Context: an optimization exercise on an open-source flow, tuned for small area. The choices shown serve that exercise and are no tape-out recipe.
The RTL was checked by simulation tests, not by an equivalence proof against the original design.
Not every run is shown, and edits may drop behaviour that the tests do not exercise.
The clock cells of runs 11 to 13 come from the design's own scripts or RTL, not from TritonCTS.
No driver is modelled on the clock port, so clock power and skew are understated where the tree is cut down; a real chip needs a root buffer or a tree.
Power and IR drop assume default switching activity.

==> design/flow/design.v <==
module fifo_one_clk (rst, clk, write_data, write_req, read_req,
                     fifo_empty, fifo_full, more10, head, top, ovf_write, ovf_read, ovf_alloc);
input         rst, clk;
input  [7:0]  write_data;
input         write_req;    
input         read_req;     
output        fifo_empty, fifo_full;
output        more10;       
output [7:0]  head;         
output [7:0]  top;          
output        ovf_write;    
output        ovf_read;     
output        ovf_alloc;    
reg [79:0]  mem;
reg [3:0]   cnt;
assign fifo_empty = (cnt == 4'd0);
assign fifo_full  = (cnt == 4'd15);
wire write_to_fifo = write_req & !fifo_full;
wire eq10 = (cnt == 4'd10);
assign more10 = (cnt > 4'd10);
always @(posedge clk or negedge rst)
	if (!rst)
		cnt <= 4'd0;
	else if (write_to_fifo & !read_req)
		cnt <= cnt + 4'd1;
	else if (read_req & !write_to_fifo)
		cnt <= cnt - 4'd1;
assign ovf_write = write_to_fifo & (more10 | (eq10 & !read_req));
assign ovf_read  = read_req & more10;
assign ovf_alloc = write_to_fifo & eq10 & !read_req;
always @(posedge clk)
	if (write_to_fifo)
		mem <= {mem[71:0], write_data};
assign top = mem[72 +: 8];
reg [7:0] rd;
integer k;
always @(*) begin
	rd = 8'd0;
	for (k = 0; k < 10; k = k + 1)
		rd = rd | (mem[k*8 +: 8] & {8{cnt == k + 1}});
end
assign head = rd;
endmodule
module switch(rst,clk,write_data_0, write_data_1,dest_0,dest_1,write_req_0, write_req_1,
data_ack_0, data_ack_1, read_data_0, read_data_1,read_data_valid_0, read_data_valid_1,source_add_0, source_add_1,
 configuration_address,configuration_data,configuration_data_valid);
input               rst,clk;
input       [7:0]   write_data_0, write_data_1;
input       [2:0]   dest_0, dest_1;
input               write_req_0, write_req_1;
output reg          data_ack_0, data_ack_1;
output reg  [7:0]   read_data_0, read_data_1;
output reg          read_data_valid_0, read_data_valid_1;
output reg          source_add_0, source_add_1;
input       [3:0]   configuration_address;
input       [7:0]   configuration_data;
input               configuration_data_valid;
reg [7:0] map;
reg       strict_rount, prioritized;
reg       last_read_out_0, last_read_out_1;
wire fifo_dest_0 = map[dest_0];
wire fifo_dest_1 = map[dest_1];
wire [3:0] empty, full, more10, rd, wreq, ovf_write, ovf_read, ovf_alloc;
wire [7:0] head0, head1, head2, head3;
wire [7:0] top0, top1, top2, top3;
assign wreq[0] = write_req_0 & !fifo_dest_0;
assign wreq[1] = write_req_0 &  fifo_dest_0;
assign wreq[2] = write_req_1 & !fifo_dest_1;
assign wreq[3] = write_req_1 &  fifo_dest_1;
always @(posedge clk or negedge rst)
	if (!rst) begin
		map          <= 8'b1111_0000;
		strict_rount <= 1'b1;
		prioritized  <= 1'b0;
	end else if (configuration_data_valid)
		case (configuration_address)
			0 : map <= configuration_data;
			1: {strict_rount, prioritized} <= configuration_data[1:0];
		endcase
always @(posedge clk or negedge rst)
	if (!rst) begin
		data_ack_0 <= 1'b0;
		data_ack_1 <= 1'b0;
	end else begin
		data_ack_0 <= write_req_0 & !(fifo_dest_0 ? full[1] : full[0]);
		data_ack_1 <= write_req_1 & !(fifo_dest_1 ? full[3] : full[2]);
	end
wire next_0 = strict_rount ? prioritized : !last_read_out_0;
wire next_1 = strict_rount ? prioritized : !last_read_out_1;
assign rd[0] = !empty[0] & (empty[2] | !next_0);
assign rd[2] = !empty[2] & (empty[0] |  next_0);
assign rd[1] = !empty[1] & (empty[3] | !next_1);
assign rd[3] = !empty[3] & (empty[1] |  next_1);
always @(posedge clk or negedge rst)
	if (!rst) begin
		read_data_valid_0 <= 1'b0;
		read_data_valid_1 <= 1'b0;
		last_read_out_0   <= 1'b0;
		last_read_out_1   <= 1'b0;
	end else begin
		read_data_valid_0 <= rd[0] | rd[2];
		read_data_valid_1 <= rd[1] | rd[3];
		if (read_data_valid_0) last_read_out_0 <= source_add_0;
		if (read_data_valid_1) last_read_out_1 <= source_add_1;
	end
reg  [39:0] mem_a, mem_b;
reg  [2:0]  cnt_a, cnt_b;
reg  [1:0]  own_a, own_b;
wire        busy_a = (cnt_a != 3'd0);
wire        busy_b = (cnt_b != 3'd0);
wire [3:0] grant_a, grant_b;
assign grant_a[0] = ovf_alloc[0] & !busy_a;
assign grant_a[1] = ovf_alloc[1] & !busy_a & !ovf_alloc[0];
assign grant_a[2] = ovf_alloc[2] & !busy_a & !(|ovf_alloc[1:0]);
assign grant_a[3] = ovf_alloc[3] & !busy_a & !(|ovf_alloc[2:0]);
assign grant_b    = ovf_alloc & ~grant_a;
wire [3:0] is_a = {busy_a & own_a == 2'd3, busy_a & own_a == 2'd2,
                   busy_a & own_a == 2'd1, busy_a & own_a == 2'd0};
wire [3:0] is_b = {busy_b & own_b == 2'd3, busy_b & own_b == 2'd2,
                   busy_b & own_b == 2'd1, busy_b & own_b == 2'd0};
wire [3:0] wr_a_q = ovf_write & (is_a | grant_a);
wire [3:0] wr_b_q = ovf_write & (is_b | grant_b);
wire wr_a = |wr_a_q;
wire wr_b = |wr_b_q;
wire rd_a = |(ovf_read & is_a);
wire rd_b = |(ovf_read & is_b);
reg [7:0] wd_a, wd_b;
always @(*) begin
	case (busy_a ? own_a : {grant_a[3] | grant_a[2], grant_a[3] | grant_a[1]})
		2'd0: wd_a = top0;
		2'd1: wd_a = top1;
		2'd2: wd_a = top2;
		default: wd_a = top3;
	endcase
	case (busy_b ? own_b : {grant_b[3] | grant_b[2], grant_b[3] | grant_b[1]})
		2'd0: wd_b = top0;
		2'd1: wd_b = top1;
		2'd2: wd_b = top2;
		default: wd_b = top3;
	endcase
end
always @(posedge clk or negedge rst)
	if (!rst) begin
		cnt_a <= 3'd0;
		cnt_b <= 3'd0;
	end else begin
		if (wr_a & !rd_a) cnt_a <= cnt_a + 3'd1;
		else if (rd_a & !wr_a) cnt_a <= cnt_a - 3'd1;
		if (wr_b & !rd_b) cnt_b <= cnt_b + 3'd1;
		else if (rd_b & !wr_b) cnt_b <= cnt_b - 3'd1;
	end
always @(posedge clk) begin
	if (|grant_a) own_a <= {grant_a[3] | grant_a[2], grant_a[3] | grant_a[1]};
	if (|grant_b) own_b <= {grant_b[3] | grant_b[2], grant_b[3] | grant_b[1]};
	if (wr_a) mem_a <= {mem_a[31:0], wd_a};
	if (wr_b) mem_b <= {mem_b[31:0], wd_b};
end
reg [7:0] head_a, head_b;
integer k;
always @(*) begin
	head_a = 8'd0;
	head_b = 8'd0;
	for (k = 0; k < 5; k = k + 1) begin
		head_a = head_a | (mem_a[k*8 +: 8] & {8{cnt_a == k + 1}});
		head_b = head_b | (mem_b[k*8 +: 8] & {8{cnt_b == k + 1}});
	end
end
wire [3:0] rd_p  = rd & ~more10;
wire       rd_a0 = rd_a & !own_a[0];
wire       rd_a1 = rd_a &  own_a[0];
wire       rd_b0 = rd_b & !own_b[0];
wire       rd_b1 = rd_b &  own_b[0];
always @(posedge clk) begin
	source_add_0 <= rd[2];
	source_add_1 <= rd[3];
	read_data_0  <= (head0 & {8{rd_p[0]}}) | (head2 & {8{rd_p[2]}}) |
	                (head_a & {8{rd_a0}}) | (head_b & {8{rd_b0}});
	read_data_1  <= (head1 & {8{rd_p[1]}}) | (head3 & {8{rd_p[3]}}) |
	                (head_a & {8{rd_a1}}) | (head_b & {8{rd_b1}});
end
fifo_one_clk FIFO_IN0_OUT0 (.rst(rst), .clk(clk), .write_data(write_data_0),
	.write_req(wreq[0]), .read_req(rd[0]),
	.fifo_empty(empty[0]), .fifo_full(full[0]), .more10(more10[0]), .head(head0), .top(top0),
	.ovf_write(ovf_write[0]), .ovf_read(ovf_read[0]), .ovf_alloc(ovf_alloc[0]));
fifo_one_clk FIFO_IN0_OUT1 (.rst(rst), .clk(clk), .write_data(write_data_0),
	.write_req(wreq[1]), .read_req(rd[1]),
	.fifo_empty(empty[1]), .fifo_full(full[1]), .more10(more10[1]), .head(head1), .top(top1),
	.ovf_write(ovf_write[1]), .ovf_read(ovf_read[1]), .ovf_alloc(ovf_alloc[1]));
fifo_one_clk FIFO_IN1_OUT0 (.rst(rst), .clk(clk), .write_data(write_data_1),
	.write_req(wreq[2]), .read_req(rd[2]),
	.fifo_empty(empty[2]), .fifo_full(full[2]), .more10(more10[2]), .head(head2), .top(top2),
	.ovf_write(ovf_write[2]), .ovf_read(ovf_read[2]), .ovf_alloc(ovf_alloc[2]));
fifo_one_clk FIFO_IN1_OUT1 (.rst(rst), .clk(clk), .write_data(write_data_1),
	.write_req(wreq[3]), .read_req(rd[3]),
	.fifo_empty(empty[3]), .fifo_full(full[3]), .more10(more10[3]), .head(head3), .top(top3),
	.ovf_write(ovf_write[3]), .ovf_read(ovf_read[3]), .ovf_alloc(ovf_alloc[3]));
endmodule
==> design/flow/flow/run.sh <==
#!/bin/bash
# Standard ORFS layout with area-oriented tweaks:
#  - clock tree without dummy loads, from small clock buffers
#  - port buffers of the smallest buffer cell
#  - power (and so area) recovery after global routing
export CTS_ARGS="-sink_clustering_enable -repair_clock_nets -dont_use_dummy_load -sink_clustering_size 30 -sink_clustering_max_diameter 80"
export BUFFER_PORTS_ARGS="-buffer_cell sky130_fd_sc_hd__buf_1"
#export RECOVER_POWER=100
bash standard.sh > standard.log 2>&1
==> design/flow/standard.sh <==
#!/bin/bash
# synth_recipe.tcl (not shown) runs the flow's synth.tcl, then flattens the netlist and writes it again
# the make line also repeats each setting of config.mk as NAME=value (left out here)
make -C /OpenROAD-flow-scripts/flow DESIGN_CONFIG=/design/flow/config.mk WORK_HOME=/design/flow/orfs CLKGATE_MAP_FILE= SYNTH_SCRIPT=/design/flow/synth_recipe.tcl "${@:-finish}"
==> design/flow/config.mk <==
export PLATFORM = sky130hd
export DESIGN_NAME = switch
export DESIGN_NICKNAME = switch
export VERILOG_FILES = /design/flow/design.v
export SDC_FILE = /design/flow/constraint.sdc
export NUM_CORES = 4
export LEC_CHECK = 0
export CAP_MARGIN = 20
export CORE_MARGIN = 2
export CORE_UTILIZATION = 40
export SLEW_MARGIN = 20
==> design/flow/constraint.sdc <==
create_clock -name core_clock -period 5.0 [get_ports {clk}]
set_input_delay 1.0000 -clock core_clock [delete_from_list [all_inputs] [get_ports {clk}]]
set_output_delay 1.0000 -clock core_clock [all_outputs]
set_load 0.01 [all_outputs]
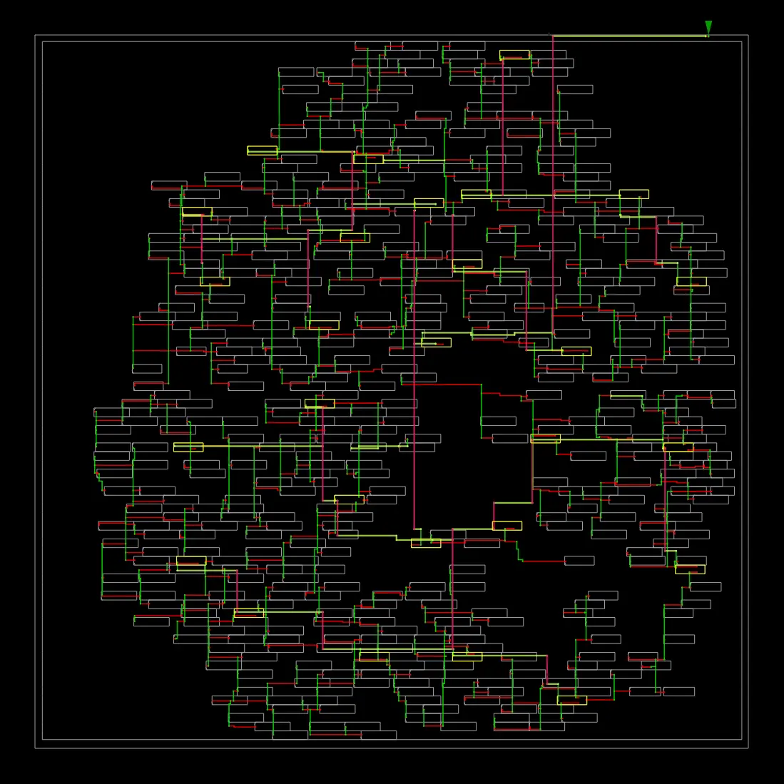
run_1/clock_nets.png
Clock Power: 2.14 mW
clk sink count: 460
Clock buffer cells: 27

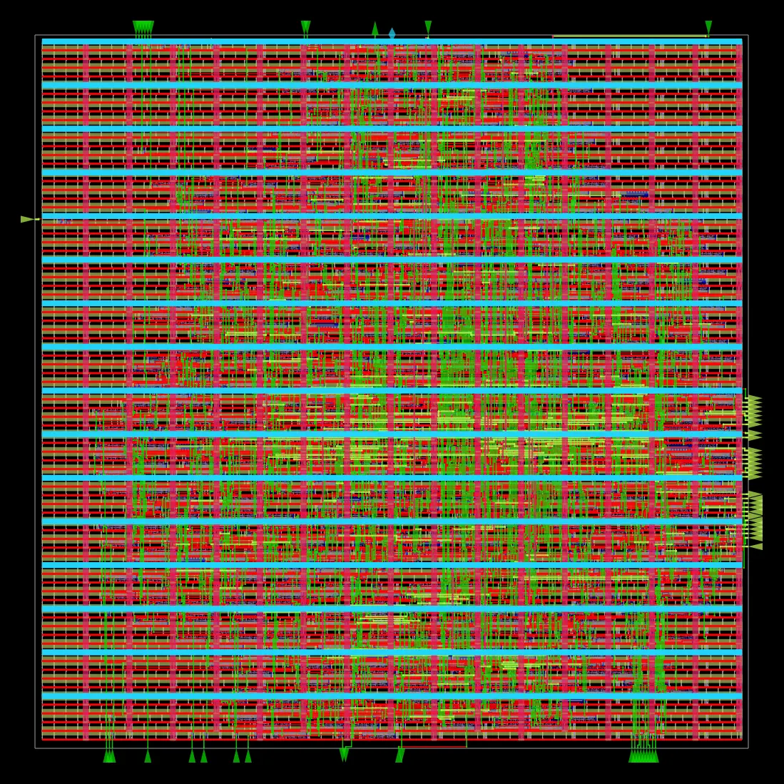
run_1/chip.png
Die Y-Extent: 222 um
Routed WL: 45.3 mm
fin area: 0.0207 sq mm
Non-Filler Instances: 1,895
Die X: 222 um

==> reports/metrics.cfg, run 1 <==
[run_status]
outcome = timing/DRC/antenna clean

[placed_design]
dp_cells = 1866

[final_layout]
nFlopsAndLatches = 460
num-multi-input-gates = 678
drive_above_1_share_pct = 10.7
utilization_pct = 43.7
mostFrequentLayoutCell = edfxtp_1

[grt]
grtUsageMet3_pct = 2.78
grt_usage_pct = 17.8
met1_usage_pct = 25.5
antenna_found_initial = 2
top_usage_layer = met2

[clocking]
post-cts-setup-buffers = 0
clk_pin_slew_ns = 0.11

[synth]
synth-simple-area-share_pct = 5.92
synth-compound-area-share_pct = 12.9
synth_edf_count = 404
syn_nets = 1307

[critical_path]
critPathCapture = mem_a[36]
crit_family = simple AND/OR/NAND/NOR gates
crit_type = reg -> reg
startpoint = FIFO_IN1_OUT0.cnt[1]
reg2reg_from = FIFO_IN1_OUT0.cnt[1]

[timing]
finalHoldViolations = 0

[route]
met3_length_mm = 2.90

[power]
largestPowerGroup = registers
comb_power_share_pct = 35.4
power_density_mw_per_mm2 = 580

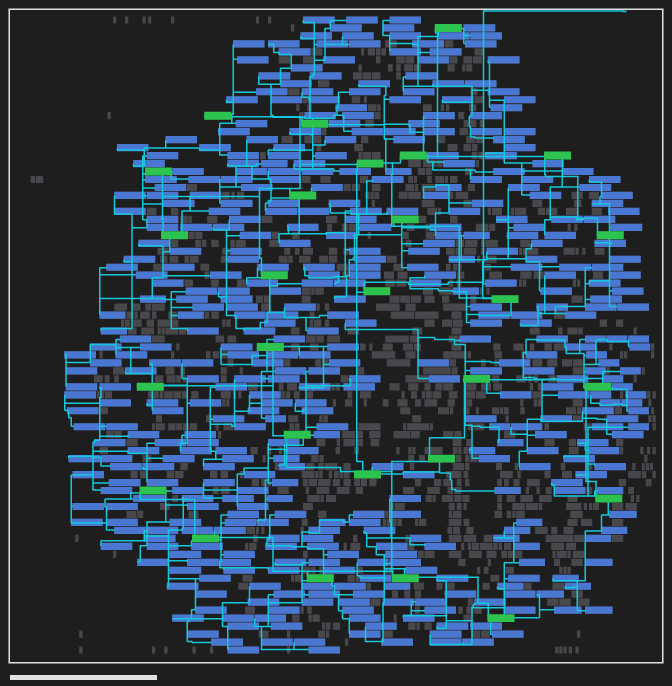
run_1/clock_wires.png
Scale bar: 50 um.
[clock-net drivers] green | count: 27
[clock wires] cyan | length: 5,210 um
[flip-flops] blue | count: 460
routed clock nets: 28
flops lie: widely spread
Clock Skews: 0.0681 ns
Clock Power Share: 17.8%
later-pin clock latency in the skew report: 0.60 ns

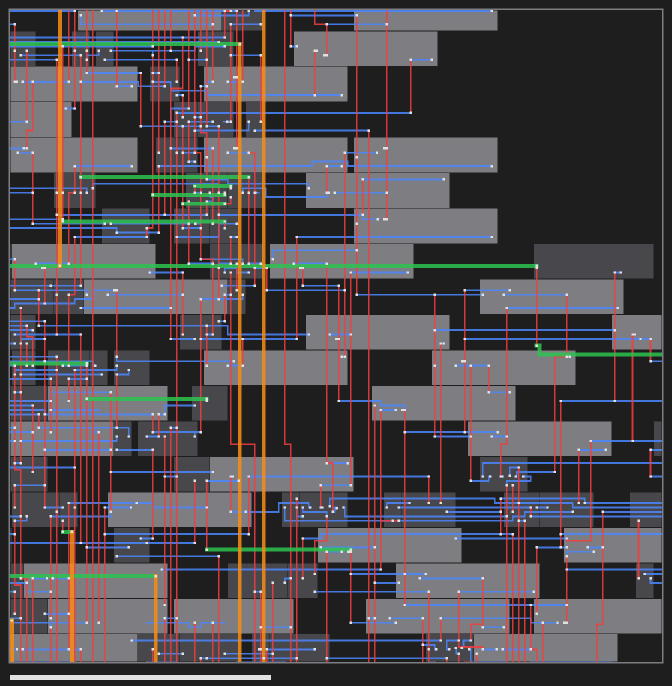
run_1/closeup.png
Scale bar: 20 um. Window x 142 to 192, y 142 to 192 um. Cells in grey, sequential cells in the stronger grey; small squares are vias.
[M3] green
[M2] red
[M4] orange
[M1] blue
netlist names of flops here include: mem_b (16), FIFO_IN1_OUT0.mem (13), FIFO_IN1_OUT0.cnt (3)
most frequent: edfxtp_1 (29), ha_1 (6)
sequential cells in the window: 33
cells with their middle in the window: 88

--- run 2 (diff from run 1) ---
--- a/design/flow/flow/run.sh
+++ b/design/flow/flow/run.sh
@@ -5,3 +5,3 @@
 #  - power (and so area) recovery after global routing
-export CTS_ARGS="-sink_clustering_enable -repair_clock_nets -dont_use_dummy_load -sink_clustering_size 30 -sink_clustering_max_diameter 80"
+export CTS_ARGS="-sink_clustering_enable -repair_clock_nets -dont_use_dummy_load -buf_list sky130_fd_sc_hd__clkbuf_8 -sink_clustering_size 20 -sink_clustering_max_diameter 60"
 export BUFFER_PORTS_ARGS="-buffer_cell sky130_fd_sc_hd__buf_1"
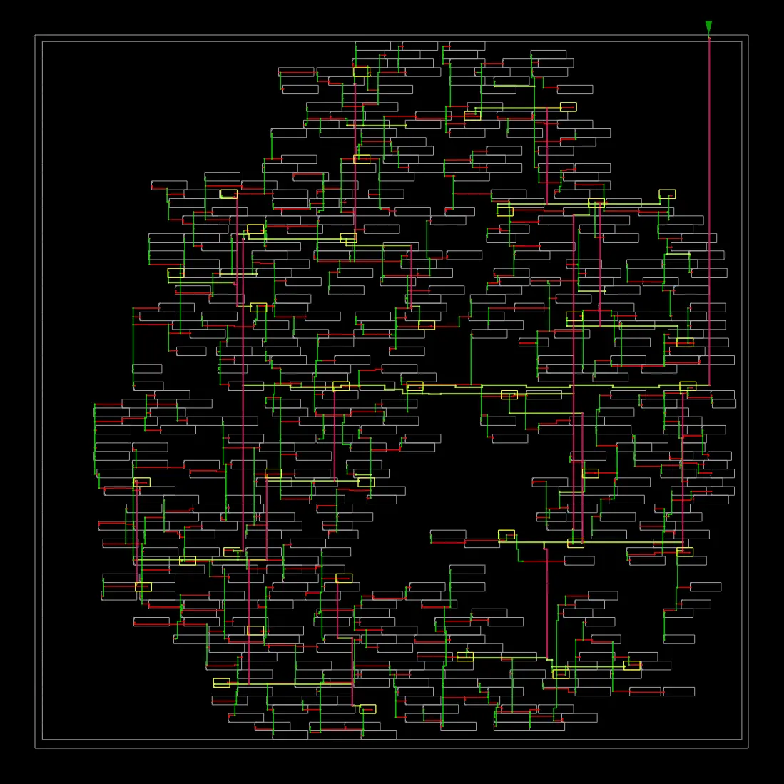
run_2/clock_nets.png
later-pin clock latency in the skew report: 0.65 ns
Clock buffer cells: 36
total CTS buffers: 36
Clock Skews: 0.0904 ns

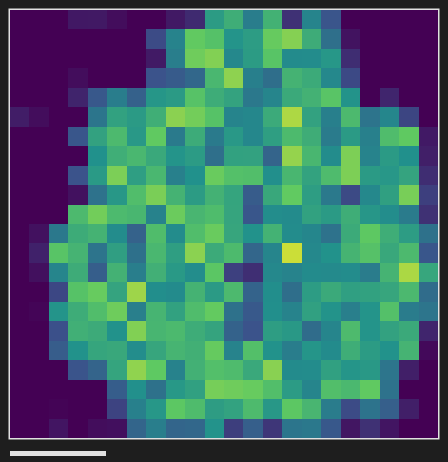
run_2/util_map.png
Scale bar: 50 um. The die is cut into 22 by 22 equal tiles; dark purple is low, yellow is high, 0 to 100% covered.
mean over tiles: 40%
emptiest ninth of the die: north-west
nearly empty tiles: 21%
tiles over 75% full: 7.9%
Core Util, Final: 43.3%
Initial Util: 40.2%

==> run 2 against run 1 <==
Still clean. Die area did not move. Sequential cell count did not move. Synthesized cell count did not move. Largest power group unchanged. Total power fell by 2.7%. Worst setup slack got worse by 0.028 ns. Design area fell by 0.87%. Sequential power barely moved. Combinational power barely moved. Via count rose by 0.12%.
==> reports/metrics.cfg, run 2 <==
[run_status]
outcome = timing/DRC/antenna clean

[critical_path]
crit_type = reg -> reg
reg2reg_from = FIFO_IN1_OUT0.cnt[1]
startpoint = FIFO_IN1_OUT0.cnt[1]
crit_family = simple AND/OR/NAND/NOR gates
critPathCapture = mem_a[36]

[grt]
met1_usage_pct = 25.9  ; +0.38 points
grt_pass1_wl_mm = 68.4
grtUsageMet3_pct = 2.62  ; -0.16 points

[power]
power_density_mw_per_mm2 = 569  ; -1.9%
pg_clk_mw = 1.82  ; -15%
comb_power_share_pct = 36.4  ; +1.0 points
largestPowerGroup = registers

[final_layout]
nFlopsAndLatches = 460  ; unchanged
postLayoutCellArea_sq_mm = 0.0206  ; -0.87%
mostFrequentLayoutCell = edfxtp_1
drive_above_1_share_pct = 11.3  ; +0.62 points
num-multi-input-gates = 678  ; unchanged
fin_cells = 1904  ; +0.47%

[clocking]
post-cts-setup-buffers = 0  ; unchanged
clk_pin_slew_ns = 0.11  ; about the same
clkSinkCount = 460  ; unchanged

[floorplanning]
die_h_um = 222  ; unchanged
die_w_um = 222  ; unchanged

[synth]
synth-simple-area-share_pct = 5.92  ; unchanged
synth-compound-area-share_pct = 12.9  ; unchanged
syn_nets = 1307  ; unchanged

[route]
met3_length_mm = 2.89  ; -0.24%

[placed_design]
dp_cells = 1866  ; unchanged

[timing]
finalHoldViolations = 0  ; unchanged

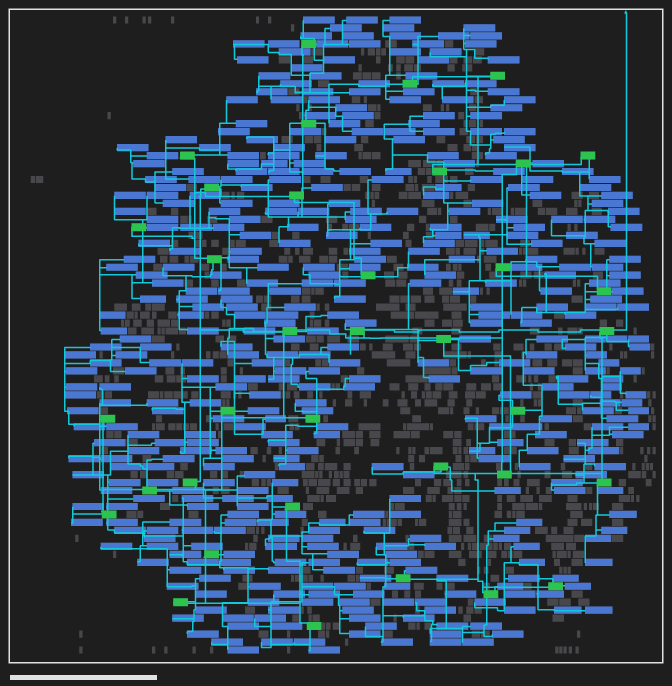
run_2/clock_wires.png
Scale bar: 50 um.
[flip-flops] blue | count: 460
[clock wires] cyan | length: 5,540 um
[clock-net drivers] green | count: 36
flops lie: widely spread
routed clock nets: 37

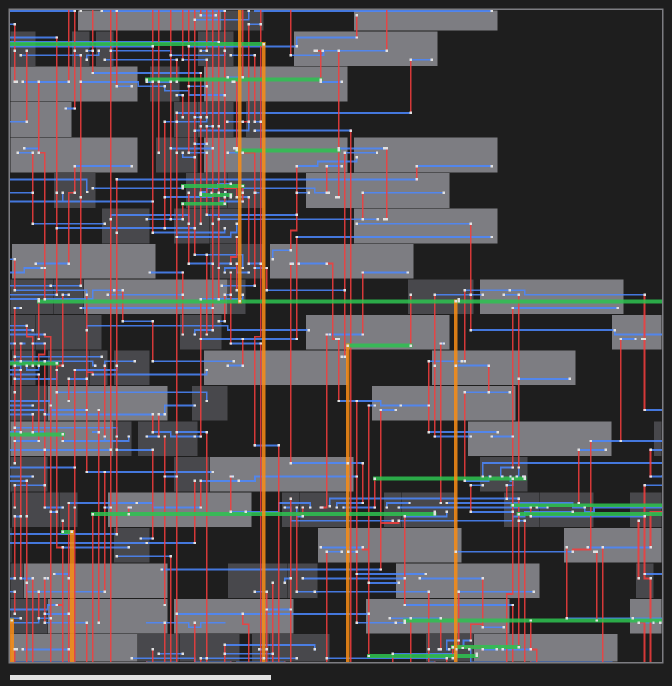
run_2/closeup.png
Scale bar: 20 um. Window x 142 to 192, y 142 to 192 um. Cells in grey, sequential cells in the stronger grey; small squares are vias.
[M3] green
[M1] blue
[M4] orange
[M2] red
cells with their middle in the window: 88
most frequent: edfxtp_1 (28), ha_1 (6)
sequential cells in the window: 32
netlist names of flops here include: mem_b (15), FIFO_IN1_OUT0.mem (13), FIFO_IN1_OUT0.cnt (3)

--- run 3 (diff from run 2) ---
==> design/flow/flow/run.sh (replaced) <==
#!/bin/bash
# ORFS layout as standard.sh does it, with these changes:
#  - synthesis maps the logic with an area-oriented ABC script
#  - clock tree without dummy loads, from larger sink clusters
#  - port buffers of the smallest buffer cell
# Each tool's output is in standard.log and in the ORFS logs under orfs/logs.
set -e
export AREA_ABC_SCRIPT=$PWD/flow/area.abc
export FLOW_SYNTH_TCL=$PWD/synth_recipe.tcl
export CTS_ARGS="-sink_clustering_enable -repair_clock_nets -dont_use_dummy_load -buf_list sky130_fd_sc_hd__clkbuf_8 -sink_clustering_size 16 -sink_clustering_max_diameter 50"
export BUFFER_PORTS_ARGS="-buffer_cell sky130_fd_sc_hd__buf_1"
sed "s#SYNTH_SCRIPT=[^ ]*#SYNTH_SCRIPT=$PWD/flow/synth_abc.tcl#" standard.sh > standard_area.sh
bash standard_area.sh > standard.log 2>&1
==> design/flow/flow/area.abc (new file) <==
&get -n
&st
&dch
&nf -R 1000 -p
&put
topo
==> design/flow/flow/synth_abc.tcl (new file) <==
# The standard synthesis script, with Yosys's abc pass given an
# area-oriented ABC script (flow/area.abc) in place of ORFS's speed script.
# Only the combinational mapping changes; the registers are the same.
proc abc {args} {
  set i [lsearch $args -script]
  if {$i >= 0} { lset args [expr {$i+1}] $::env(AREA_ABC_SCRIPT) }
  puts "abc: $args"
  yosys abc {*}$args
}
source $::env(FLOW_SYNTH_TCL)
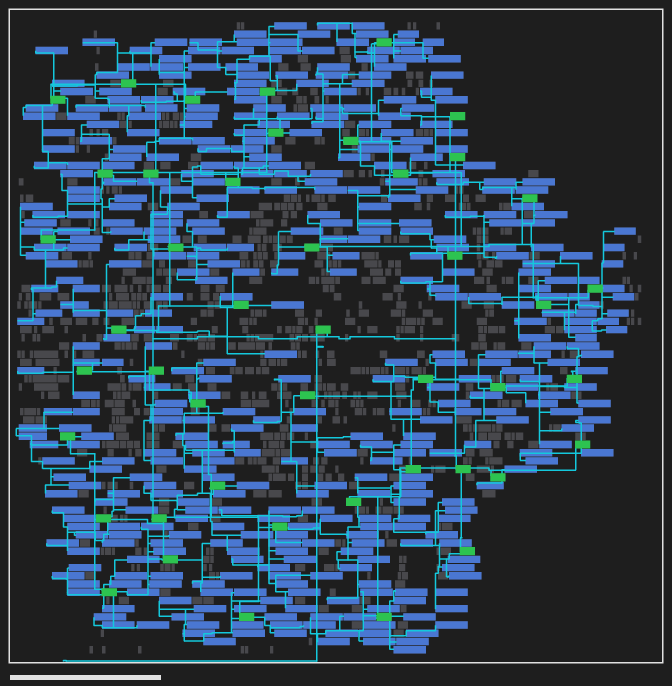
run_3/clock_wires.png
Scale bar: 50 um.
[clock wires] cyan | length: 5,420 um
[clock-net drivers] green | count: 45
[flip-flops] blue | count: 460
routed clock nets: 46
flops lie: widely spread
Clock Power Share: 17.5%
Clock Skews: 0.0669 ns
Clock Power: 1.99 mW

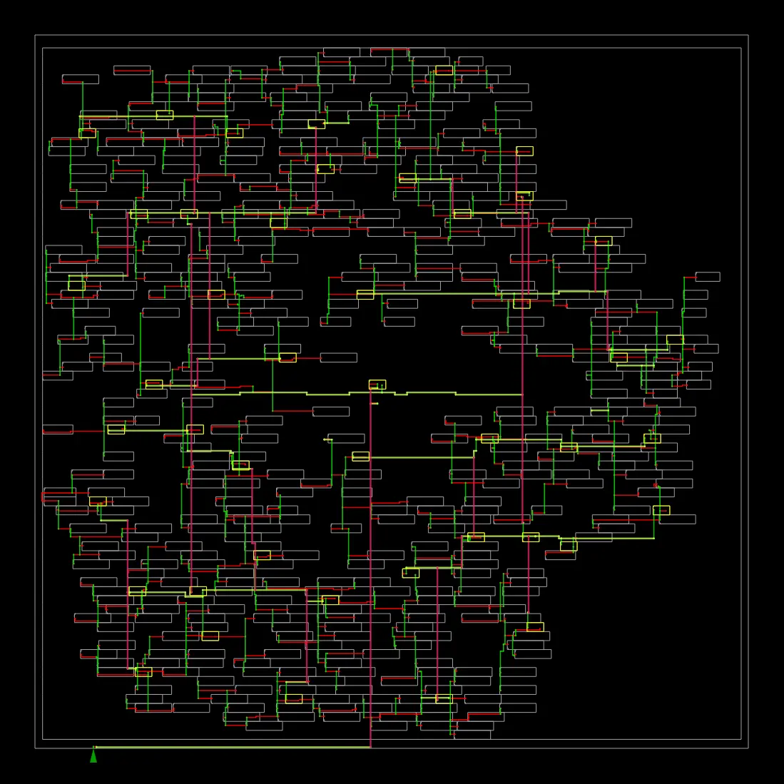
run_3/clock_nets.png
Seq cells: 460
total CTS buffers: 45
Clock buffer cells: 45

==> run 3 against run 2 <==
Count of clock-buffer cells in the layout rose by 9. Total power down 2.9%. Critical path type is now in -> reg. Largest power group unchanged. Combinational power down 15%. Largest cell class unchanged. Still clean. Critical path depth up 4.
==> reports/metrics.cfg, run 3 <==
[hold_path]
hp-class = reg -> reg

[synth]
synth-simple-area-share_pct = 8.93  ; +3.0 points
syn_nets = 1208  ; -7.6%
ys_ff_latch = 460
synth-compound-area-share_pct = 10.5  ; -2.4 points

[critical_path]
crit_family = simple AND/OR/NAND/NOR gates
crit_type = in -> reg
startpoint = dest_0[0]
rrSetupSlack_ns = 1.01
reg2reg_to = mem_a[29]

[clocking]
post-cts-setup-buffers = 0  ; unchanged
clkSinkCount = 460  ; unchanged
clk_pin_slew_ns = 0.08  ; -0.03 ns

[final_layout]
nFillCells = 3981
nonClkBufAreaFrac_pct = 1.63
fin_cells = 1842  ; -3.3%
mostFrequentLayoutCell = edfxtp_1
drive_above_1_share_pct = 6.24  ; -5.1 points
postLayoutCellArea_sq_mm = 0.0197  ; -4.0%

[run_status]
outcome = timing/DRC/antenna clean

[placed_design]
dp_cells = 1796  ; -3.8%
place_congestion = 0.895

[power]
comb_power_share_pct = 31.7  ; -4.7 points
p_leak_nw = 6.55
power_density_mw_per_mm2 = 576  ; +1.2%
largestPowerGroup = registers

[grt]
grt_pass1_vias = 10200
grtUsageMet3_pct = 2.84  ; +0.22 points
grt_pass1_wl_mm = 62.2  ; -9.0%
met1_usage_pct = 25.8  ; -0.15 points

[route]
met3_length_mm = 2.53  ; -13%

[timing]
finalHoldViolations = 0  ; unchanged

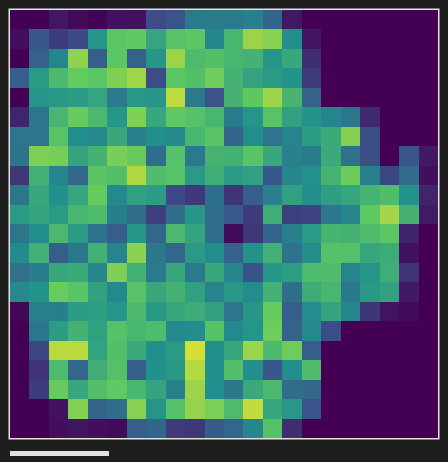
run_3/util_map.png
Scale bar: 50 um. The die is cut into 22 by 22 equal tiles; dark purple is low, yellow is high, 0 to 100% covered.
nearly empty tiles: 19%
tiles over 75% full: 8.7%
fullest tile: 94%
mean over tiles: 41%
core box area: 0.0443 sq mm
Initial Util: 40.6%
Core Util, Final: 44.5%

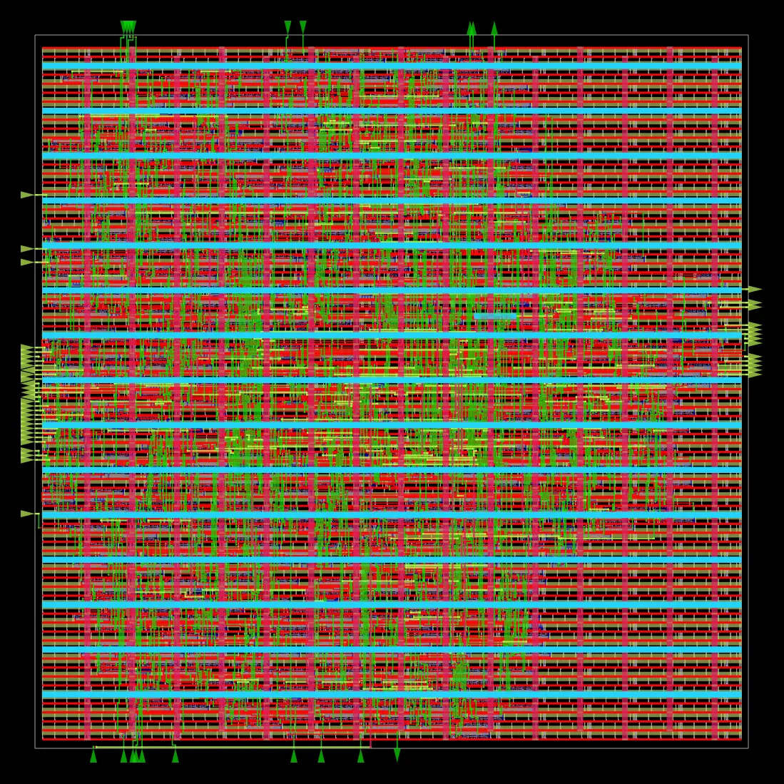
run_3/chip.png
Die Y-Extent: 216 um
Die X: 216 um

--- run 4 (diff from run 3) ---
==> design/flow/flow/area.abc (replaced) <==
&get -n
&st
&dch
&nf -R 1000 -p
&st
&syn2
&dch
&nf -R 1000 -p
&st
&dch
&nf -R 1000 -p
&put
buffer -c
topo
stime -c
upsize -c
dnsize -c
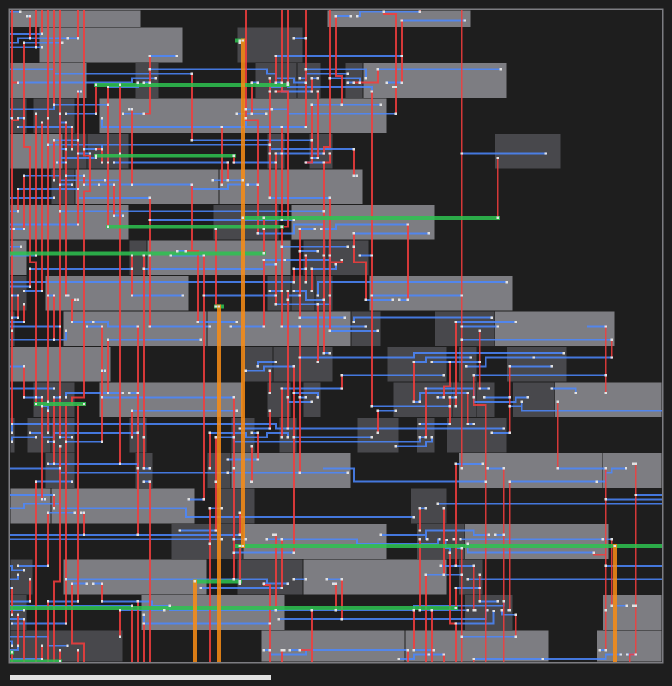
run_4/closeup.png
Scale bar: 20 um. Window x 139 to 189, y 139 to 189 um. Cells in grey, sequential cells in the stronger grey; small squares are vias.
[M4] orange
[M2] red
[M3] green
[M1] blue
sequential cells in the window: 28
netlist names of flops here include: mem_b (17), mem_a (8), cnt_b (3)
most frequent: edfxtp_1 (25), o21ai_0 (9), nor2_1 (8)
cells with their middle in the window: 84

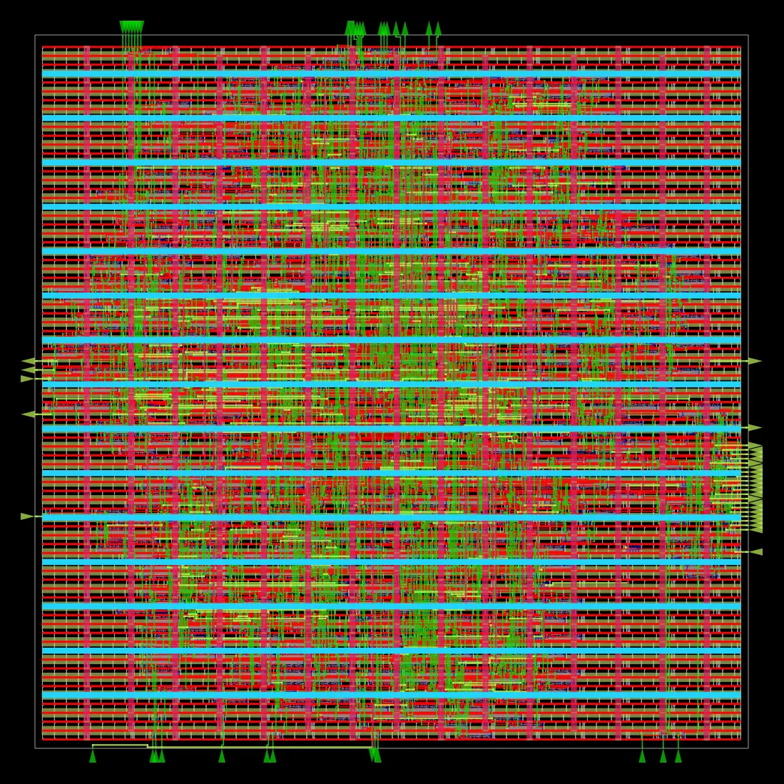
run_4/chip.png
Die Y-Extent: 219 um
Die X: 219 um

==> run 4 against run 3 <==
Combinational power is essentially flat. Sequential cell count did not move. Sequential power hardly changed. Critical endpoint is now cnt_a[2]. Largest power group unchanged. Highest routed layer is now met4.
==> reports/metrics.cfg, run 4 <==
[placed_design]
place_congestion = 0.900  ; +0.54%
dp_cells = 1768  ; -1.6%
pre_cts_ws_ns = 0.509

[final_layout]
postLayoutCellArea_sq_mm = 0.0199  ; +0.67%
largest_class = registers
num-multi-input-gates = 618
nFlopsAndLatches = 460  ; unchanged
nonClkBufAreaFrac_pct = 1.48  ; -0.15 points
drive_above_1_share_pct = 8.42  ; +2.2 points
utilization_pct = 43.8  ; -0.75 points
buffers = 69
fin_cells = 1813  ; -1.6%
mostFrequentLayoutCell = edfxtp_1
nFillCells = 4001  ; +0.50%

[power]
power_density_mw_per_mm2 = 573  ; -0.54%
largestPowerGroup = registers
comb_power_share_pct = 31.7  ; about the same
pwr-share-clk_pct = 17.5  ; about the same
pg_clk_mw = 1.99  ; about the same
p_seq_share_pct = 50.8
p_leak_nw = 6.39  ; -2.5%

[timing]
finalHoldViolations = 0  ; unchanged
fin_crit_sh_pct = 79.8
timing.slew.headroom_pct = 28.7

[floorplanning]
core_region_area_sq_mm = 0.0454  ; +2.4%
start_util_pct = 40.6  ; about the same
die_area_sq_mm = 0.0478
io_pins = 61

[grt]
grtUsageMet3_pct = 3.81  ; +0.98 points
grt_pass1_vias = 10200  ; +0.029%
grt_pass1_wl_mm = 67.2  ; +8.0%
top_usage_layer = met2
overflow = 0
antenna_found_initial = 1
met1_usage_pct = 27.1  ; +1.4 points

[synth]
synth_xor_area_share_pct = 0.951
ys_ff_latch = 460  ; unchanged
syn_nets = 1237  ; +2.4%
synth-simple-area-share_pct = 5.86  ; -3.1 points
async_reset_ff_share_pct = 8.26

[critical_path]
crit_family = simple AND/OR/NAND/NOR gates
cp.depth = 16
reg2reg_to = cnt_a[2]
startpoint = FIFO_IN1_OUT0.cnt[1]
crit_type = reg -> reg
rrSetupSlack_ns = 1.01  ; about the same

[clocking]
cts_tree = yes
post-cts-setup-buffers = 0  ; unchanged
clkSinkCount = 460  ; unchanged
clk_pin_slew_ns = 0.10  ; +0.02 ns

[route]
met3_length_mm = 3.58  ; +41%
drt-total-wl_mm = 45.7

[hold_path]
hp-class = reg -> reg

[run_status]
outcome = timing/DRC/antenna clean

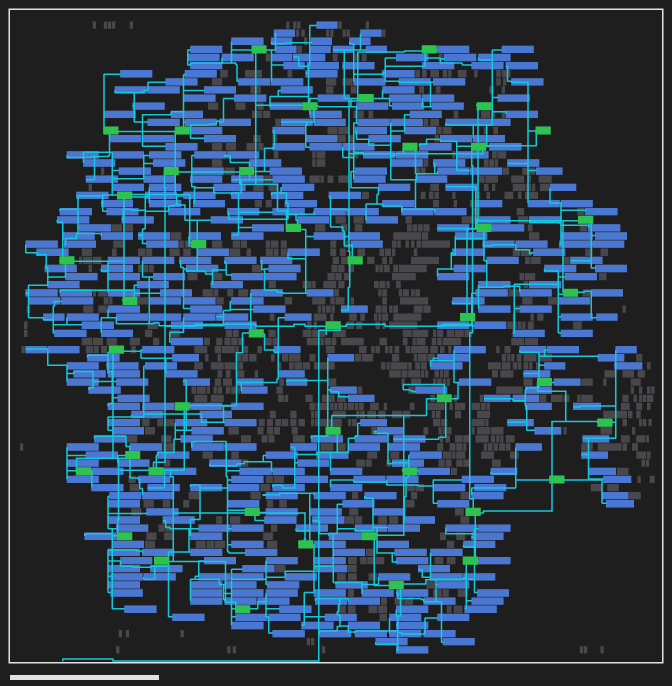
run_4/clock_wires.png
Scale bar: 50 um.
[flip-flops] blue | count: 460
[clock-net drivers] green | count: 44
[clock wires] cyan | length: 5,710 um
flops lie: widely spread

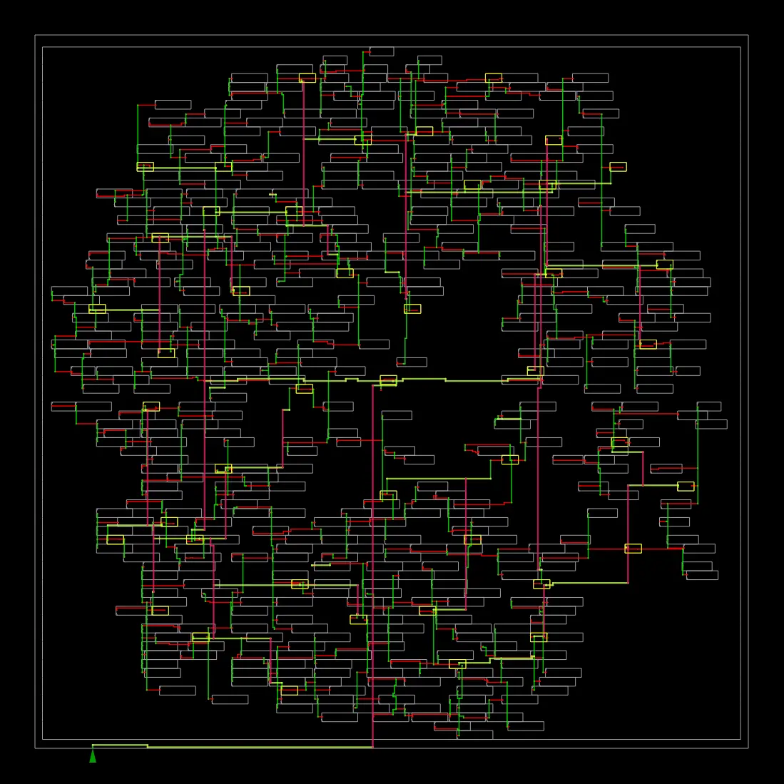
run_4/clock_nets.png
Clock buffer cells: 44
total CTS buffers: 44
Clock Skews: 0.0677 ns

--- run 5 (diff from run 4) ---
--- a/design/flow/design.v
+++ b/design/flow/design.v
@@ -20,2 +20,7 @@
 assign more10 = (cnt > 4'd10);
+wire [3:0] tg;
+assign tg[0] = write_to_fifo ^ read_req;
+assign tg[1] = tg[0] & (cnt[0] ~^ write_to_fifo);
+assign tg[2] = tg[1] & (cnt[1] ~^ write_to_fifo);
+assign tg[3] = tg[2] & (cnt[2] ~^ write_to_fifo);
 always @(posedge clk or negedge rst)
@@ -23,6 +28,4 @@
 		cnt <= 4'd0;
-	else if (write_to_fifo & !read_req)
-		cnt <= cnt + 4'd1;
-	else if (read_req & !write_to_fifo)
-		cnt <= cnt - 4'd1;
+	else
+		cnt <= cnt ^ tg;
 assign ovf_write = write_to_fifo & (more10 | (eq10 & !read_req));
@@ -141,2 +144,9 @@
 end
+wire [2:0] tg_a, tg_b;
+assign tg_a[0] = wr_a ^ rd_a;
+assign tg_a[1] = tg_a[0] & (cnt_a[0] ~^ wr_a);
+assign tg_a[2] = tg_a[1] & (cnt_a[1] ~^ wr_a);
+assign tg_b[0] = wr_b ^ rd_b;
+assign tg_b[1] = tg_b[0] & (cnt_b[0] ~^ wr_b);
+assign tg_b[2] = tg_b[1] & (cnt_b[1] ~^ wr_b);
 always @(posedge clk or negedge rst)
@@ -146,6 +156,4 @@
 	end else begin
-		if (wr_a & !rd_a) cnt_a <= cnt_a + 3'd1;
-		else if (rd_a & !wr_a) cnt_a <= cnt_a - 3'd1;
-		if (wr_b & !rd_b) cnt_b <= cnt_b + 3'd1;
-		else if (rd_b & !wr_b) cnt_b <= cnt_b - 3'd1;
+		cnt_a <= cnt_a ^ tg_a;
+		cnt_b <= cnt_b ^ tg_b;
 	end
==> design/flow/flow/area.abc (replaced) <==
&get -n
&st
&dch
&nf -R 1000 -p
&put
topo
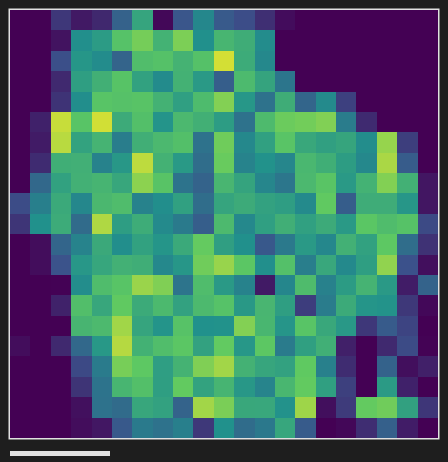
run_5/util_map.png
Scale bar: 50 um. The die is cut into 21 by 21 equal tiles; dark purple is low, yellow is high, 0 to 100% covered.
Core Util, Final: 45.1%
core box area: 0.0432 sq mm

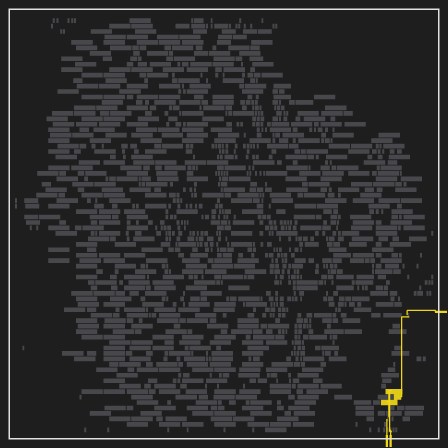
run_5/port_trees.png
[dest_1] yellow | direction: input | end cells: 3 | buffers: 3 | wire: 111 um

==> run 5 against run 4 <==
Count of clock-buffer cells in the layout shrank 2. Combinational power shrank 6.1%. Hold slack lost 0.0027 ns. Via count shrank 0.73%. Clock power shrank 3%. Worst setup slack lost 0.025 ns. Sequential share of layout area grew 1.4 points. Die area shrank 4.7%. Total power shrank 1.5%. Critical endpoint is now mem_a[21]. Design area shrank 2.0%. Largest cell class unchanged.
==> reports/metrics.cfg, run 5 <==
[floorplanning]
start_util_pct = 40.6  ; about the same
die_area_sq_mm = 0.0455  ; -4.7%
io_pins = 61  ; unchanged

[clocking]
clkSinkCount = 460  ; unchanged

[synth]
async_reset_ff_share_pct = 8.26  ; unchanged
ys_ff_latch = 460  ; unchanged
synth_xor_area_share_pct = 1.55  ; +0.60 points
syn_nets = 1143  ; -7.6%

[power]
largestPowerGroup = registers
comb_power_share_pct = 30.2  ; -1.5 points
pwr-share-clk_pct = 17.2  ; -0.3 points
p_leak_nw = 6.26  ; -2.0%
power_density_mw_per_mm2 = 576  ; +0.45%

[final_layout]
drive_above_1_share_pct = 9.08  ; +0.66 points
nFlopsAndLatches = 460  ; unchanged
postLayoutCellArea_sq_mm = 0.0195  ; -2.0%
nonClkBufAreaFrac_pct = 2.73  ; +1.3 points

[grt]
met1_usage_pct = 27.5  ; +0.34 points
grtUsageMet3_pct = 3.34  ; -0.47 points
top_usage_layer = met2
grt_pass1_vias = 10500  ; +2.2%
overflow = 0  ; unchanged
antenna_found_initial = 0  ; -1

[placed_design]
dp_cells = 1788  ; +1.1%
pre_cts_ws_ns = 0.365  ; -0.143 ns

[hold_path]
hp-class = reg -> reg

[critical_path]
crit_family = simple AND/OR/NAND/NOR gates
rrSetupSlack_ns = 1.20  ; +0.19 ns
reg2reg_to = mem_a[21]
startpoint = dest_1[0]

[timing]
timing.slew.headroom_pct = 25.8  ; -2.9 points

[route]
drt-total-wl_mm = 43.3  ; -5.3%
met3_length_mm = 3.48  ; -2.7%

[run_status]
outcome = timing/DRC/antenna clean

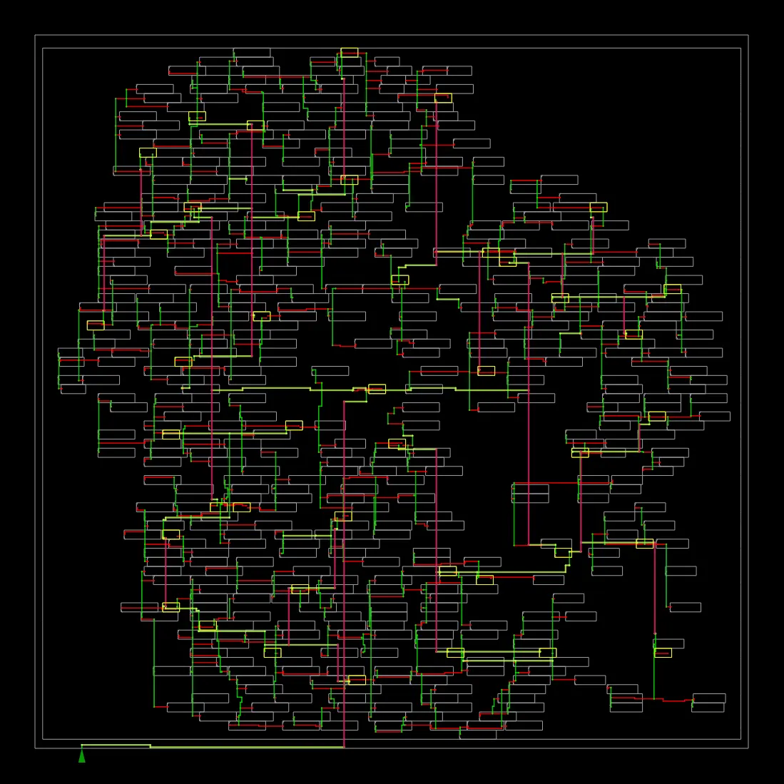
run_5/clock_nets.png
Clock Skews: 0.0583 ns
total CTS buffers: 42
Clock Power: 1.93 mW
later-pin clock latency in the skew report: 0.63 ns

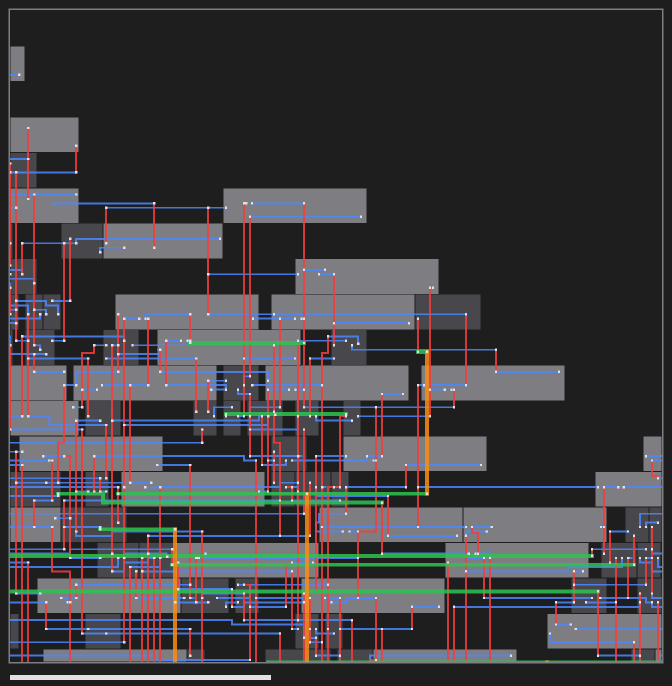
run_5/closeup.png
Scale bar: 20 um. Window x 135 to 185, y 135 to 185 um. Cells in grey, sequential cells in the stronger grey; small squares are vias.

--- run 6 (diff from run 5) ---
--- a/design/flow/config.mk
+++ b/design/flow/config.mk
@@ -9,3 +9,4 @@
 export CORE_MARGIN = 2
-export CORE_UTILIZATION = 40
+export CORE_UTILIZATION = 65
+export PLACE_DENSITY = 0.75
 export SLEW_MARGIN = 20
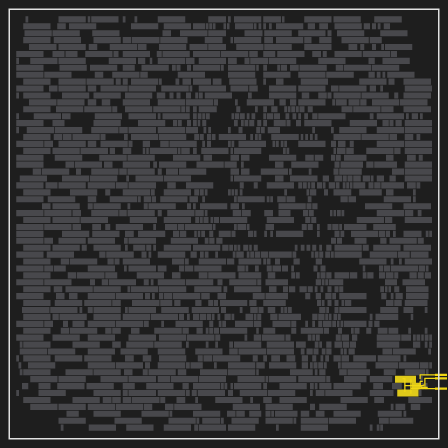
run_6/port_trees.png
[dest_1] yellow | direction: input | end cells: 3 | buffers: 3 | wire: 52.6 um
PortBufs: 60
# IOs: 61

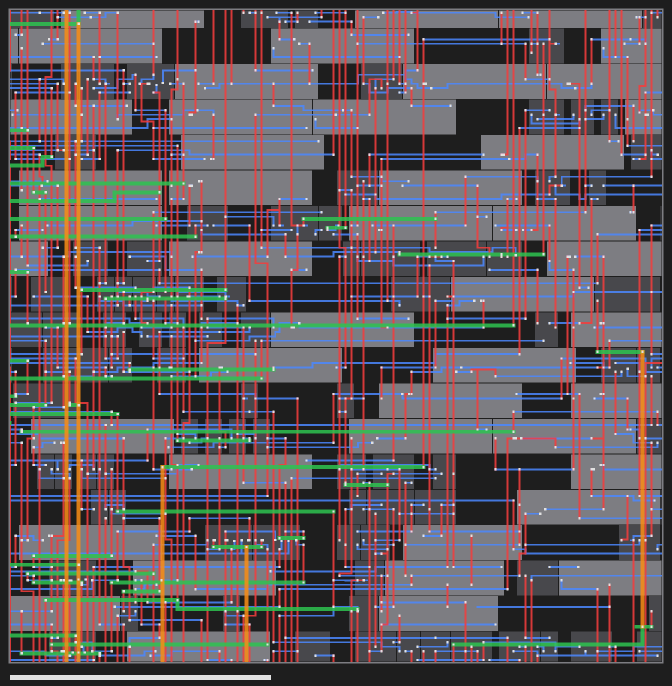
run_6/closeup.png
Scale bar: 20 um. Window x 101 to 151, y 101 to 151 um. Cells in grey, sequential cells in the stronger grey; small squares are vias.
[M2] red
[M3] green
[M1] blue
[M4] orange
most frequent: edfxtp_1 (38), nand2_1 (18), a22oi_1 (8)
netlist names of flops here include: mem_b (19), mem_a (13), FIFO_IN1_OUT1.mem (6)
cells with their middle in the window: 131
sequential cells in the window: 42

==> run 6 against run 5 <==
Still clean. Sequential share of layout area rose by 1.3 points. Core utilization grew 26 points. Sequential cell count did not move. Largest power group unchanged. Highest routed layer unchanged.
==> reports/metrics.cfg, run 6 <==
[grt]
grt_pass1_vias = 10300  ; -1.9%
overflow = 0  ; unchanged
met1_usage_pct = 45.8  ; +18 points
antenna_found_initial = 0  ; unchanged
grtUsageMet3_pct = 5.08  ; +1.7 points
top_usage_layer = met1

[floorplanning]
die_area_sq_mm = 0.0283  ; -38%
start_util_pct = 65.6  ; +25 points
core_region_area_sq_mm = 0.0267  ; -38%

[placed_design]
place_area_sq_mm = 0.0186
pre_cts_ws_ns = 0.419  ; +0.0542 ns
dp_cells = 1543  ; -14%
place_congestion = 0.906

[synth]
ys_ff_latch = 460  ; unchanged
netlist_top_cells_area = edfxtp_1 69%, a222oi_1 5.6%, dfrtp_1 4.7%
syn_nets = 1143  ; unchanged
async_reset_ff_share_pct = 8.26  ; unchanged
synth_xor_area_share_pct = 1.55  ; unchanged
synth-compound-area-share_pct = 10.8

[critical_path]
cp_max_fo = 84
critPathCapture = cnt_b[2]
reg2reg_to = cnt_b[2]
rrSetupSlack_ns = 1.24  ; +0.04 ns
startpoint = dest_0[0]
worstPathArrival_ns = 4.46
crit_family = simple AND/OR/NAND/NOR gates

[clocking]
htree_num_levels = 2
cts-resized-gates = 0
cts_buffer_depth = 3
cts_buffers = 39  ; -7.1%
clkSinkCount = 460  ; unchanged

[final_layout]
utilization_pct = 71.5  ; +26 points
drive_above_1_share_pct = 8.62  ; -0.46 points
seq_share_pct = 70.4
nFillCells = 1762
postLayoutCellArea_sq_mm = 0.0191  ; -1.9%
nonClkBufAreaFrac_pct = 2.77  ; +0.039 points
nFlopsAndLatches = 460  ; unchanged
mostFrequentLayoutCell = edfxtp_1
final_cell_mix = 404 x edfxtp_1, 130 x nand2_1, 98 x a222oi_1, 63 x a21oi_1, 59 x buf_1

[route]
drt-total-wl_mm = 41.6  ; -3.8%
drc = 0
avgViaCountPerCell = 6.91
met1_length_mm = 17.3
met3_length_mm = 4.20  ; +21%

[timing]
min_period_ns = 4.01
timing.slew.headroom_pct = 16.1  ; -9.7 points
tightest_slew_ns = 1.25
finalWorstSetupSlack_ns = 0.986

[power]
p_int_mw = 7.11
netSwitchingPower_mw = 3.98
pwr-share-clk_pct = 16.3  ; -0.9 points
power_density_mw_per_mm2 = 580  ; +0.76%
largestPowerGroup = registers
comb_power_share_pct = 30.5  ; +0.3 points
p_leak_nw = 6.23  ; -0.42%

[run_status]
outcome = timing/DRC/antenna clean

[hold_path]
hp-class = reg -> reg

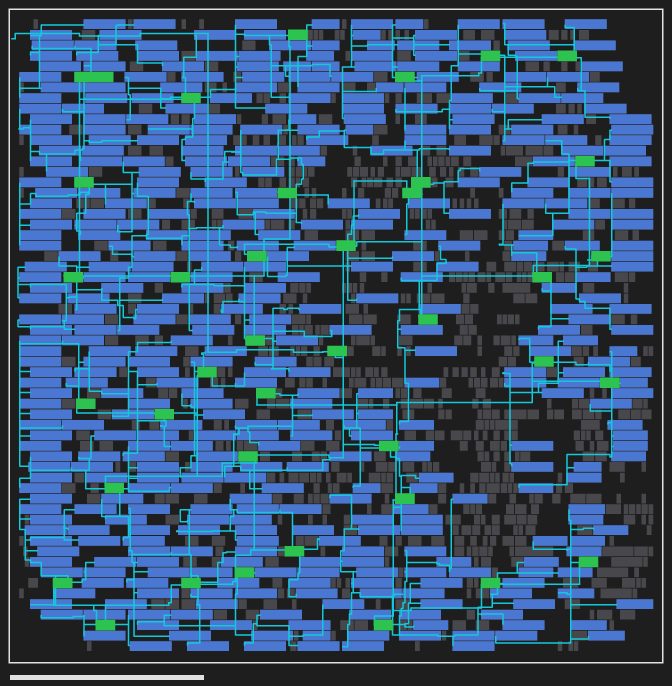
run_6/clock_wires.png
Scale bar: 50 um.
[clock wires] cyan | length: 4,580 um
[flip-flops] blue | count: 460
[clock-net drivers] green | count: 39
flops lie: widely spread
routed clock nets: 40

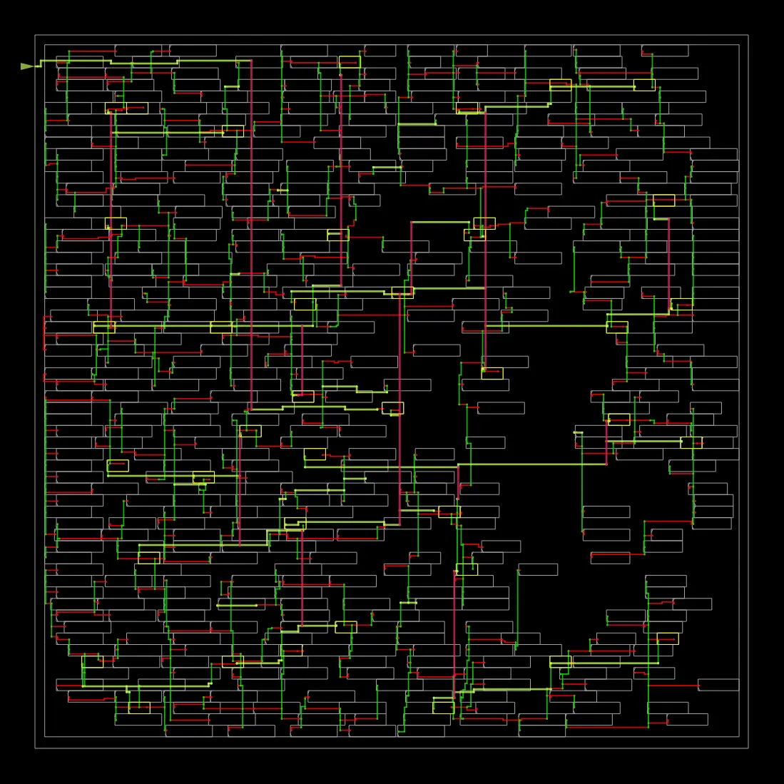
run_6/clock_nets.png
Clock buffer cells: 39
Clock Power: 1.81 mW
Clock Skews: 0.0413 ns
later-pin clock latency in the skew report: 0.57 ns

--- run 7 (diff from run 6) ---
--- a/design/flow/config.mk
+++ b/design/flow/config.mk
@@ -7,3 +7,3 @@
 export LEC_CHECK = 0
-export CAP_MARGIN = 20
+export CAP_MARGIN = 0
 export CORE_MARGIN = 2
@@ -11,2 +11,2 @@
 export PLACE_DENSITY = 0.75
-export SLEW_MARGIN = 20
+export SLEW_MARGIN = 0
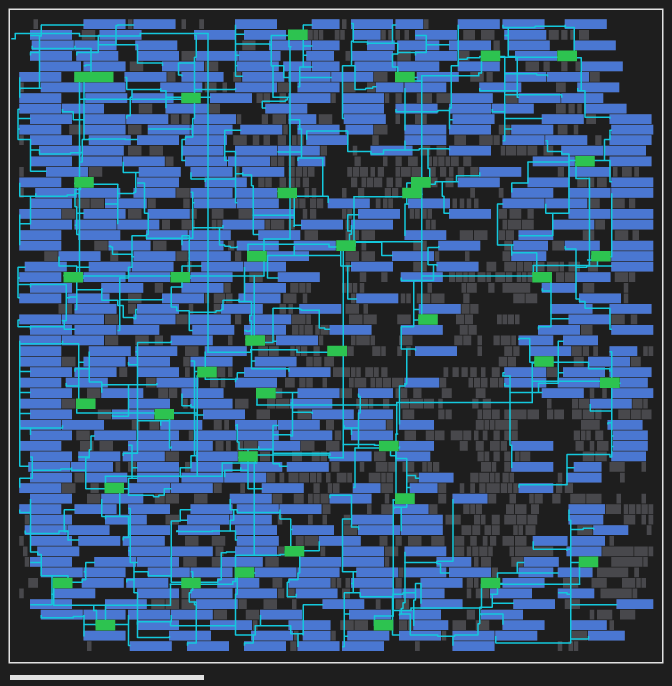
run_7/clock_wires.png
Scale bar: 50 um.
Clock Power Share: 16.3%
later-pin clock latency in the skew report: 0.56 ns

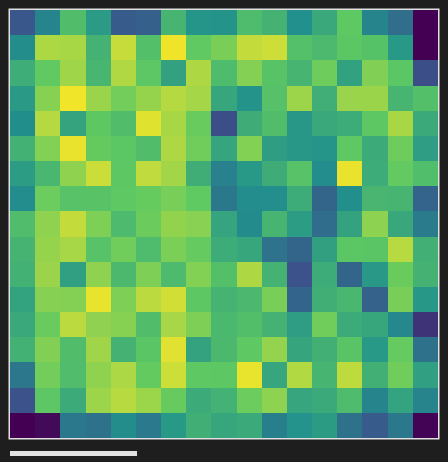
run_7/util_map.png
Scale bar: 50 um. The die is cut into 17 by 17 equal tiles; dark purple is low, yellow is high, 0 to 100% covered.
tiles over 75% full: 36%
nearly empty tiles: 1.4%
fullest tile: 98%

==> run 7 against run 6 <==
Still clean. Count of clock-buffer cells in the layout stayed put. Critical path type unchanged. Maximum frequency is 0.56% higher. Largest power group unchanged. Clock skew is 0.0016 ns lower. Synthesized cell count stayed put. Critical path depth stayed put. Worst setup slack better by 0.022 ns. Combinational power hardly changed. Non-clock buffer count is 1 lower. Clock power hardly changed.
==> reports/metrics.cfg, run 7 <==
[synth]
yosys.cell_count.top_type = edfxtp_1
muxShareOfSynthArea_pct = 1.51
synth-compound-area-share_pct = 10.8  ; unchanged
syn_nets = 1143  ; unchanged
synth_xor_area_share_pct = 1.55  ; unchanged
async_reset_ff_share_pct = 8.26  ; unchanged
netlist_top_cells_area = edfxtp_1 69%, a222oi_1 5.6%, dfrtp_1 4.7%

[grt]
grtUsageMet3_pct = 5.08  ; unchanged
met1_usage_pct = 45.8  ; unchanged
antenna_found_initial = 0  ; unchanged
overflow = 0  ; unchanged
top_usage_layer = met1

[critical_path]
startpoint = dest_0[0]
cp_max_fo = 84  ; unchanged
rrSetupSlack_ns = 1.22  ; -0.02 ns
crit_family = simple AND/OR/NAND/NOR gates
critPathCapture = cnt_b[2]
worstPathArrival_ns = 4.43  ; -0.03 ns
reg2reg_to = read_data_1[3]

[placed_design]
io_buffers = 60  ; unchanged
place_congestion = 0.906  ; unchanged
pre_cts_ws_ns = 0.419  ; unchanged
place_area_sq_mm = 0.0186  ; unchanged
dp.final_hpwl_mm = 29.2

[power]
p_int_mw = 7.10  ; about the same
p_leak_nw = 6.22  ; -0.18%
pg_clk_mw = 1.81  ; about the same
comb_power_share_pct = 30.5  ; about the same
largestPowerGroup = registers
netSwitchingPower_mw = 3.97  ; -0.37%

[timing]
min_period_ns = 3.99  ; -0.0225 ns
fin_crit_sh_pct = 79.8
finalWorstSetupSlack_ns = 1.01  ; +0.0225 ns
timing.slew.headroom_pct = 13.3  ; -2.8 points
fin_skew_ns = 0.0397  ; -0.00161 ns
tightest_slew_ns = 1.29  ; +0.0380 ns

[route]
avgViaCountPerCell = 6.91  ; -0.10%
drc = 0  ; unchanged
top_layer = met4
met3_length_mm = 4.27  ; +1.8%
met1_length_mm = 17.1  ; -0.87%

[final_layout]
nClkBuffers = 39  ; unchanged
final_cell_mix = 404 x edfxtp_1, 130 x nand2_1, 98 x a222oi_1, 63 x a21oi_1, 59 x buf_1
utilization_pct = 71.5  ; -0.075 points
seq_share_pct = 70.4  ; +0.074 points
nonClkBufAreaFrac_pct = 2.75  ; -0.023 points
nFlopsAndLatches = 460  ; unchanged
nFillCells = 1764  ; +0.11%
mostFrequentLayoutCell = edfxtp_1
drive_above_1_share_pct = 8.30  ; -0.32 points

[floorplanning]
io_pins = 61  ; unchanged
core_region_area_sq_mm = 0.0267  ; unchanged
start_util_pct = 65.6  ; unchanged

[run_status]
outcome = timing/DRC/antenna clean

[clocking]
cts_buffer_depth = 3  ; unchanged
htree_num_levels = 2  ; unchanged
cts_buffers = 39  ; unchanged

[hold_path]
hp-class = reg -> reg

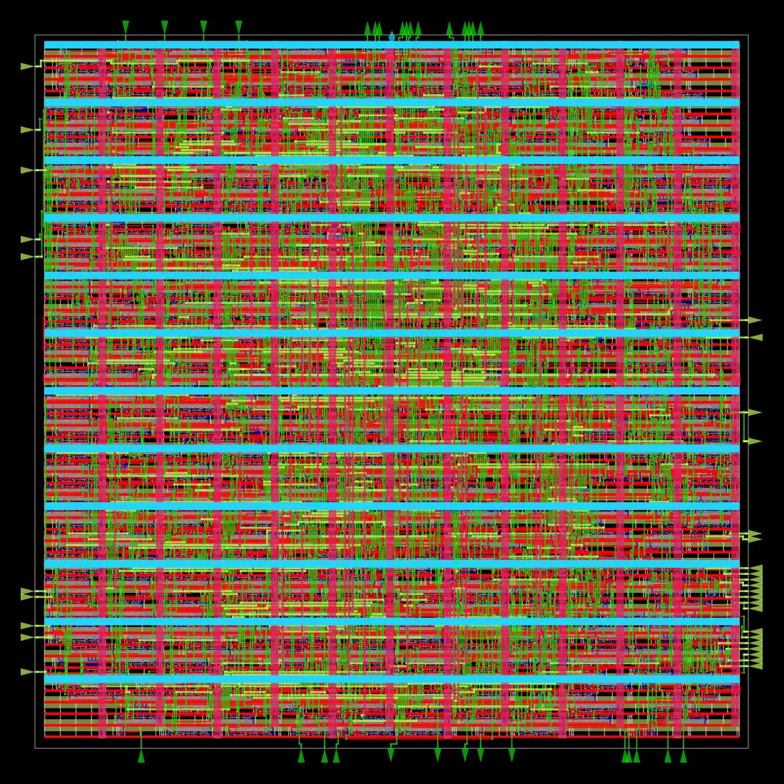
run_7/chip.png
Row Count: 60
Die Y-Extent: 168 um
die area: 0.0283 sq mm

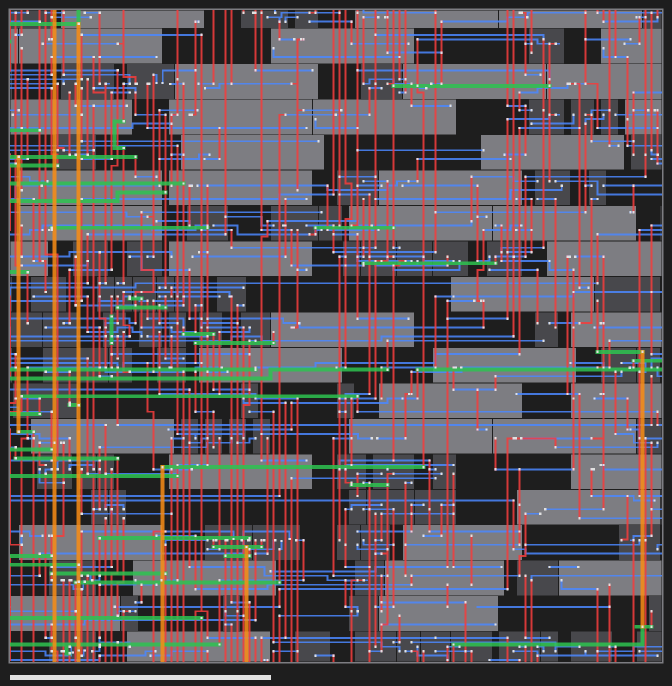
run_7/closeup.png
Scale bar: 20 um. Window x 101 to 151, y 101 to 151 um. Cells in grey, sequential cells in the stronger grey; small squares are vias.
[M1] blue
[M3] green
[M4] orange
[M2] red
sequential cells in the window: 42
most frequent: edfxtp_1 (38), nand2_1 (18), a22oi_1 (8)
cells with their middle in the window: 131
netlist names of flops here include: mem_b (19), mem_a (13), FIFO_IN1_OUT1.mem (6)

--- run 8 (diff from run 7) ---
--- a/design/flow/flow/run.sh
+++ b/design/flow/flow/run.sh
@@ -9,3 +9,3 @@
 export FLOW_SYNTH_TCL=$PWD/synth_recipe.tcl
-export CTS_ARGS="-sink_clustering_enable -repair_clock_nets -dont_use_dummy_load -buf_list sky130_fd_sc_hd__clkbuf_8 -sink_clustering_size 16 -sink_clustering_max_diameter 50"
+export CTS_ARGS="-sink_clustering_enable -repair_clock_nets -dont_use_dummy_load -buf_list sky130_fd_sc_hd__clkbuf_8 -sink_clustering_size 22 -sink_clustering_max_diameter 60"
 export BUFFER_PORTS_ARGS="-buffer_cell sky130_fd_sc_hd__buf_1"
--- a/design/flow/config.mk
+++ b/design/flow/config.mk
@@ -7,3 +7,3 @@
 export LEC_CHECK = 0
-export CAP_MARGIN = 0
+export CAP_MARGIN = 20
 export CORE_MARGIN = 2
@@ -11,2 +11,2 @@
 export PLACE_DENSITY = 0.75
-export SLEW_MARGIN = 0
+export SLEW_MARGIN = 20
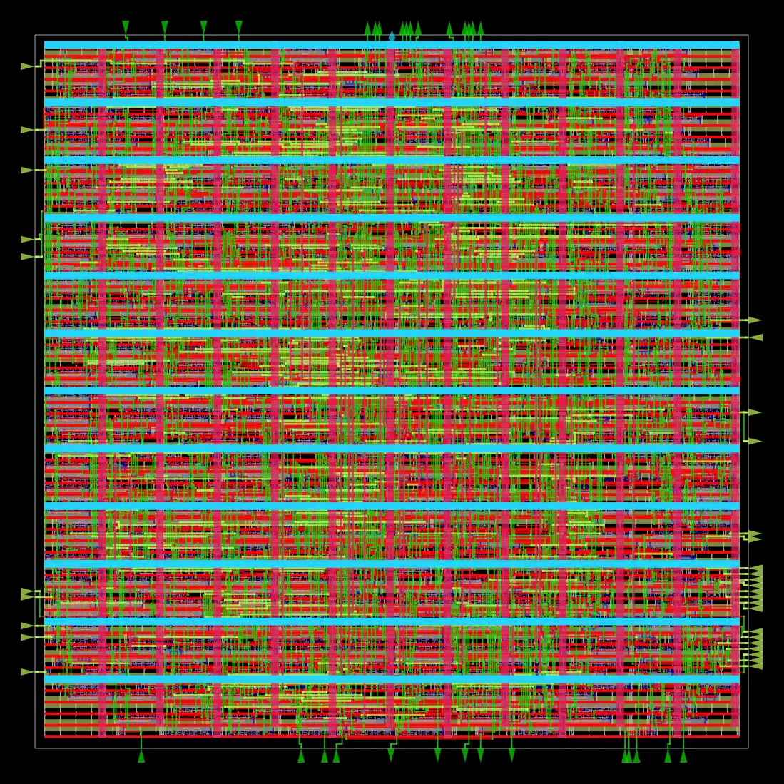
run_8/chip.png
Die X: 168 um
Core Util, Final: 71.1%
Routed WL: 41.4 mm
fin area: 0.0190 sq mm
Non-Filler Instances: 1,575

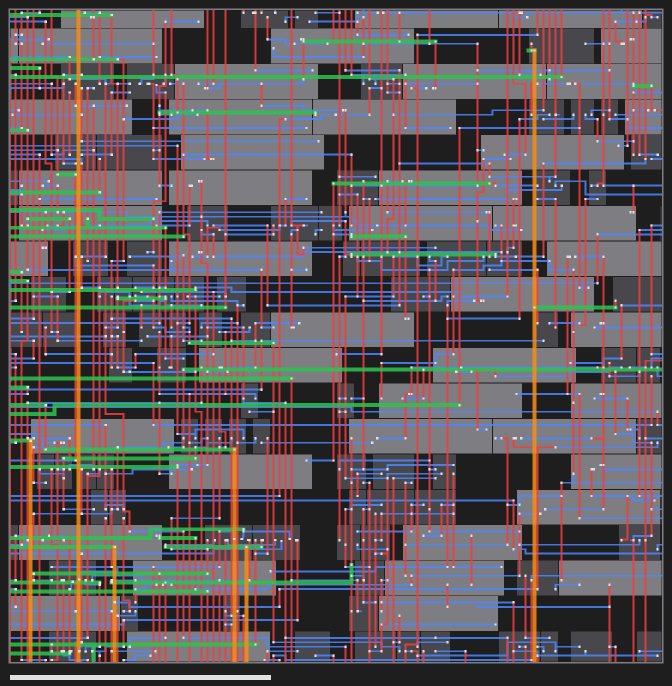
run_8/closeup.png
Scale bar: 20 um. Window x 101 to 151, y 101 to 151 um. Cells in grey, sequential cells in the stronger grey; small squares are vias.

==> run 8 against run 7 <==
Still clean. Via count fell by 0.84%. Combinational power hardly changed. Synthesized cell count unchanged. Critical path depth down 1. Sequential share of layout area is 0.33 points higher. Clock skew increased by 0.028 ns. Non-clock buffer count up 1. Synthesized area unchanged. Design area is 0.47% lower. Clock power decreased by 9.9%. Largest power group unchanged. Highest routed layer unchanged.
==> reports/metrics.cfg, run 8 <==
[route]
met3_length_mm = 4.16  ; -2.6%
met1_length_mm = 17.0  ; -0.88%
drc = 0  ; unchanged
top_layer = met4

[floorplanning]
core_region_area_sq_mm = 0.0267  ; unchanged
io_pins = 61  ; unchanged

[power]
largestPowerGroup = registers
netSwitchingPower_mw = 3.94  ; -0.84%
p_leak_nw = 6.18  ; -0.75%
comb_power_share_pct = 31.0  ; +0.5 points
p_int_mw = 6.96  ; -2.0%

[synth]
synth_xor_area_share_pct = 1.55  ; unchanged
yosys.cell_count.top_type = edfxtp_1
netlist_top_cells_area = edfxtp_1 69%, a222oi_1 5.6%, dfrtp_1 4.7%
muxShareOfSynthArea_pct = 1.51  ; unchanged

[hold_path]
hp-class = reg -> reg

[final_layout]
mostFrequentLayoutCell = edfxtp_1
nFillCells = 1772  ; +0.45%
drive_above_1_share_pct = 8.02  ; -0.28 points
nonClkBufAreaFrac_pct = 2.78  ; +0.039 points

[run_status]
outcome = timing/DRC/antenna clean

[critical_path]
startpoint = dest_1[0]
crit_family = simple AND/OR/NAND/NOR gates
cp_max_fo = 40  ; -52%

[clocking]
htree_num_levels = 1  ; -1
cts_buffer_depth = 3  ; unchanged

[timing]
timing.slew.headroom_pct = 23.1  ; +9.8 points
fin_crit_sh_pct = 79.2  ; -0.62 points
min_period_ns = 3.96  ; -0.0309 ns
tightest_slew_ns = 1.15  ; -0.142 ns

[grt]
overflow = 0  ; unchanged

[placed_design]
dp.final_hpwl_mm = 29.2  ; about the same
pre_cts_ws_ns = 0.419  ; unchanged
place_congestion = 0.906  ; unchanged
place_area_sq_mm = 0.0186  ; unchanged

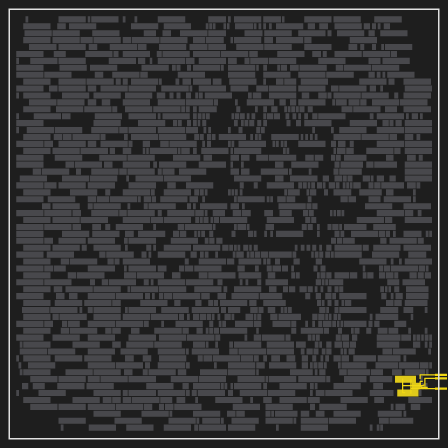
run_8/port_trees.png
[dest_1] yellow | direction: input | end cells: 3 | buffers: 3 | wire: 53.8 um

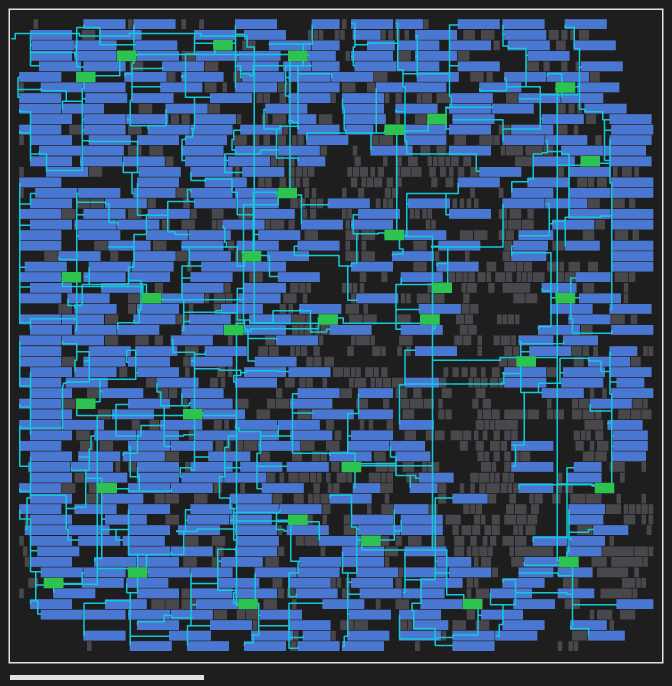
run_8/clock_wires.png
Scale bar: 50 um.
later-pin clock latency in the skew report: 0.64 ns
Clock Skews: 0.0679 ns
Clock Power Share: 14.9%

--- run 9 (diff from run 8) ---
--- a/design/flow/flow/run.sh
+++ b/design/flow/flow/run.sh
@@ -9,3 +9,3 @@
 export FLOW_SYNTH_TCL=$PWD/synth_recipe.tcl
-export CTS_ARGS="-sink_clustering_enable -repair_clock_nets -dont_use_dummy_load -buf_list sky130_fd_sc_hd__clkbuf_8 -sink_clustering_size 22 -sink_clustering_max_diameter 60"
+export CTS_ARGS="-sink_clustering_enable -repair_clock_nets -dont_use_dummy_load -buf_list sky130_fd_sc_hd__clkbuf_8 -sink_clustering_size 20 -sink_clustering_max_diameter 55"
 export BUFFER_PORTS_ARGS="-buffer_cell sky130_fd_sc_hd__buf_1"
==> design/flow/flow/area.abc (replaced) <==
&get -n
&st
&dch
&nf -R 1000 -p -C 32 -F 10 -A 10
&put
topo
--- a/design/flow/config.mk
+++ b/design/flow/config.mk
@@ -9,4 +9,4 @@
 export CORE_MARGIN = 2
-export CORE_UTILIZATION = 65
-export PLACE_DENSITY = 0.75
+export CORE_UTILIZATION = 70
+export PLACE_DENSITY = 0.8
 export SLEW_MARGIN = 20
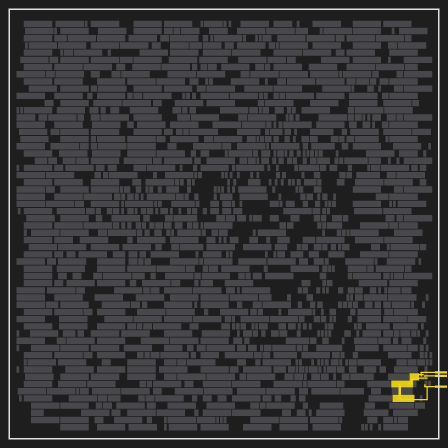
run_9/port_trees.png
[dest_1] yellow | direction: input | end cells: 3 | buffers: 3 | wire: 56.6 um

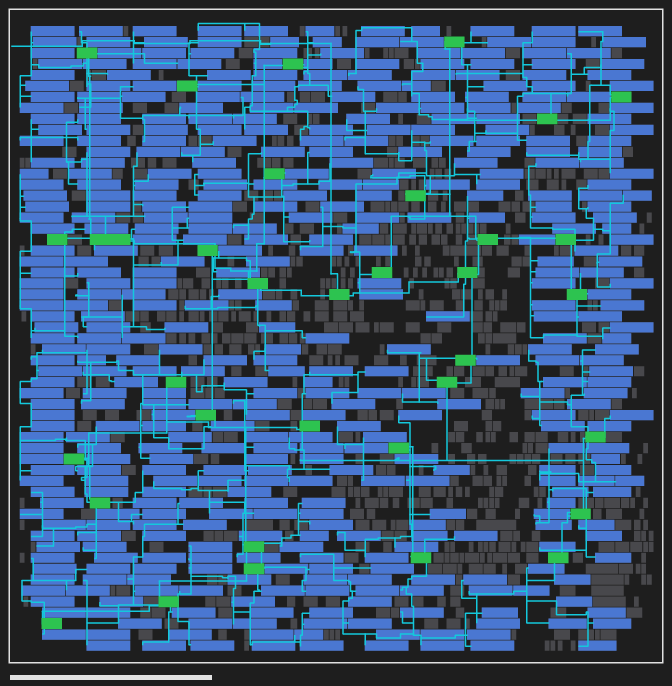
run_9/clock_wires.png
Scale bar: 50 um.
[clock wires] cyan | length: 4,250 um
[flip-flops] blue | count: 460
[clock-net drivers] green | count: 35
routed clock nets: 36
flops lie: widely spread

==> run 9 against run 8 <==
Count of clock-buffer cells in the layout increased by 4. Die area decreased by 7.7%. Design area decreased by 0.63%. Register-to-register slack got worse by 0.32 ns. Combinational power decreased by 4%. Worst setup slack got worse by 0.24 ns.
==> reports/metrics.cfg, run 9 <==
[final_layout]
fin_cells = 1484  ; -5.8%
mostFrequentLayoutCell = edfxtp_1
nFillCells = 1418  ; -20%
drive_above_1_share_pct = 8.79  ; +0.77 points
postLayoutCellArea_sq_mm = 0.0189  ; -0.63%

[clocking]
htree_num_levels = 2  ; +1
cts_buffer_depth = 3  ; unchanged

[power]
comb_power_share_pct = 29.7  ; -1.3 points
netSwitchingPower_mw = 3.96  ; +0.51%
p_seq_share_pct = 54.6
p_int_mw = 6.96  ; about the same
pwr-share-clk_pct = 15.7  ; +0.8 points

[synth]
yosys.cell_count.top_type = edfxtp_1
netlist_top_cells_area = edfxtp_1 70%, a222oi_1 7.4%, dfrtp_1 4.7%
synth_xor_area_share_pct = 1.71  ; +0.16 points

[timing]
fin_skew_ns = 0.0962  ; +0.0283 ns
min_period_ns = 4.20  ; +0.242 ns
tightest_slew_ns = 1.19  ; +0.0423 ns
timing.slew.headroom_pct = 20.2  ; -2.8 points
fin_crit_sh_pct = 84.1  ; +4.8 points

[run_status]
outcome = timing/DRC/antenna clean

[critical_path]
startpoint = dest_0[0]

[route]
drc = 0  ; unchanged
top_layer = met5
drt-total-wl_mm = 41.4  ; +0.14%
met3_length_mm = 4.95  ; +19%
met1_length_mm = 15.9  ; -6.3%

[hold_path]
hp-class = reg -> reg

[placed_design]
pre_cts_ws_ns = 0.292  ; -0.127 ns
dp.final_hpwl_mm = 28.8  ; -1.3%
place_congestion = 0.962  ; +6.2%
place_area_sq_mm = 0.0184  ; -1.1%

[floorplanning]
io_pins = 61  ; unchanged
die_w_um = 162  ; -3.9%

[grt]
overflow = 0  ; unchanged

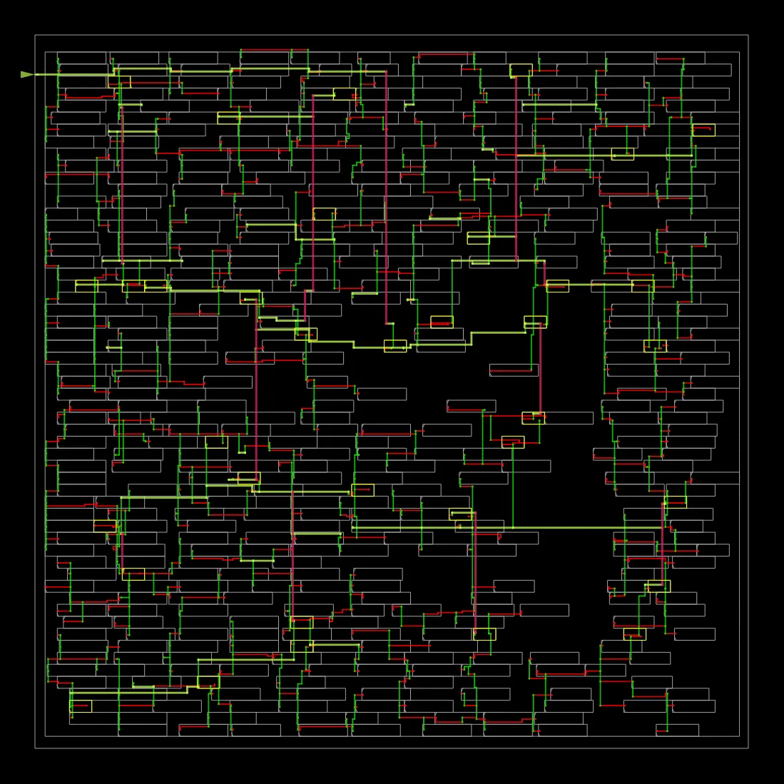
run_9/clock_nets.png
later-pin clock latency in the skew report: 0.57 ns
total CTS buffers: 35

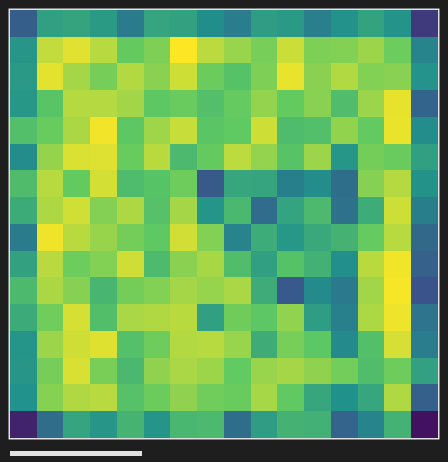
run_9/util_map.png
Scale bar: 50 um. The die is cut into 16 by 16 equal tiles; dark purple is low, yellow is high, 0 to 100% covered.
Initial Util: 71.3%
core box area: 0.0244 sq mm
Core Util, Final: 77.4%

--- run 10 (diff from run 9) ---
--- a/design/flow/flow/run.sh
+++ b/design/flow/flow/run.sh
@@ -9,3 +9,3 @@
 export FLOW_SYNTH_TCL=$PWD/synth_recipe.tcl
-export CTS_ARGS="-sink_clustering_enable -repair_clock_nets -dont_use_dummy_load -buf_list sky130_fd_sc_hd__clkbuf_8 -sink_clustering_size 20 -sink_clustering_max_diameter 55"
+export CTS_ARGS="-sink_clustering_enable -repair_clock_nets -dont_use_dummy_load -buf_list sky130_fd_sc_hd__clkbuf_4 -sink_clustering_size 10 -sink_clustering_max_diameter 40"
 export BUFFER_PORTS_ARGS="-buffer_cell sky130_fd_sc_hd__buf_1"
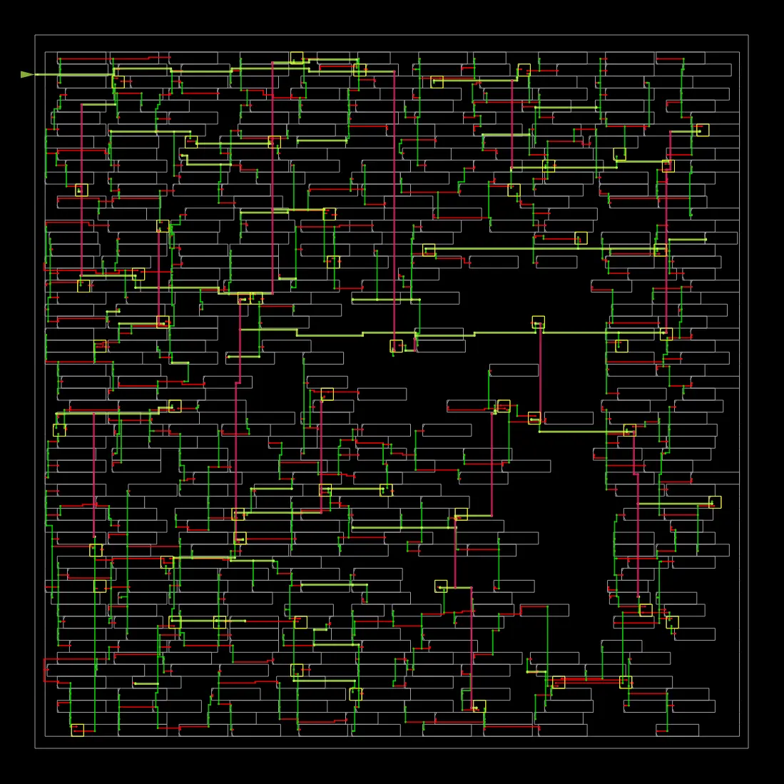
run_10/clock_nets.png
Clock buffer cells: 56
Clock Skews: 0.106 ns
Clock Power: 1.62 mW
total CTS buffers: 56

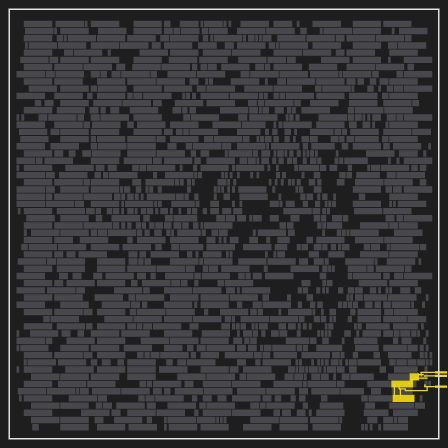
run_10/port_trees.png
[dest_1] yellow | direction: input | end cells: 3 | buffers: 3 | wire: 54.0 um

==> run 10 against run 9 <==
Global-route usage grew 0.32 points. Sequential share of layout area is 0.21 points higher. Via count increased by 0.75%. Critical path depth decreased by 2. Core utilization down 0.23 points. Worst setup slack gained 0.093 ns. Design area shrank 0.30%. Critical path type is now reg -> reg. Critical endpoint unchanged. Largest power group unchanged.
==> reports/metrics.cfg, run 10 <==
[critical_path]
worstPathArrival_ns = 4.68
startpoint = FIFO_IN0_OUT0.cnt[2]

[floorplanning]
io_pins = 61  ; unchanged
start_util_pct = 71.3  ; unchanged
core_region_area_sq_mm = 0.0244  ; unchanged

[clocking]
clock_latency_ns = 0.75  ; +0.18 ns
htree_num_levels = 2  ; unchanged
cts_buffer_depth = 3  ; unchanged
cts-root-buf = clkbuf_4

[synth]
syn_nets = 1078
synth_xor_area_share_pct = 1.71  ; unchanged

[power]
p_int_mw = 6.84  ; -1.7%
ir_drop_uv = 300
pwr-share-clk_pct = 15.0  ; -0.7 points
netSwitchingPower_mw = 3.96  ; +0.12%

[timing]
tightest_slew_ns = 1.17  ; -0.0185 ns
fin_crit_sh_pct = 82.2  ; -1.9 points
timing.slew.headroom_pct = 21.5  ; +1.2 points
min_period_ns = 4.11  ; -0.0929 ns

[run_status]
outcome = timing/DRC/antenna clean

[route]
drc = 0  ; unchanged
met3_length_mm = 5.11  ; +3.2%
met1_length_mm = 15.8  ; -0.55%
drt-total-wl_mm = 41.6  ; +0.32%

[final_layout]
drive_above_1_share_pct = 10.4  ; +1.6 points
fin_cells = 1507  ; +1.5%
inv_count = 10
mostFrequentLayoutCell = edfxtp_1
nFillCells = 1455  ; +2.6%

[placed_design]
place_area_sq_mm = 0.0184  ; unchanged
dp.final_hpwl_mm = 28.8  ; unchanged

[hold_path]
hp-class = reg -> reg

[grt]
overflow = 0  ; unchanged

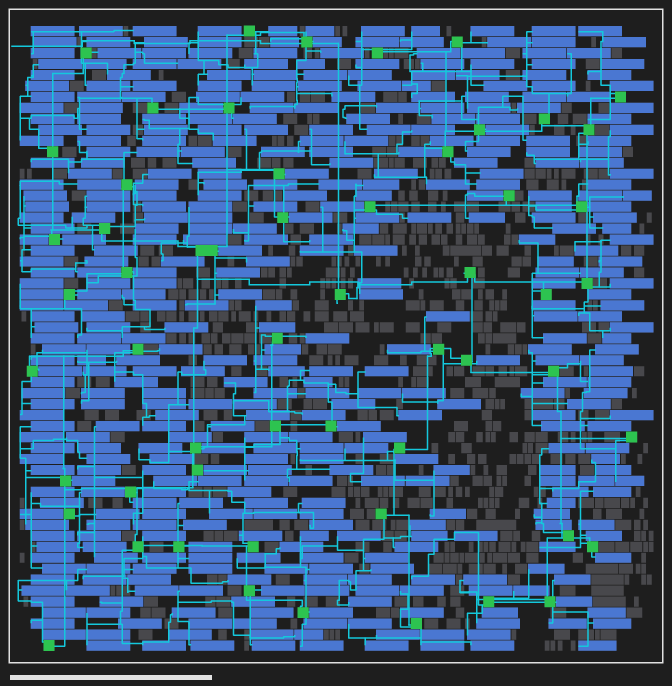
run_10/clock_wires.png
Scale bar: 50 um.
[flip-flops] blue | count: 460
[clock wires] cyan | length: 4,610 um
[clock-net drivers] green | count: 56
routed clock nets: 57

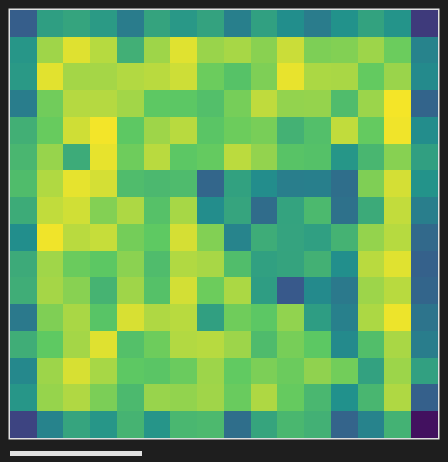
run_10/util_map.png
Scale bar: 50 um. The die is cut into 16 by 16 equal tiles; dark purple is low, yellow is high, 0 to 100% covered.
Core Util, Final: 77.2%

--- run 11 (diff from run 10) ---
==> design/flow/flow/run.sh (replaced) <==
#!/bin/bash
# ORFS layout as standard.sh does it, with these changes:
#  - synthesis maps the logic with an area-oriented ABC script
#  - a plain two-level clock tree (flow/clock_tree.tcl) in place of TritonCTS
#  - port buffers of the smallest buffer cell
# Each tool's output is in standard.log and in the ORFS logs under orfs/logs.
set -e
export AREA_ABC_SCRIPT=$PWD/flow/area.abc
export FLOW_SYNTH_TCL=$PWD/synth_recipe.tcl
export PRE_CTS_TCL=$PWD/flow/clock_tree.tcl
export CLK_GROUP=16
export CLK_LEAF=sky130_fd_sc_hd__clkbuf_8
export CLK_ROOT=sky130_fd_sc_hd__clkbuf_16
export BUFFER_PORTS_ARGS="-buffer_cell sky130_fd_sc_hd__buf_1"
sed "s#SYNTH_SCRIPT=[^ ]*#SYNTH_SCRIPT=$PWD/flow/synth_abc.tcl#" standard.sh > standard_area.sh
bash standard_area.sh > standard.log 2>&1
==> design/flow/flow/clock_tree.tcl (new file) <==
# Loaded by cts.tcl (PRE_CTS_TCL): replaces TritonCTS with a plain two-level
# clock tree, one leaf buffer per geographic group of sinks and one root buffer.
proc build_clock_tree {} {
  set group_size [expr {[info exists ::env(CLK_GROUP)] ? $::env(CLK_GROUP) : 24}]
  set leaf_cell  [expr {[info exists ::env(CLK_LEAF)] ? $::env(CLK_LEAF) : "sky130_fd_sc_hd__clkbuf_8"}]
  set root_cell  [expr {[info exists ::env(CLK_ROOT)] ? $::env(CLK_ROOT) : "sky130_fd_sc_hd__clkbuf_16"}]
  set db [ord::get_db]
  set block [ord::get_db_block]
  set clk_net [$block findNet clk]
  set sinks {}
  foreach it [$clk_net getITerms] {
    set inst [$it getInst]
    set bb [$inst getBBox]
    set x [expr {([$bb xMin] + [$bb xMax]) / 2}]
    set y [expr {([$bb yMin] + [$bb yMax]) / 2}]
    lappend sinks [list $x $y $it]
  }
  set n [llength $sinks]
  set ngroups [expr {int(ceil(double($n) / $group_size))}]
  # columns x rows of groups, about square
  set ncols [expr {int(ceil(sqrt($ngroups)))}]
  set nrows [expr {int(ceil(double($ngroups) / $ncols))}]
  set sinks [lsort -integer -index 0 $sinks]
  set per_col [expr {int(ceil(double($n) / $ncols))}]
  set groups {}
  for {set c 0} {$c < $ncols} {incr c} {
    set col [lrange $sinks [expr {$c * $per_col}] [expr {($c + 1) * $per_col - 1}]]
    if {[llength $col] == 0} continue
    set col [lsort -integer -index 1 $col]
    set nr [expr {int(ceil(double([llength $col]) / $group_size))}]
    set per_row [expr {int(ceil(double([llength $col]) / $nr))}]
    for {set r 0} {$r < $nr} {incr r} {
      set g [lrange $col [expr {$r * $per_row}] [expr {($r + 1) * $per_row - 1}]]
      if {[llength $g]} { lappend groups $g }
    }
  }
  set leaf_master [$db findMaster $leaf_cell]
  set root_master [$db findMaster $root_cell]
  set root_net [odb::dbNet_create $block clknet_root]
  $root_net setSigType CLOCK
  set i 0
  set sx 0; set sy 0
  foreach g $groups {
    set cx 0; set cy 0
    foreach s $g { incr cx [lindex $s 0]; incr cy [lindex $s 1] }
    set cx [expr {$cx / [llength $g]}]
    set cy [expr {$cy / [llength $g]}]
    set buf [odb::dbInst_create $block $leaf_master clkbuf_leaf_$i]
    set net [odb::dbNet_create $block clknet_leaf_$i]
    $net setSigType CLOCK
    foreach s $g {
      set it [lindex $s 2]
      $it disconnect
      $it connect $net
    }
    [$buf findITerm X] connect $net
    [$buf findITerm A] connect $root_net
    $buf setLocation $cx $cy
    $buf setPlacementStatus PLACED
    incr sx $cx; incr sy $cy
    incr i
  }
  set root [odb::dbInst_create $block $root_master clkbuf_root]
  [$root findITerm A] connect $clk_net
  [$root findITerm X] connect $root_net
  $root setLocation [expr {$sx / $i}] [expr {$sy / $i}]
  $root setPlacementStatus PLACED
  puts "clock tree: $n sinks, $i leaf buffers ($leaf_cell), root $root_cell"
}

rename clock_tree_synthesis ""
proc clock_tree_synthesis {args} {
  build_clock_tree
  set_propagated_clock [all_clocks]
}
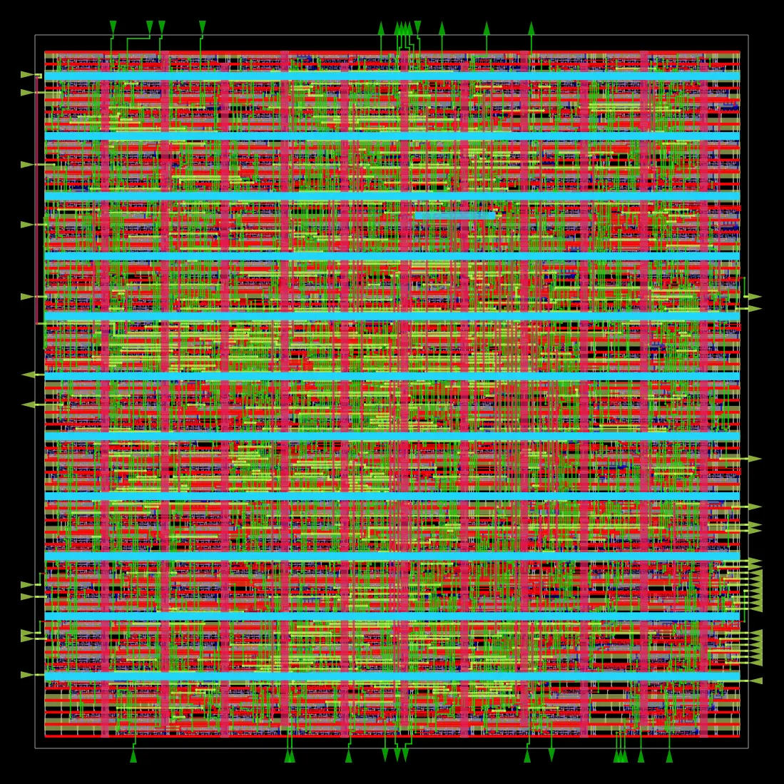
run_11/chip.png
Die Y-Extent: 162 um
Row Count: 57
fin area: 0.0188 sq mm

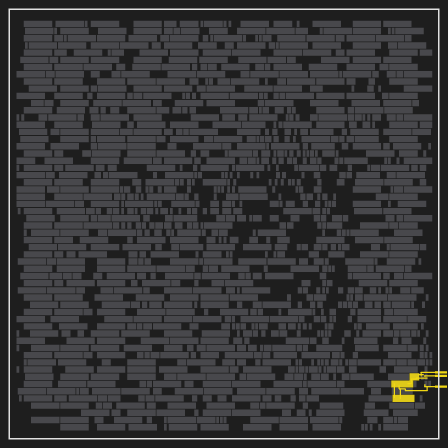
run_11/port_trees.png
[dest_1] yellow | direction: input | end cells: 3 | buffers: 3 | wire: 54.0 um

==> run 11 against run 10 <==
Still clean on timing, DRC and antenna. Global-route usage down 1.0 points. Clock power barely moved. Register-to-register slack worse by 0.08 ns. First-iteration DRC count decreased by 8.6%. Sequential share of layout area barely moved. Design area hardly changed. Clock skew is 0.072 ns lower. Final cell count is 1.8% lower. Total power is 0.32% higher. Synthesized area unchanged. Sequential power about the same. Worst setup slack worse by 0.079 ns.
==> reports/metrics.cfg, run 11 <==
[route]
met1_length_mm = 15.6  ; -1.1%
avgRoutedWirePerCell_um = 27.8
drt-total-wl_mm = 41.2  ; -0.89%
drc = 0  ; unchanged
met3_length_mm = 4.98  ; -2.5%

[final_layout]
inv_count = 10  ; unchanged
drive_above_1_share_pct = 8.48  ; -1.9 points
fin_cells = 1480  ; -1.8%
mostFrequentLayoutCell = edfxtp_1
nFillCells = 1428  ; -1.9%
utilization_pct = 77.2  ; about the same

[grt]
grt_pass1_wl_mm = 60.6
antenna_found_initial = 1
overflow = 0  ; unchanged

[power]
p_int_mw = 6.90  ; +0.79%
ir_drop_uv = 369  ; +23%
pwr-share-clk_pct = 15.0  ; about the same
netSwitchingPower_mw = 3.94  ; -0.49%

[floorplanning]
start_util_pct = 71.3  ; unchanged
io_pins = 61  ; unchanged
core_region_area_sq_mm = 0.0244  ; unchanged
die_area_sq_mm = 0.0261

[timing]
min_period_ns = 4.19  ; +0.0790 ns
timing.slew.headroom_pct = 18.8  ; -2.7 points
fin_crit_sh_pct = 83.8  ; +1.6 points

[synth]
synth_xor_area_share_pct = 1.71  ; unchanged
syn_avg_cell_area_sq_um = 16.7
syn_nets = 1078  ; unchanged

[critical_path]
worstPathArrival_ns = 4.62  ; -0.06 ns
startpoint = FIFO_IN1_OUT0.cnt[0]

[hold_path]
hp-class = reg -> reg

[placed_design]
dp.final_hpwl_mm = 28.8  ; unchanged
place_area_sq_mm = 0.0184  ; unchanged
pre_cts_ws_ns = 0.292

[run_status]
outcome = timing/DRC/antenna clean

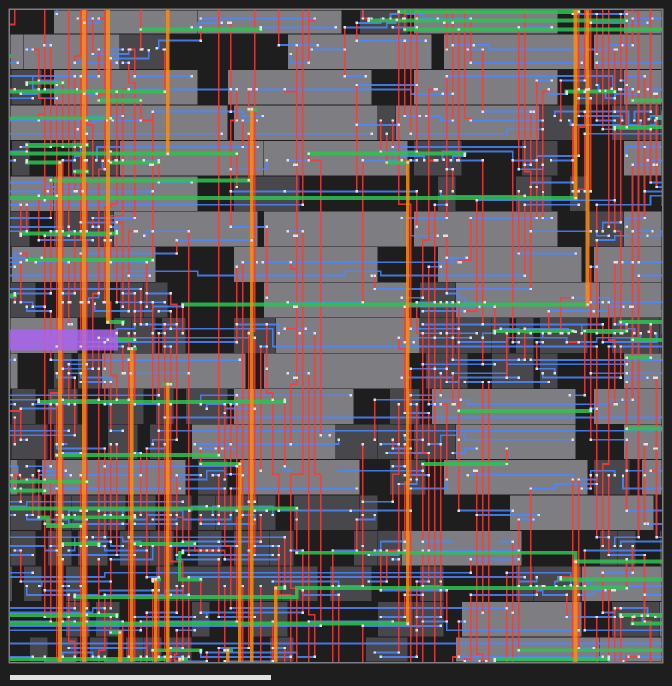
run_11/closeup.png
Scale bar: 20 um. Window x 96 to 146, y 96 to 146 um. Cells in grey, sequential cells in the stronger grey; small squares are vias.

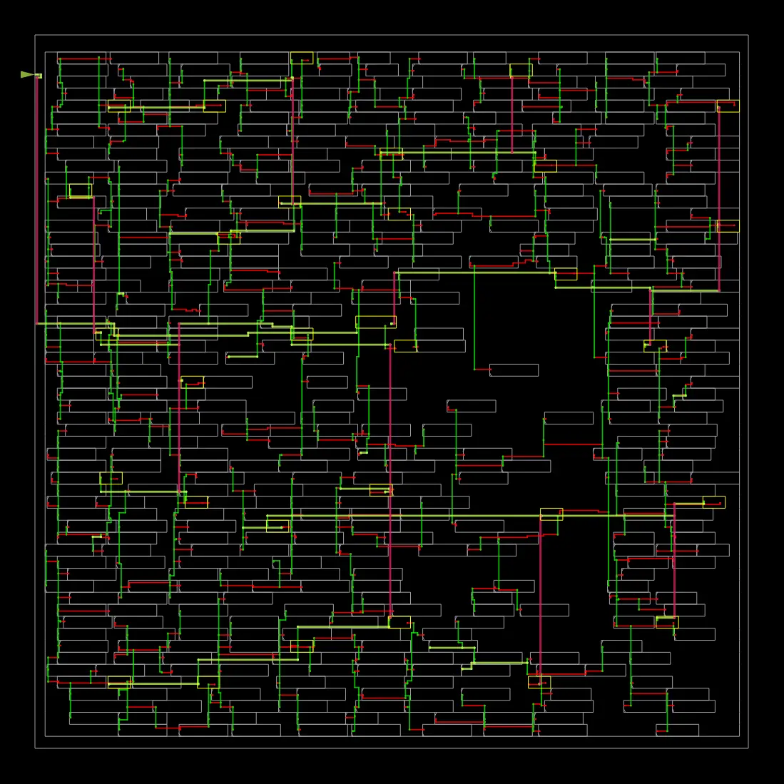
run_11/clock_nets.png
Clock Power: 1.63 mW
Clock Skews: 0.0340 ns
later-pin clock latency in the skew report: 0.56 ns

--- run 12 (diff from run 11) ---
--- a/design/flow/flow/run.sh
+++ b/design/flow/flow/run.sh
@@ -13,2 +13,3 @@
 export CLK_ROOT=sky130_fd_sc_hd__clkbuf_16
+export REMOVE_ABC_BUFFERS=1
 export BUFFER_PORTS_ARGS="-buffer_cell sky130_fd_sc_hd__buf_1"
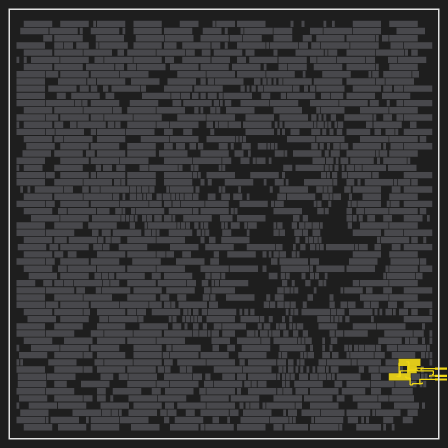
run_12/port_trees.png
[dest_1] yellow | direction: input | end cells: 3 | buffers: 3 | wire: 59.5 um

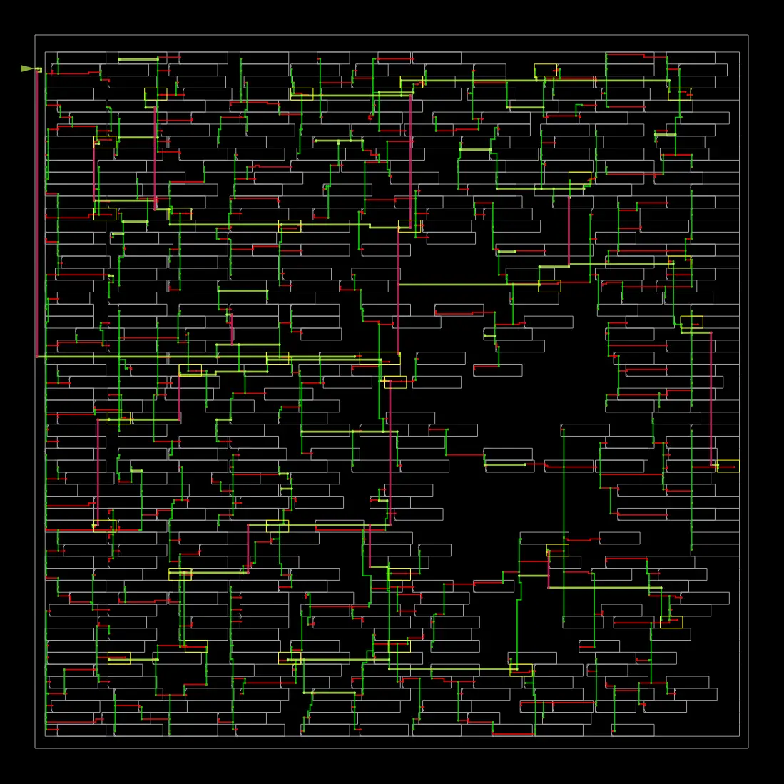
run_12/clock_nets.png
Clock Skews: 0.0304 ns
later-pin clock latency in the skew report: 0.55 ns

==> run 12 against run 11 <==
Critical path depth grew 3. Sequential cell count unchanged. Hold slack improved by 0.0053 ns. Sequential power about the same. Largest power group unchanged. Highest routed layer is now met4.
==> reports/metrics.cfg, run 12 <==
[run_status]
outcome = timing/DRC/antenna clean

[synth]
syn_avg_cell_area_sq_um = 16.7  ; unchanged
synth.top_cell.area_share_pct = 69.8
synth_xor_area_share_pct = 1.71  ; unchanged

[final_layout]
fin_cells = 1484  ; +0.27%
nFillCells = 1414  ; -0.98%
postLayoutCellArea_sq_mm = 0.0187  ; -0.56%
inv_count = 10  ; unchanged
utilization_pct = 76.8  ; -0.43 points
mostFrequentLayoutCell = edfxtp_1
drive_above_1_share_pct = 6.72  ; -1.8 points

[grt]
overflow = 0  ; unchanged
grt_pass1_wl_mm = 62.4  ; +2.9%
antenna_found_initial = 1  ; unchanged

[route]
met3_length_mm = 4.77  ; -4.3%
drtPass1Iterations = 10
drt-total-wl_mm = 41.3  ; +0.32%
avgRoutedWirePerCell_um = 27.8  ; about the same
met1_length_mm = 16.2  ; +3.9%
drc = 0  ; unchanged

[critical_path]
worstPathArrival_ns = 4.62  ; about the same
startpoint = dest_1[0]
cp-start-kind = primary input
cp-end-kind = register

[power]
p_leak_nw = 6.11
pg_clk_mw = 1.63  ; about the same
ir_drop_uv = 382  ; +3.6%
p_int_mw = 6.89  ; -0.16%
netSwitchingPower_mw = 3.88  ; -1.5%

[floorplanning]
die_area_sq_mm = 0.0261  ; unchanged
rows = 57  ; unchanged
die_h_um = 162  ; unchanged
core_region_area_sq_mm = 0.0244  ; unchanged
io_pins = 61  ; unchanged
start_util_pct = 71.3  ; unchanged

[placed_design]
dp.final_hpwl_mm = 29.4  ; +1.8%
place_area_sq_mm = 0.0183  ; -0.44%
pre_cts_ws_ns = 0.254  ; -0.0387 ns

[hold_path]
hp-class = reg -> reg

[timing]
timing.slew.headroom_pct = 24.1  ; +5.3 points
report.final.slew_viol_count = 0
holdWs_ns = 0.450
fin_crit_sh_pct = 83.5  ; -0.29 points
min_period_ns = 4.17  ; -0.0146 ns

[clocking]
cts-resized-gates = 0

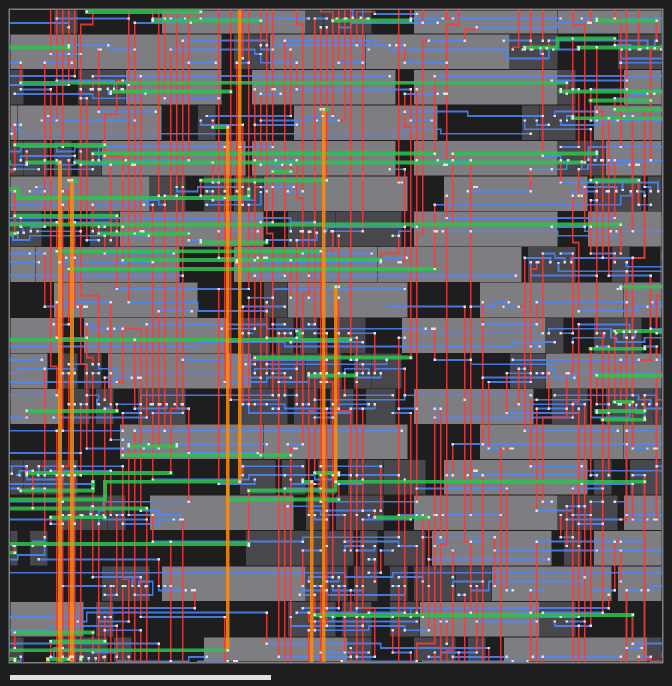
run_12/closeup.png
Scale bar: 20 um. Window x 96 to 146, y 96 to 146 um. Cells in grey, sequential cells in the stronger grey; small squares are vias.
[M2] red
[M3] green
[M4] orange
[M1] blue
netlist names of flops here include: FIFO_IN1_OUT0.mem (17), mem_a (17), FIFO_IN1_OUT0.cnt (4)
cells with their middle in the window: 138
most frequent: edfxtp_1 (37), nand2_1 (26), a222oi_1 (15)
sequential cells in the window: 45

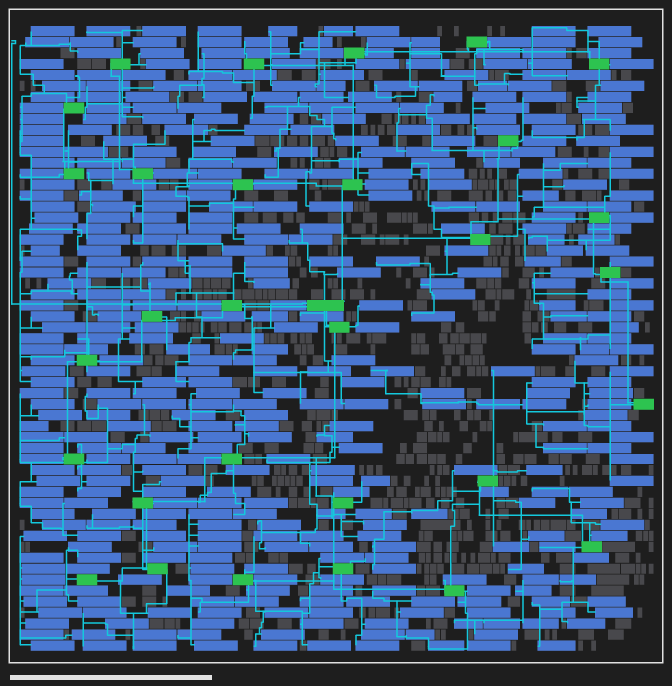
run_12/clock_wires.png
Scale bar: 50 um.
Clock Power Share: 15.1%

--- run 13 (diff from run 12) ---
--- a/design/flow/flow/run.sh
+++ b/design/flow/flow/run.sh
@@ -4,2 +4,4 @@
 #  - a plain two-level clock tree (flow/clock_tree.tcl) in place of TritonCTS
+#  - no timing repair at floorplan (REMOVE_ABC_BUFFERS): later stages repair
+#    timing with placement in hand
 #  - port buffers of the smallest buffer cell
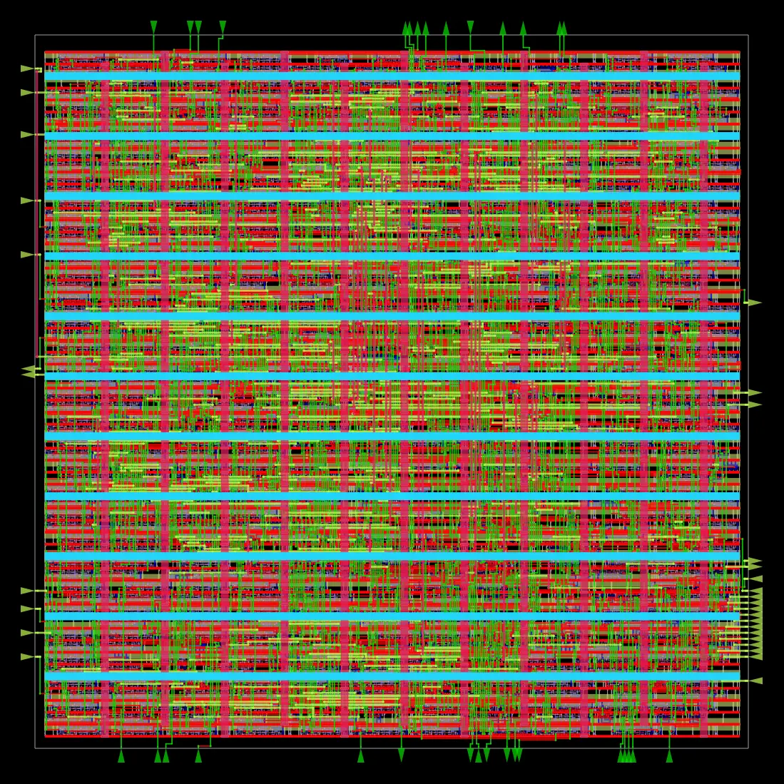
run_13/chip.png
Routed WL: 41.3 mm
die area: 0.0261 sq mm
fin area: 0.0187 sq mm
Die X: 162 um
Core Util, Final: 76.8%

==> run 13 against run 12 <==
Die area unchanged. Sequential share of layout area is the same. Register-to-register slack about the same. Design area unchanged. Core utilization unchanged. Total power did not move. Synthesized cell count stayed put. Sequential cell count unchanged. Hold slack unchanged. Critical endpoint unchanged.
==> reports/metrics.cfg, run 13 <==
[clocking]
cts_hold_buf = 0
cts-resized-gates = 0  ; unchanged

[floorplanning]
io_pins = 61  ; unchanged
rows = 57  ; unchanged
start_util_pct = 71.3  ; unchanged

[power]
power_density_mw_per_mm2 = 575
pg_clk_mw = 1.63  ; about the same
p_int_mw = 6.89  ; unchanged
netSwitchingPower_mw = 3.88  ; unchanged
pwr-share-clk_pct = 15.1  ; about the same
ir_drop_uv = 382  ; unchanged
p_leak_nw = 6.11  ; unchanged

[synth]
seq_area_frac_synth_pct = 77.3
synth.top_cell.area_share_pct = 69.8  ; unchanged
synth_xor_area_share_pct = 1.71  ; unchanged
synth.distinct_cells = 39
synth_largest_area_cell = edfxtp_1
synth_top_family_by_area = compound AO/OA/AOI/OAI gates
syn_avg_cell_area_sq_um = 16.7  ; unchanged

[grt]
grt_usage_pct = 31.6
antenna_found_initial = 1  ; unchanged
grt_pass1_wl_mm = 62.4  ; unchanged

[critical_path]
worstPathArrival_ns = 4.62  ; about the same
crit_family = simple AND/OR/NAND/NOR gates
critPathSlowestCell = nor4_1
required_ns = 5.45
reg2reg_to = cnt_b[2]
cp-start-kind = primary input
startpoint = dest_1[0]
cp-end-kind = register

[placed_design]
place_area_sq_mm = 0.0183  ; unchanged
dp.final_hpwl_mm = 29.4  ; unchanged
pre_cts_ws_ns = 0.254  ; unchanged

[final_layout]
nFillCells = 1414  ; unchanged
seq_share_pct = 71.8
fin_cells = 1484  ; unchanged
seq_area_sq_mm = 0.0134
drive_above_1_share_pct = 6.72  ; unchanged
inv_count = 10  ; unchanged

[timing]
timing.slew.headroom_pct = 24.1  ; unchanged
holdWs_ns = 0.450  ; unchanged
tightest_slew_ns = 1.13
fin_skew_ns = 0.0304  ; unchanged
min_period_ns = 4.17  ; unchanged
fin_crit_sh_pct = 83.5  ; unchanged

[job]
max_cap_violations = 0

[route]
drtPass1Iterations = 10  ; unchanged
met1_length_mm = 16.2  ; unchanged
avgRoutedWirePerCell_um = 27.8  ; unchanged
drc = 0  ; unchanged
met2WireLength_mm = 18.9
met3_length_mm = 4.77  ; unchanged

[run_status]
outcome = timing/DRC/antenna clean

[hold_path]
hp-class = reg -> reg

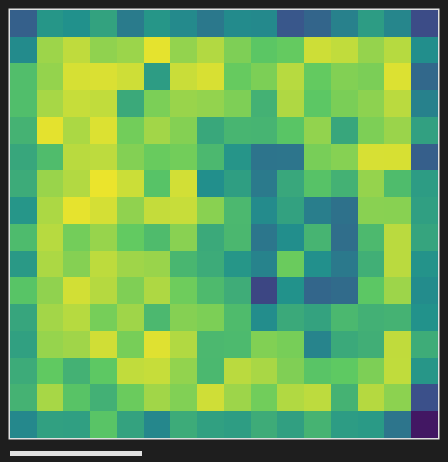
run_13/util_map.png
Scale bar: 50 um. The die is cut into 16 by 16 equal tiles; dark purple is low, yellow is high, 0 to 100% covered.
mean over tiles: 70%
fullest tile: 97%
tiles over 75% full: 49%


==> gallery <==
Finished layout with every layer on.
picture 1
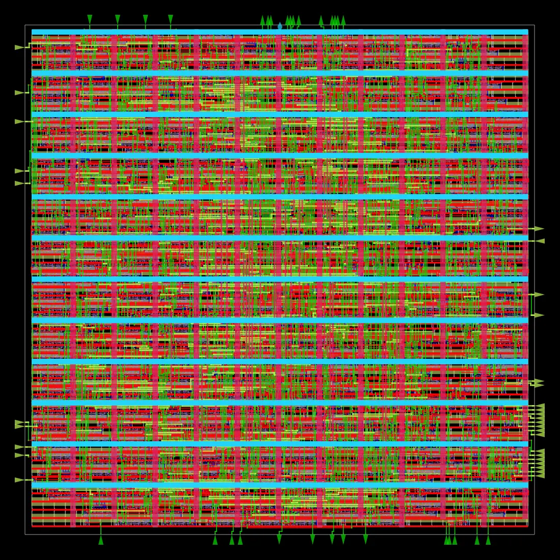
picture 2
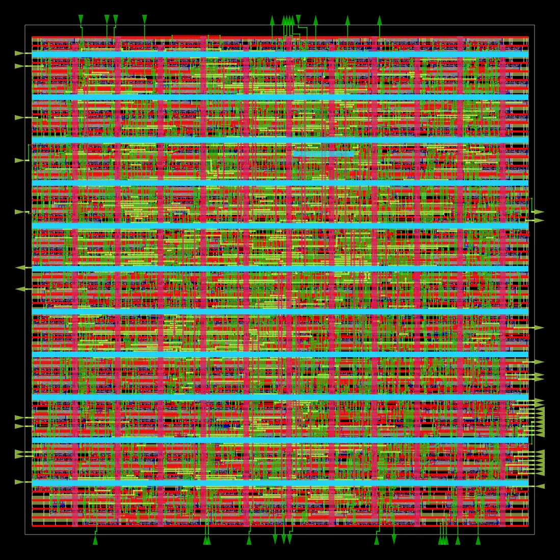
picture 3
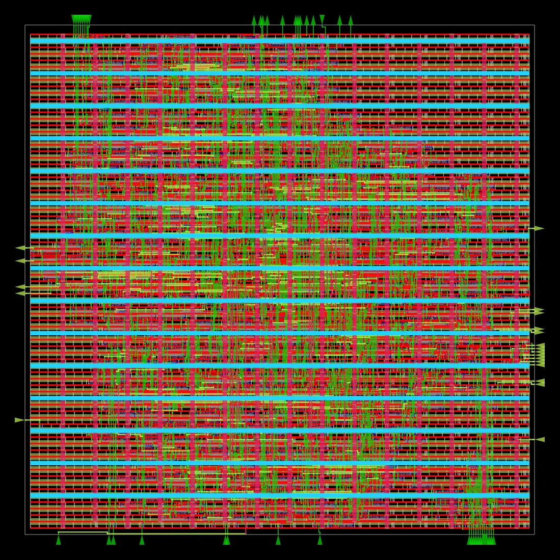
picture 4
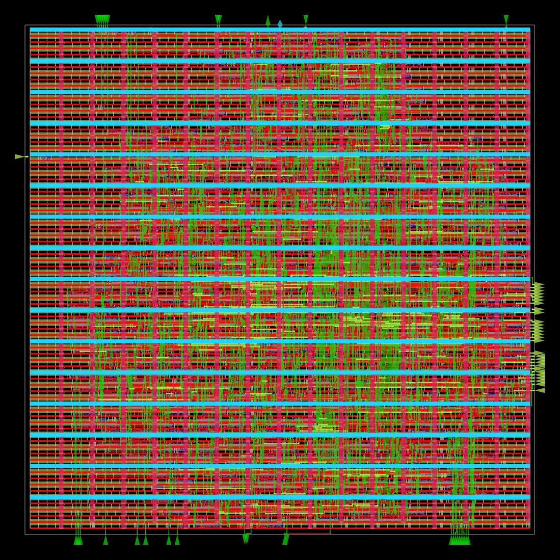
Run 5 is picture 3.
Run 2 is picture 4.
Run 6 is picture 1.
Run 9 is picture 2.

## port drivers added, routing unchanged
The flow's constraints put no driver on any port. The routed layouts listed below were extracted and timed again, unchanged, in two steps.
Step 1 (the two cells are an assumption about what drives the block):
set clk [get_ports {clk}]
set_driving_cell -lib_cell sky130_fd_sc_hd__clkbuf_16 $clk
set_driving_cell -lib_cell sky130_fd_sc_hd__buf_2 [delete_from_list [all_inputs] $clk]
Step 2 adds t to the input delays and takes it off the output delays; t is the mean of the earliest and latest rising clock arrival at the registers after step 1. Input paths then give back, and output paths get back, about the clock's delay inside the block.
a / b / c = ideal ports / drivers / drivers and shift; a / b = the first two.
run	t (ns)	slack for setup (ns)	clock arrival spread, ns	worst slew at a driven data input, ns	pins driven straight from the clock port
run 1	0.623	0.983 / 0.983 / 0.899	0.068 / 0.068	0.08	1
run 2	0.660	0.955 / 0.955 / 0.884	0.094 / 0.094	0.09	1
run 3	0.665	0.897 / 0.921 / 0.256	0.071 / 0.071	0.05	1
run 4	0.662	1.009 / 1.009 / 0.446	0.068 / 0.067	0.08	1
run 5	0.651	0.984 / 1.007 / 0.356	0.066 / 0.066	0.07	1
run 6	0.597	0.986 / 1.008 / 0.411	0.049 / 0.048	0.04	1
run 7	0.595	1.009 / 1.031 / 0.436	0.046 / 0.046	0.04	1
run 8	0.651	1.040 / 1.060 / 0.409	0.071 / 0.071	0.03	1
run 9	0.572	0.797 / 0.814 / 0.242	0.097 / 0.097	0.04	1
run 10	0.743	0.890 / 0.890 / 0.248	0.106 / 0.106	0.04	1
run 11	0.597	0.811 / 0.811 / 0.265	0.035 / 0.035	0.04	1
run 12	0.585	0.826 / 0.847 / 0.261	0.033 / 0.033	0.05	1
run 13	0.585	0.826 / 0.847 / 0.261	0.033 / 0.033	0.05	1
After both steps every run listed still meets setup and hold. The setup slack of run 10, which loses most, moves by 0.000 ns with the drivers and by -0.642 ns with both steps.
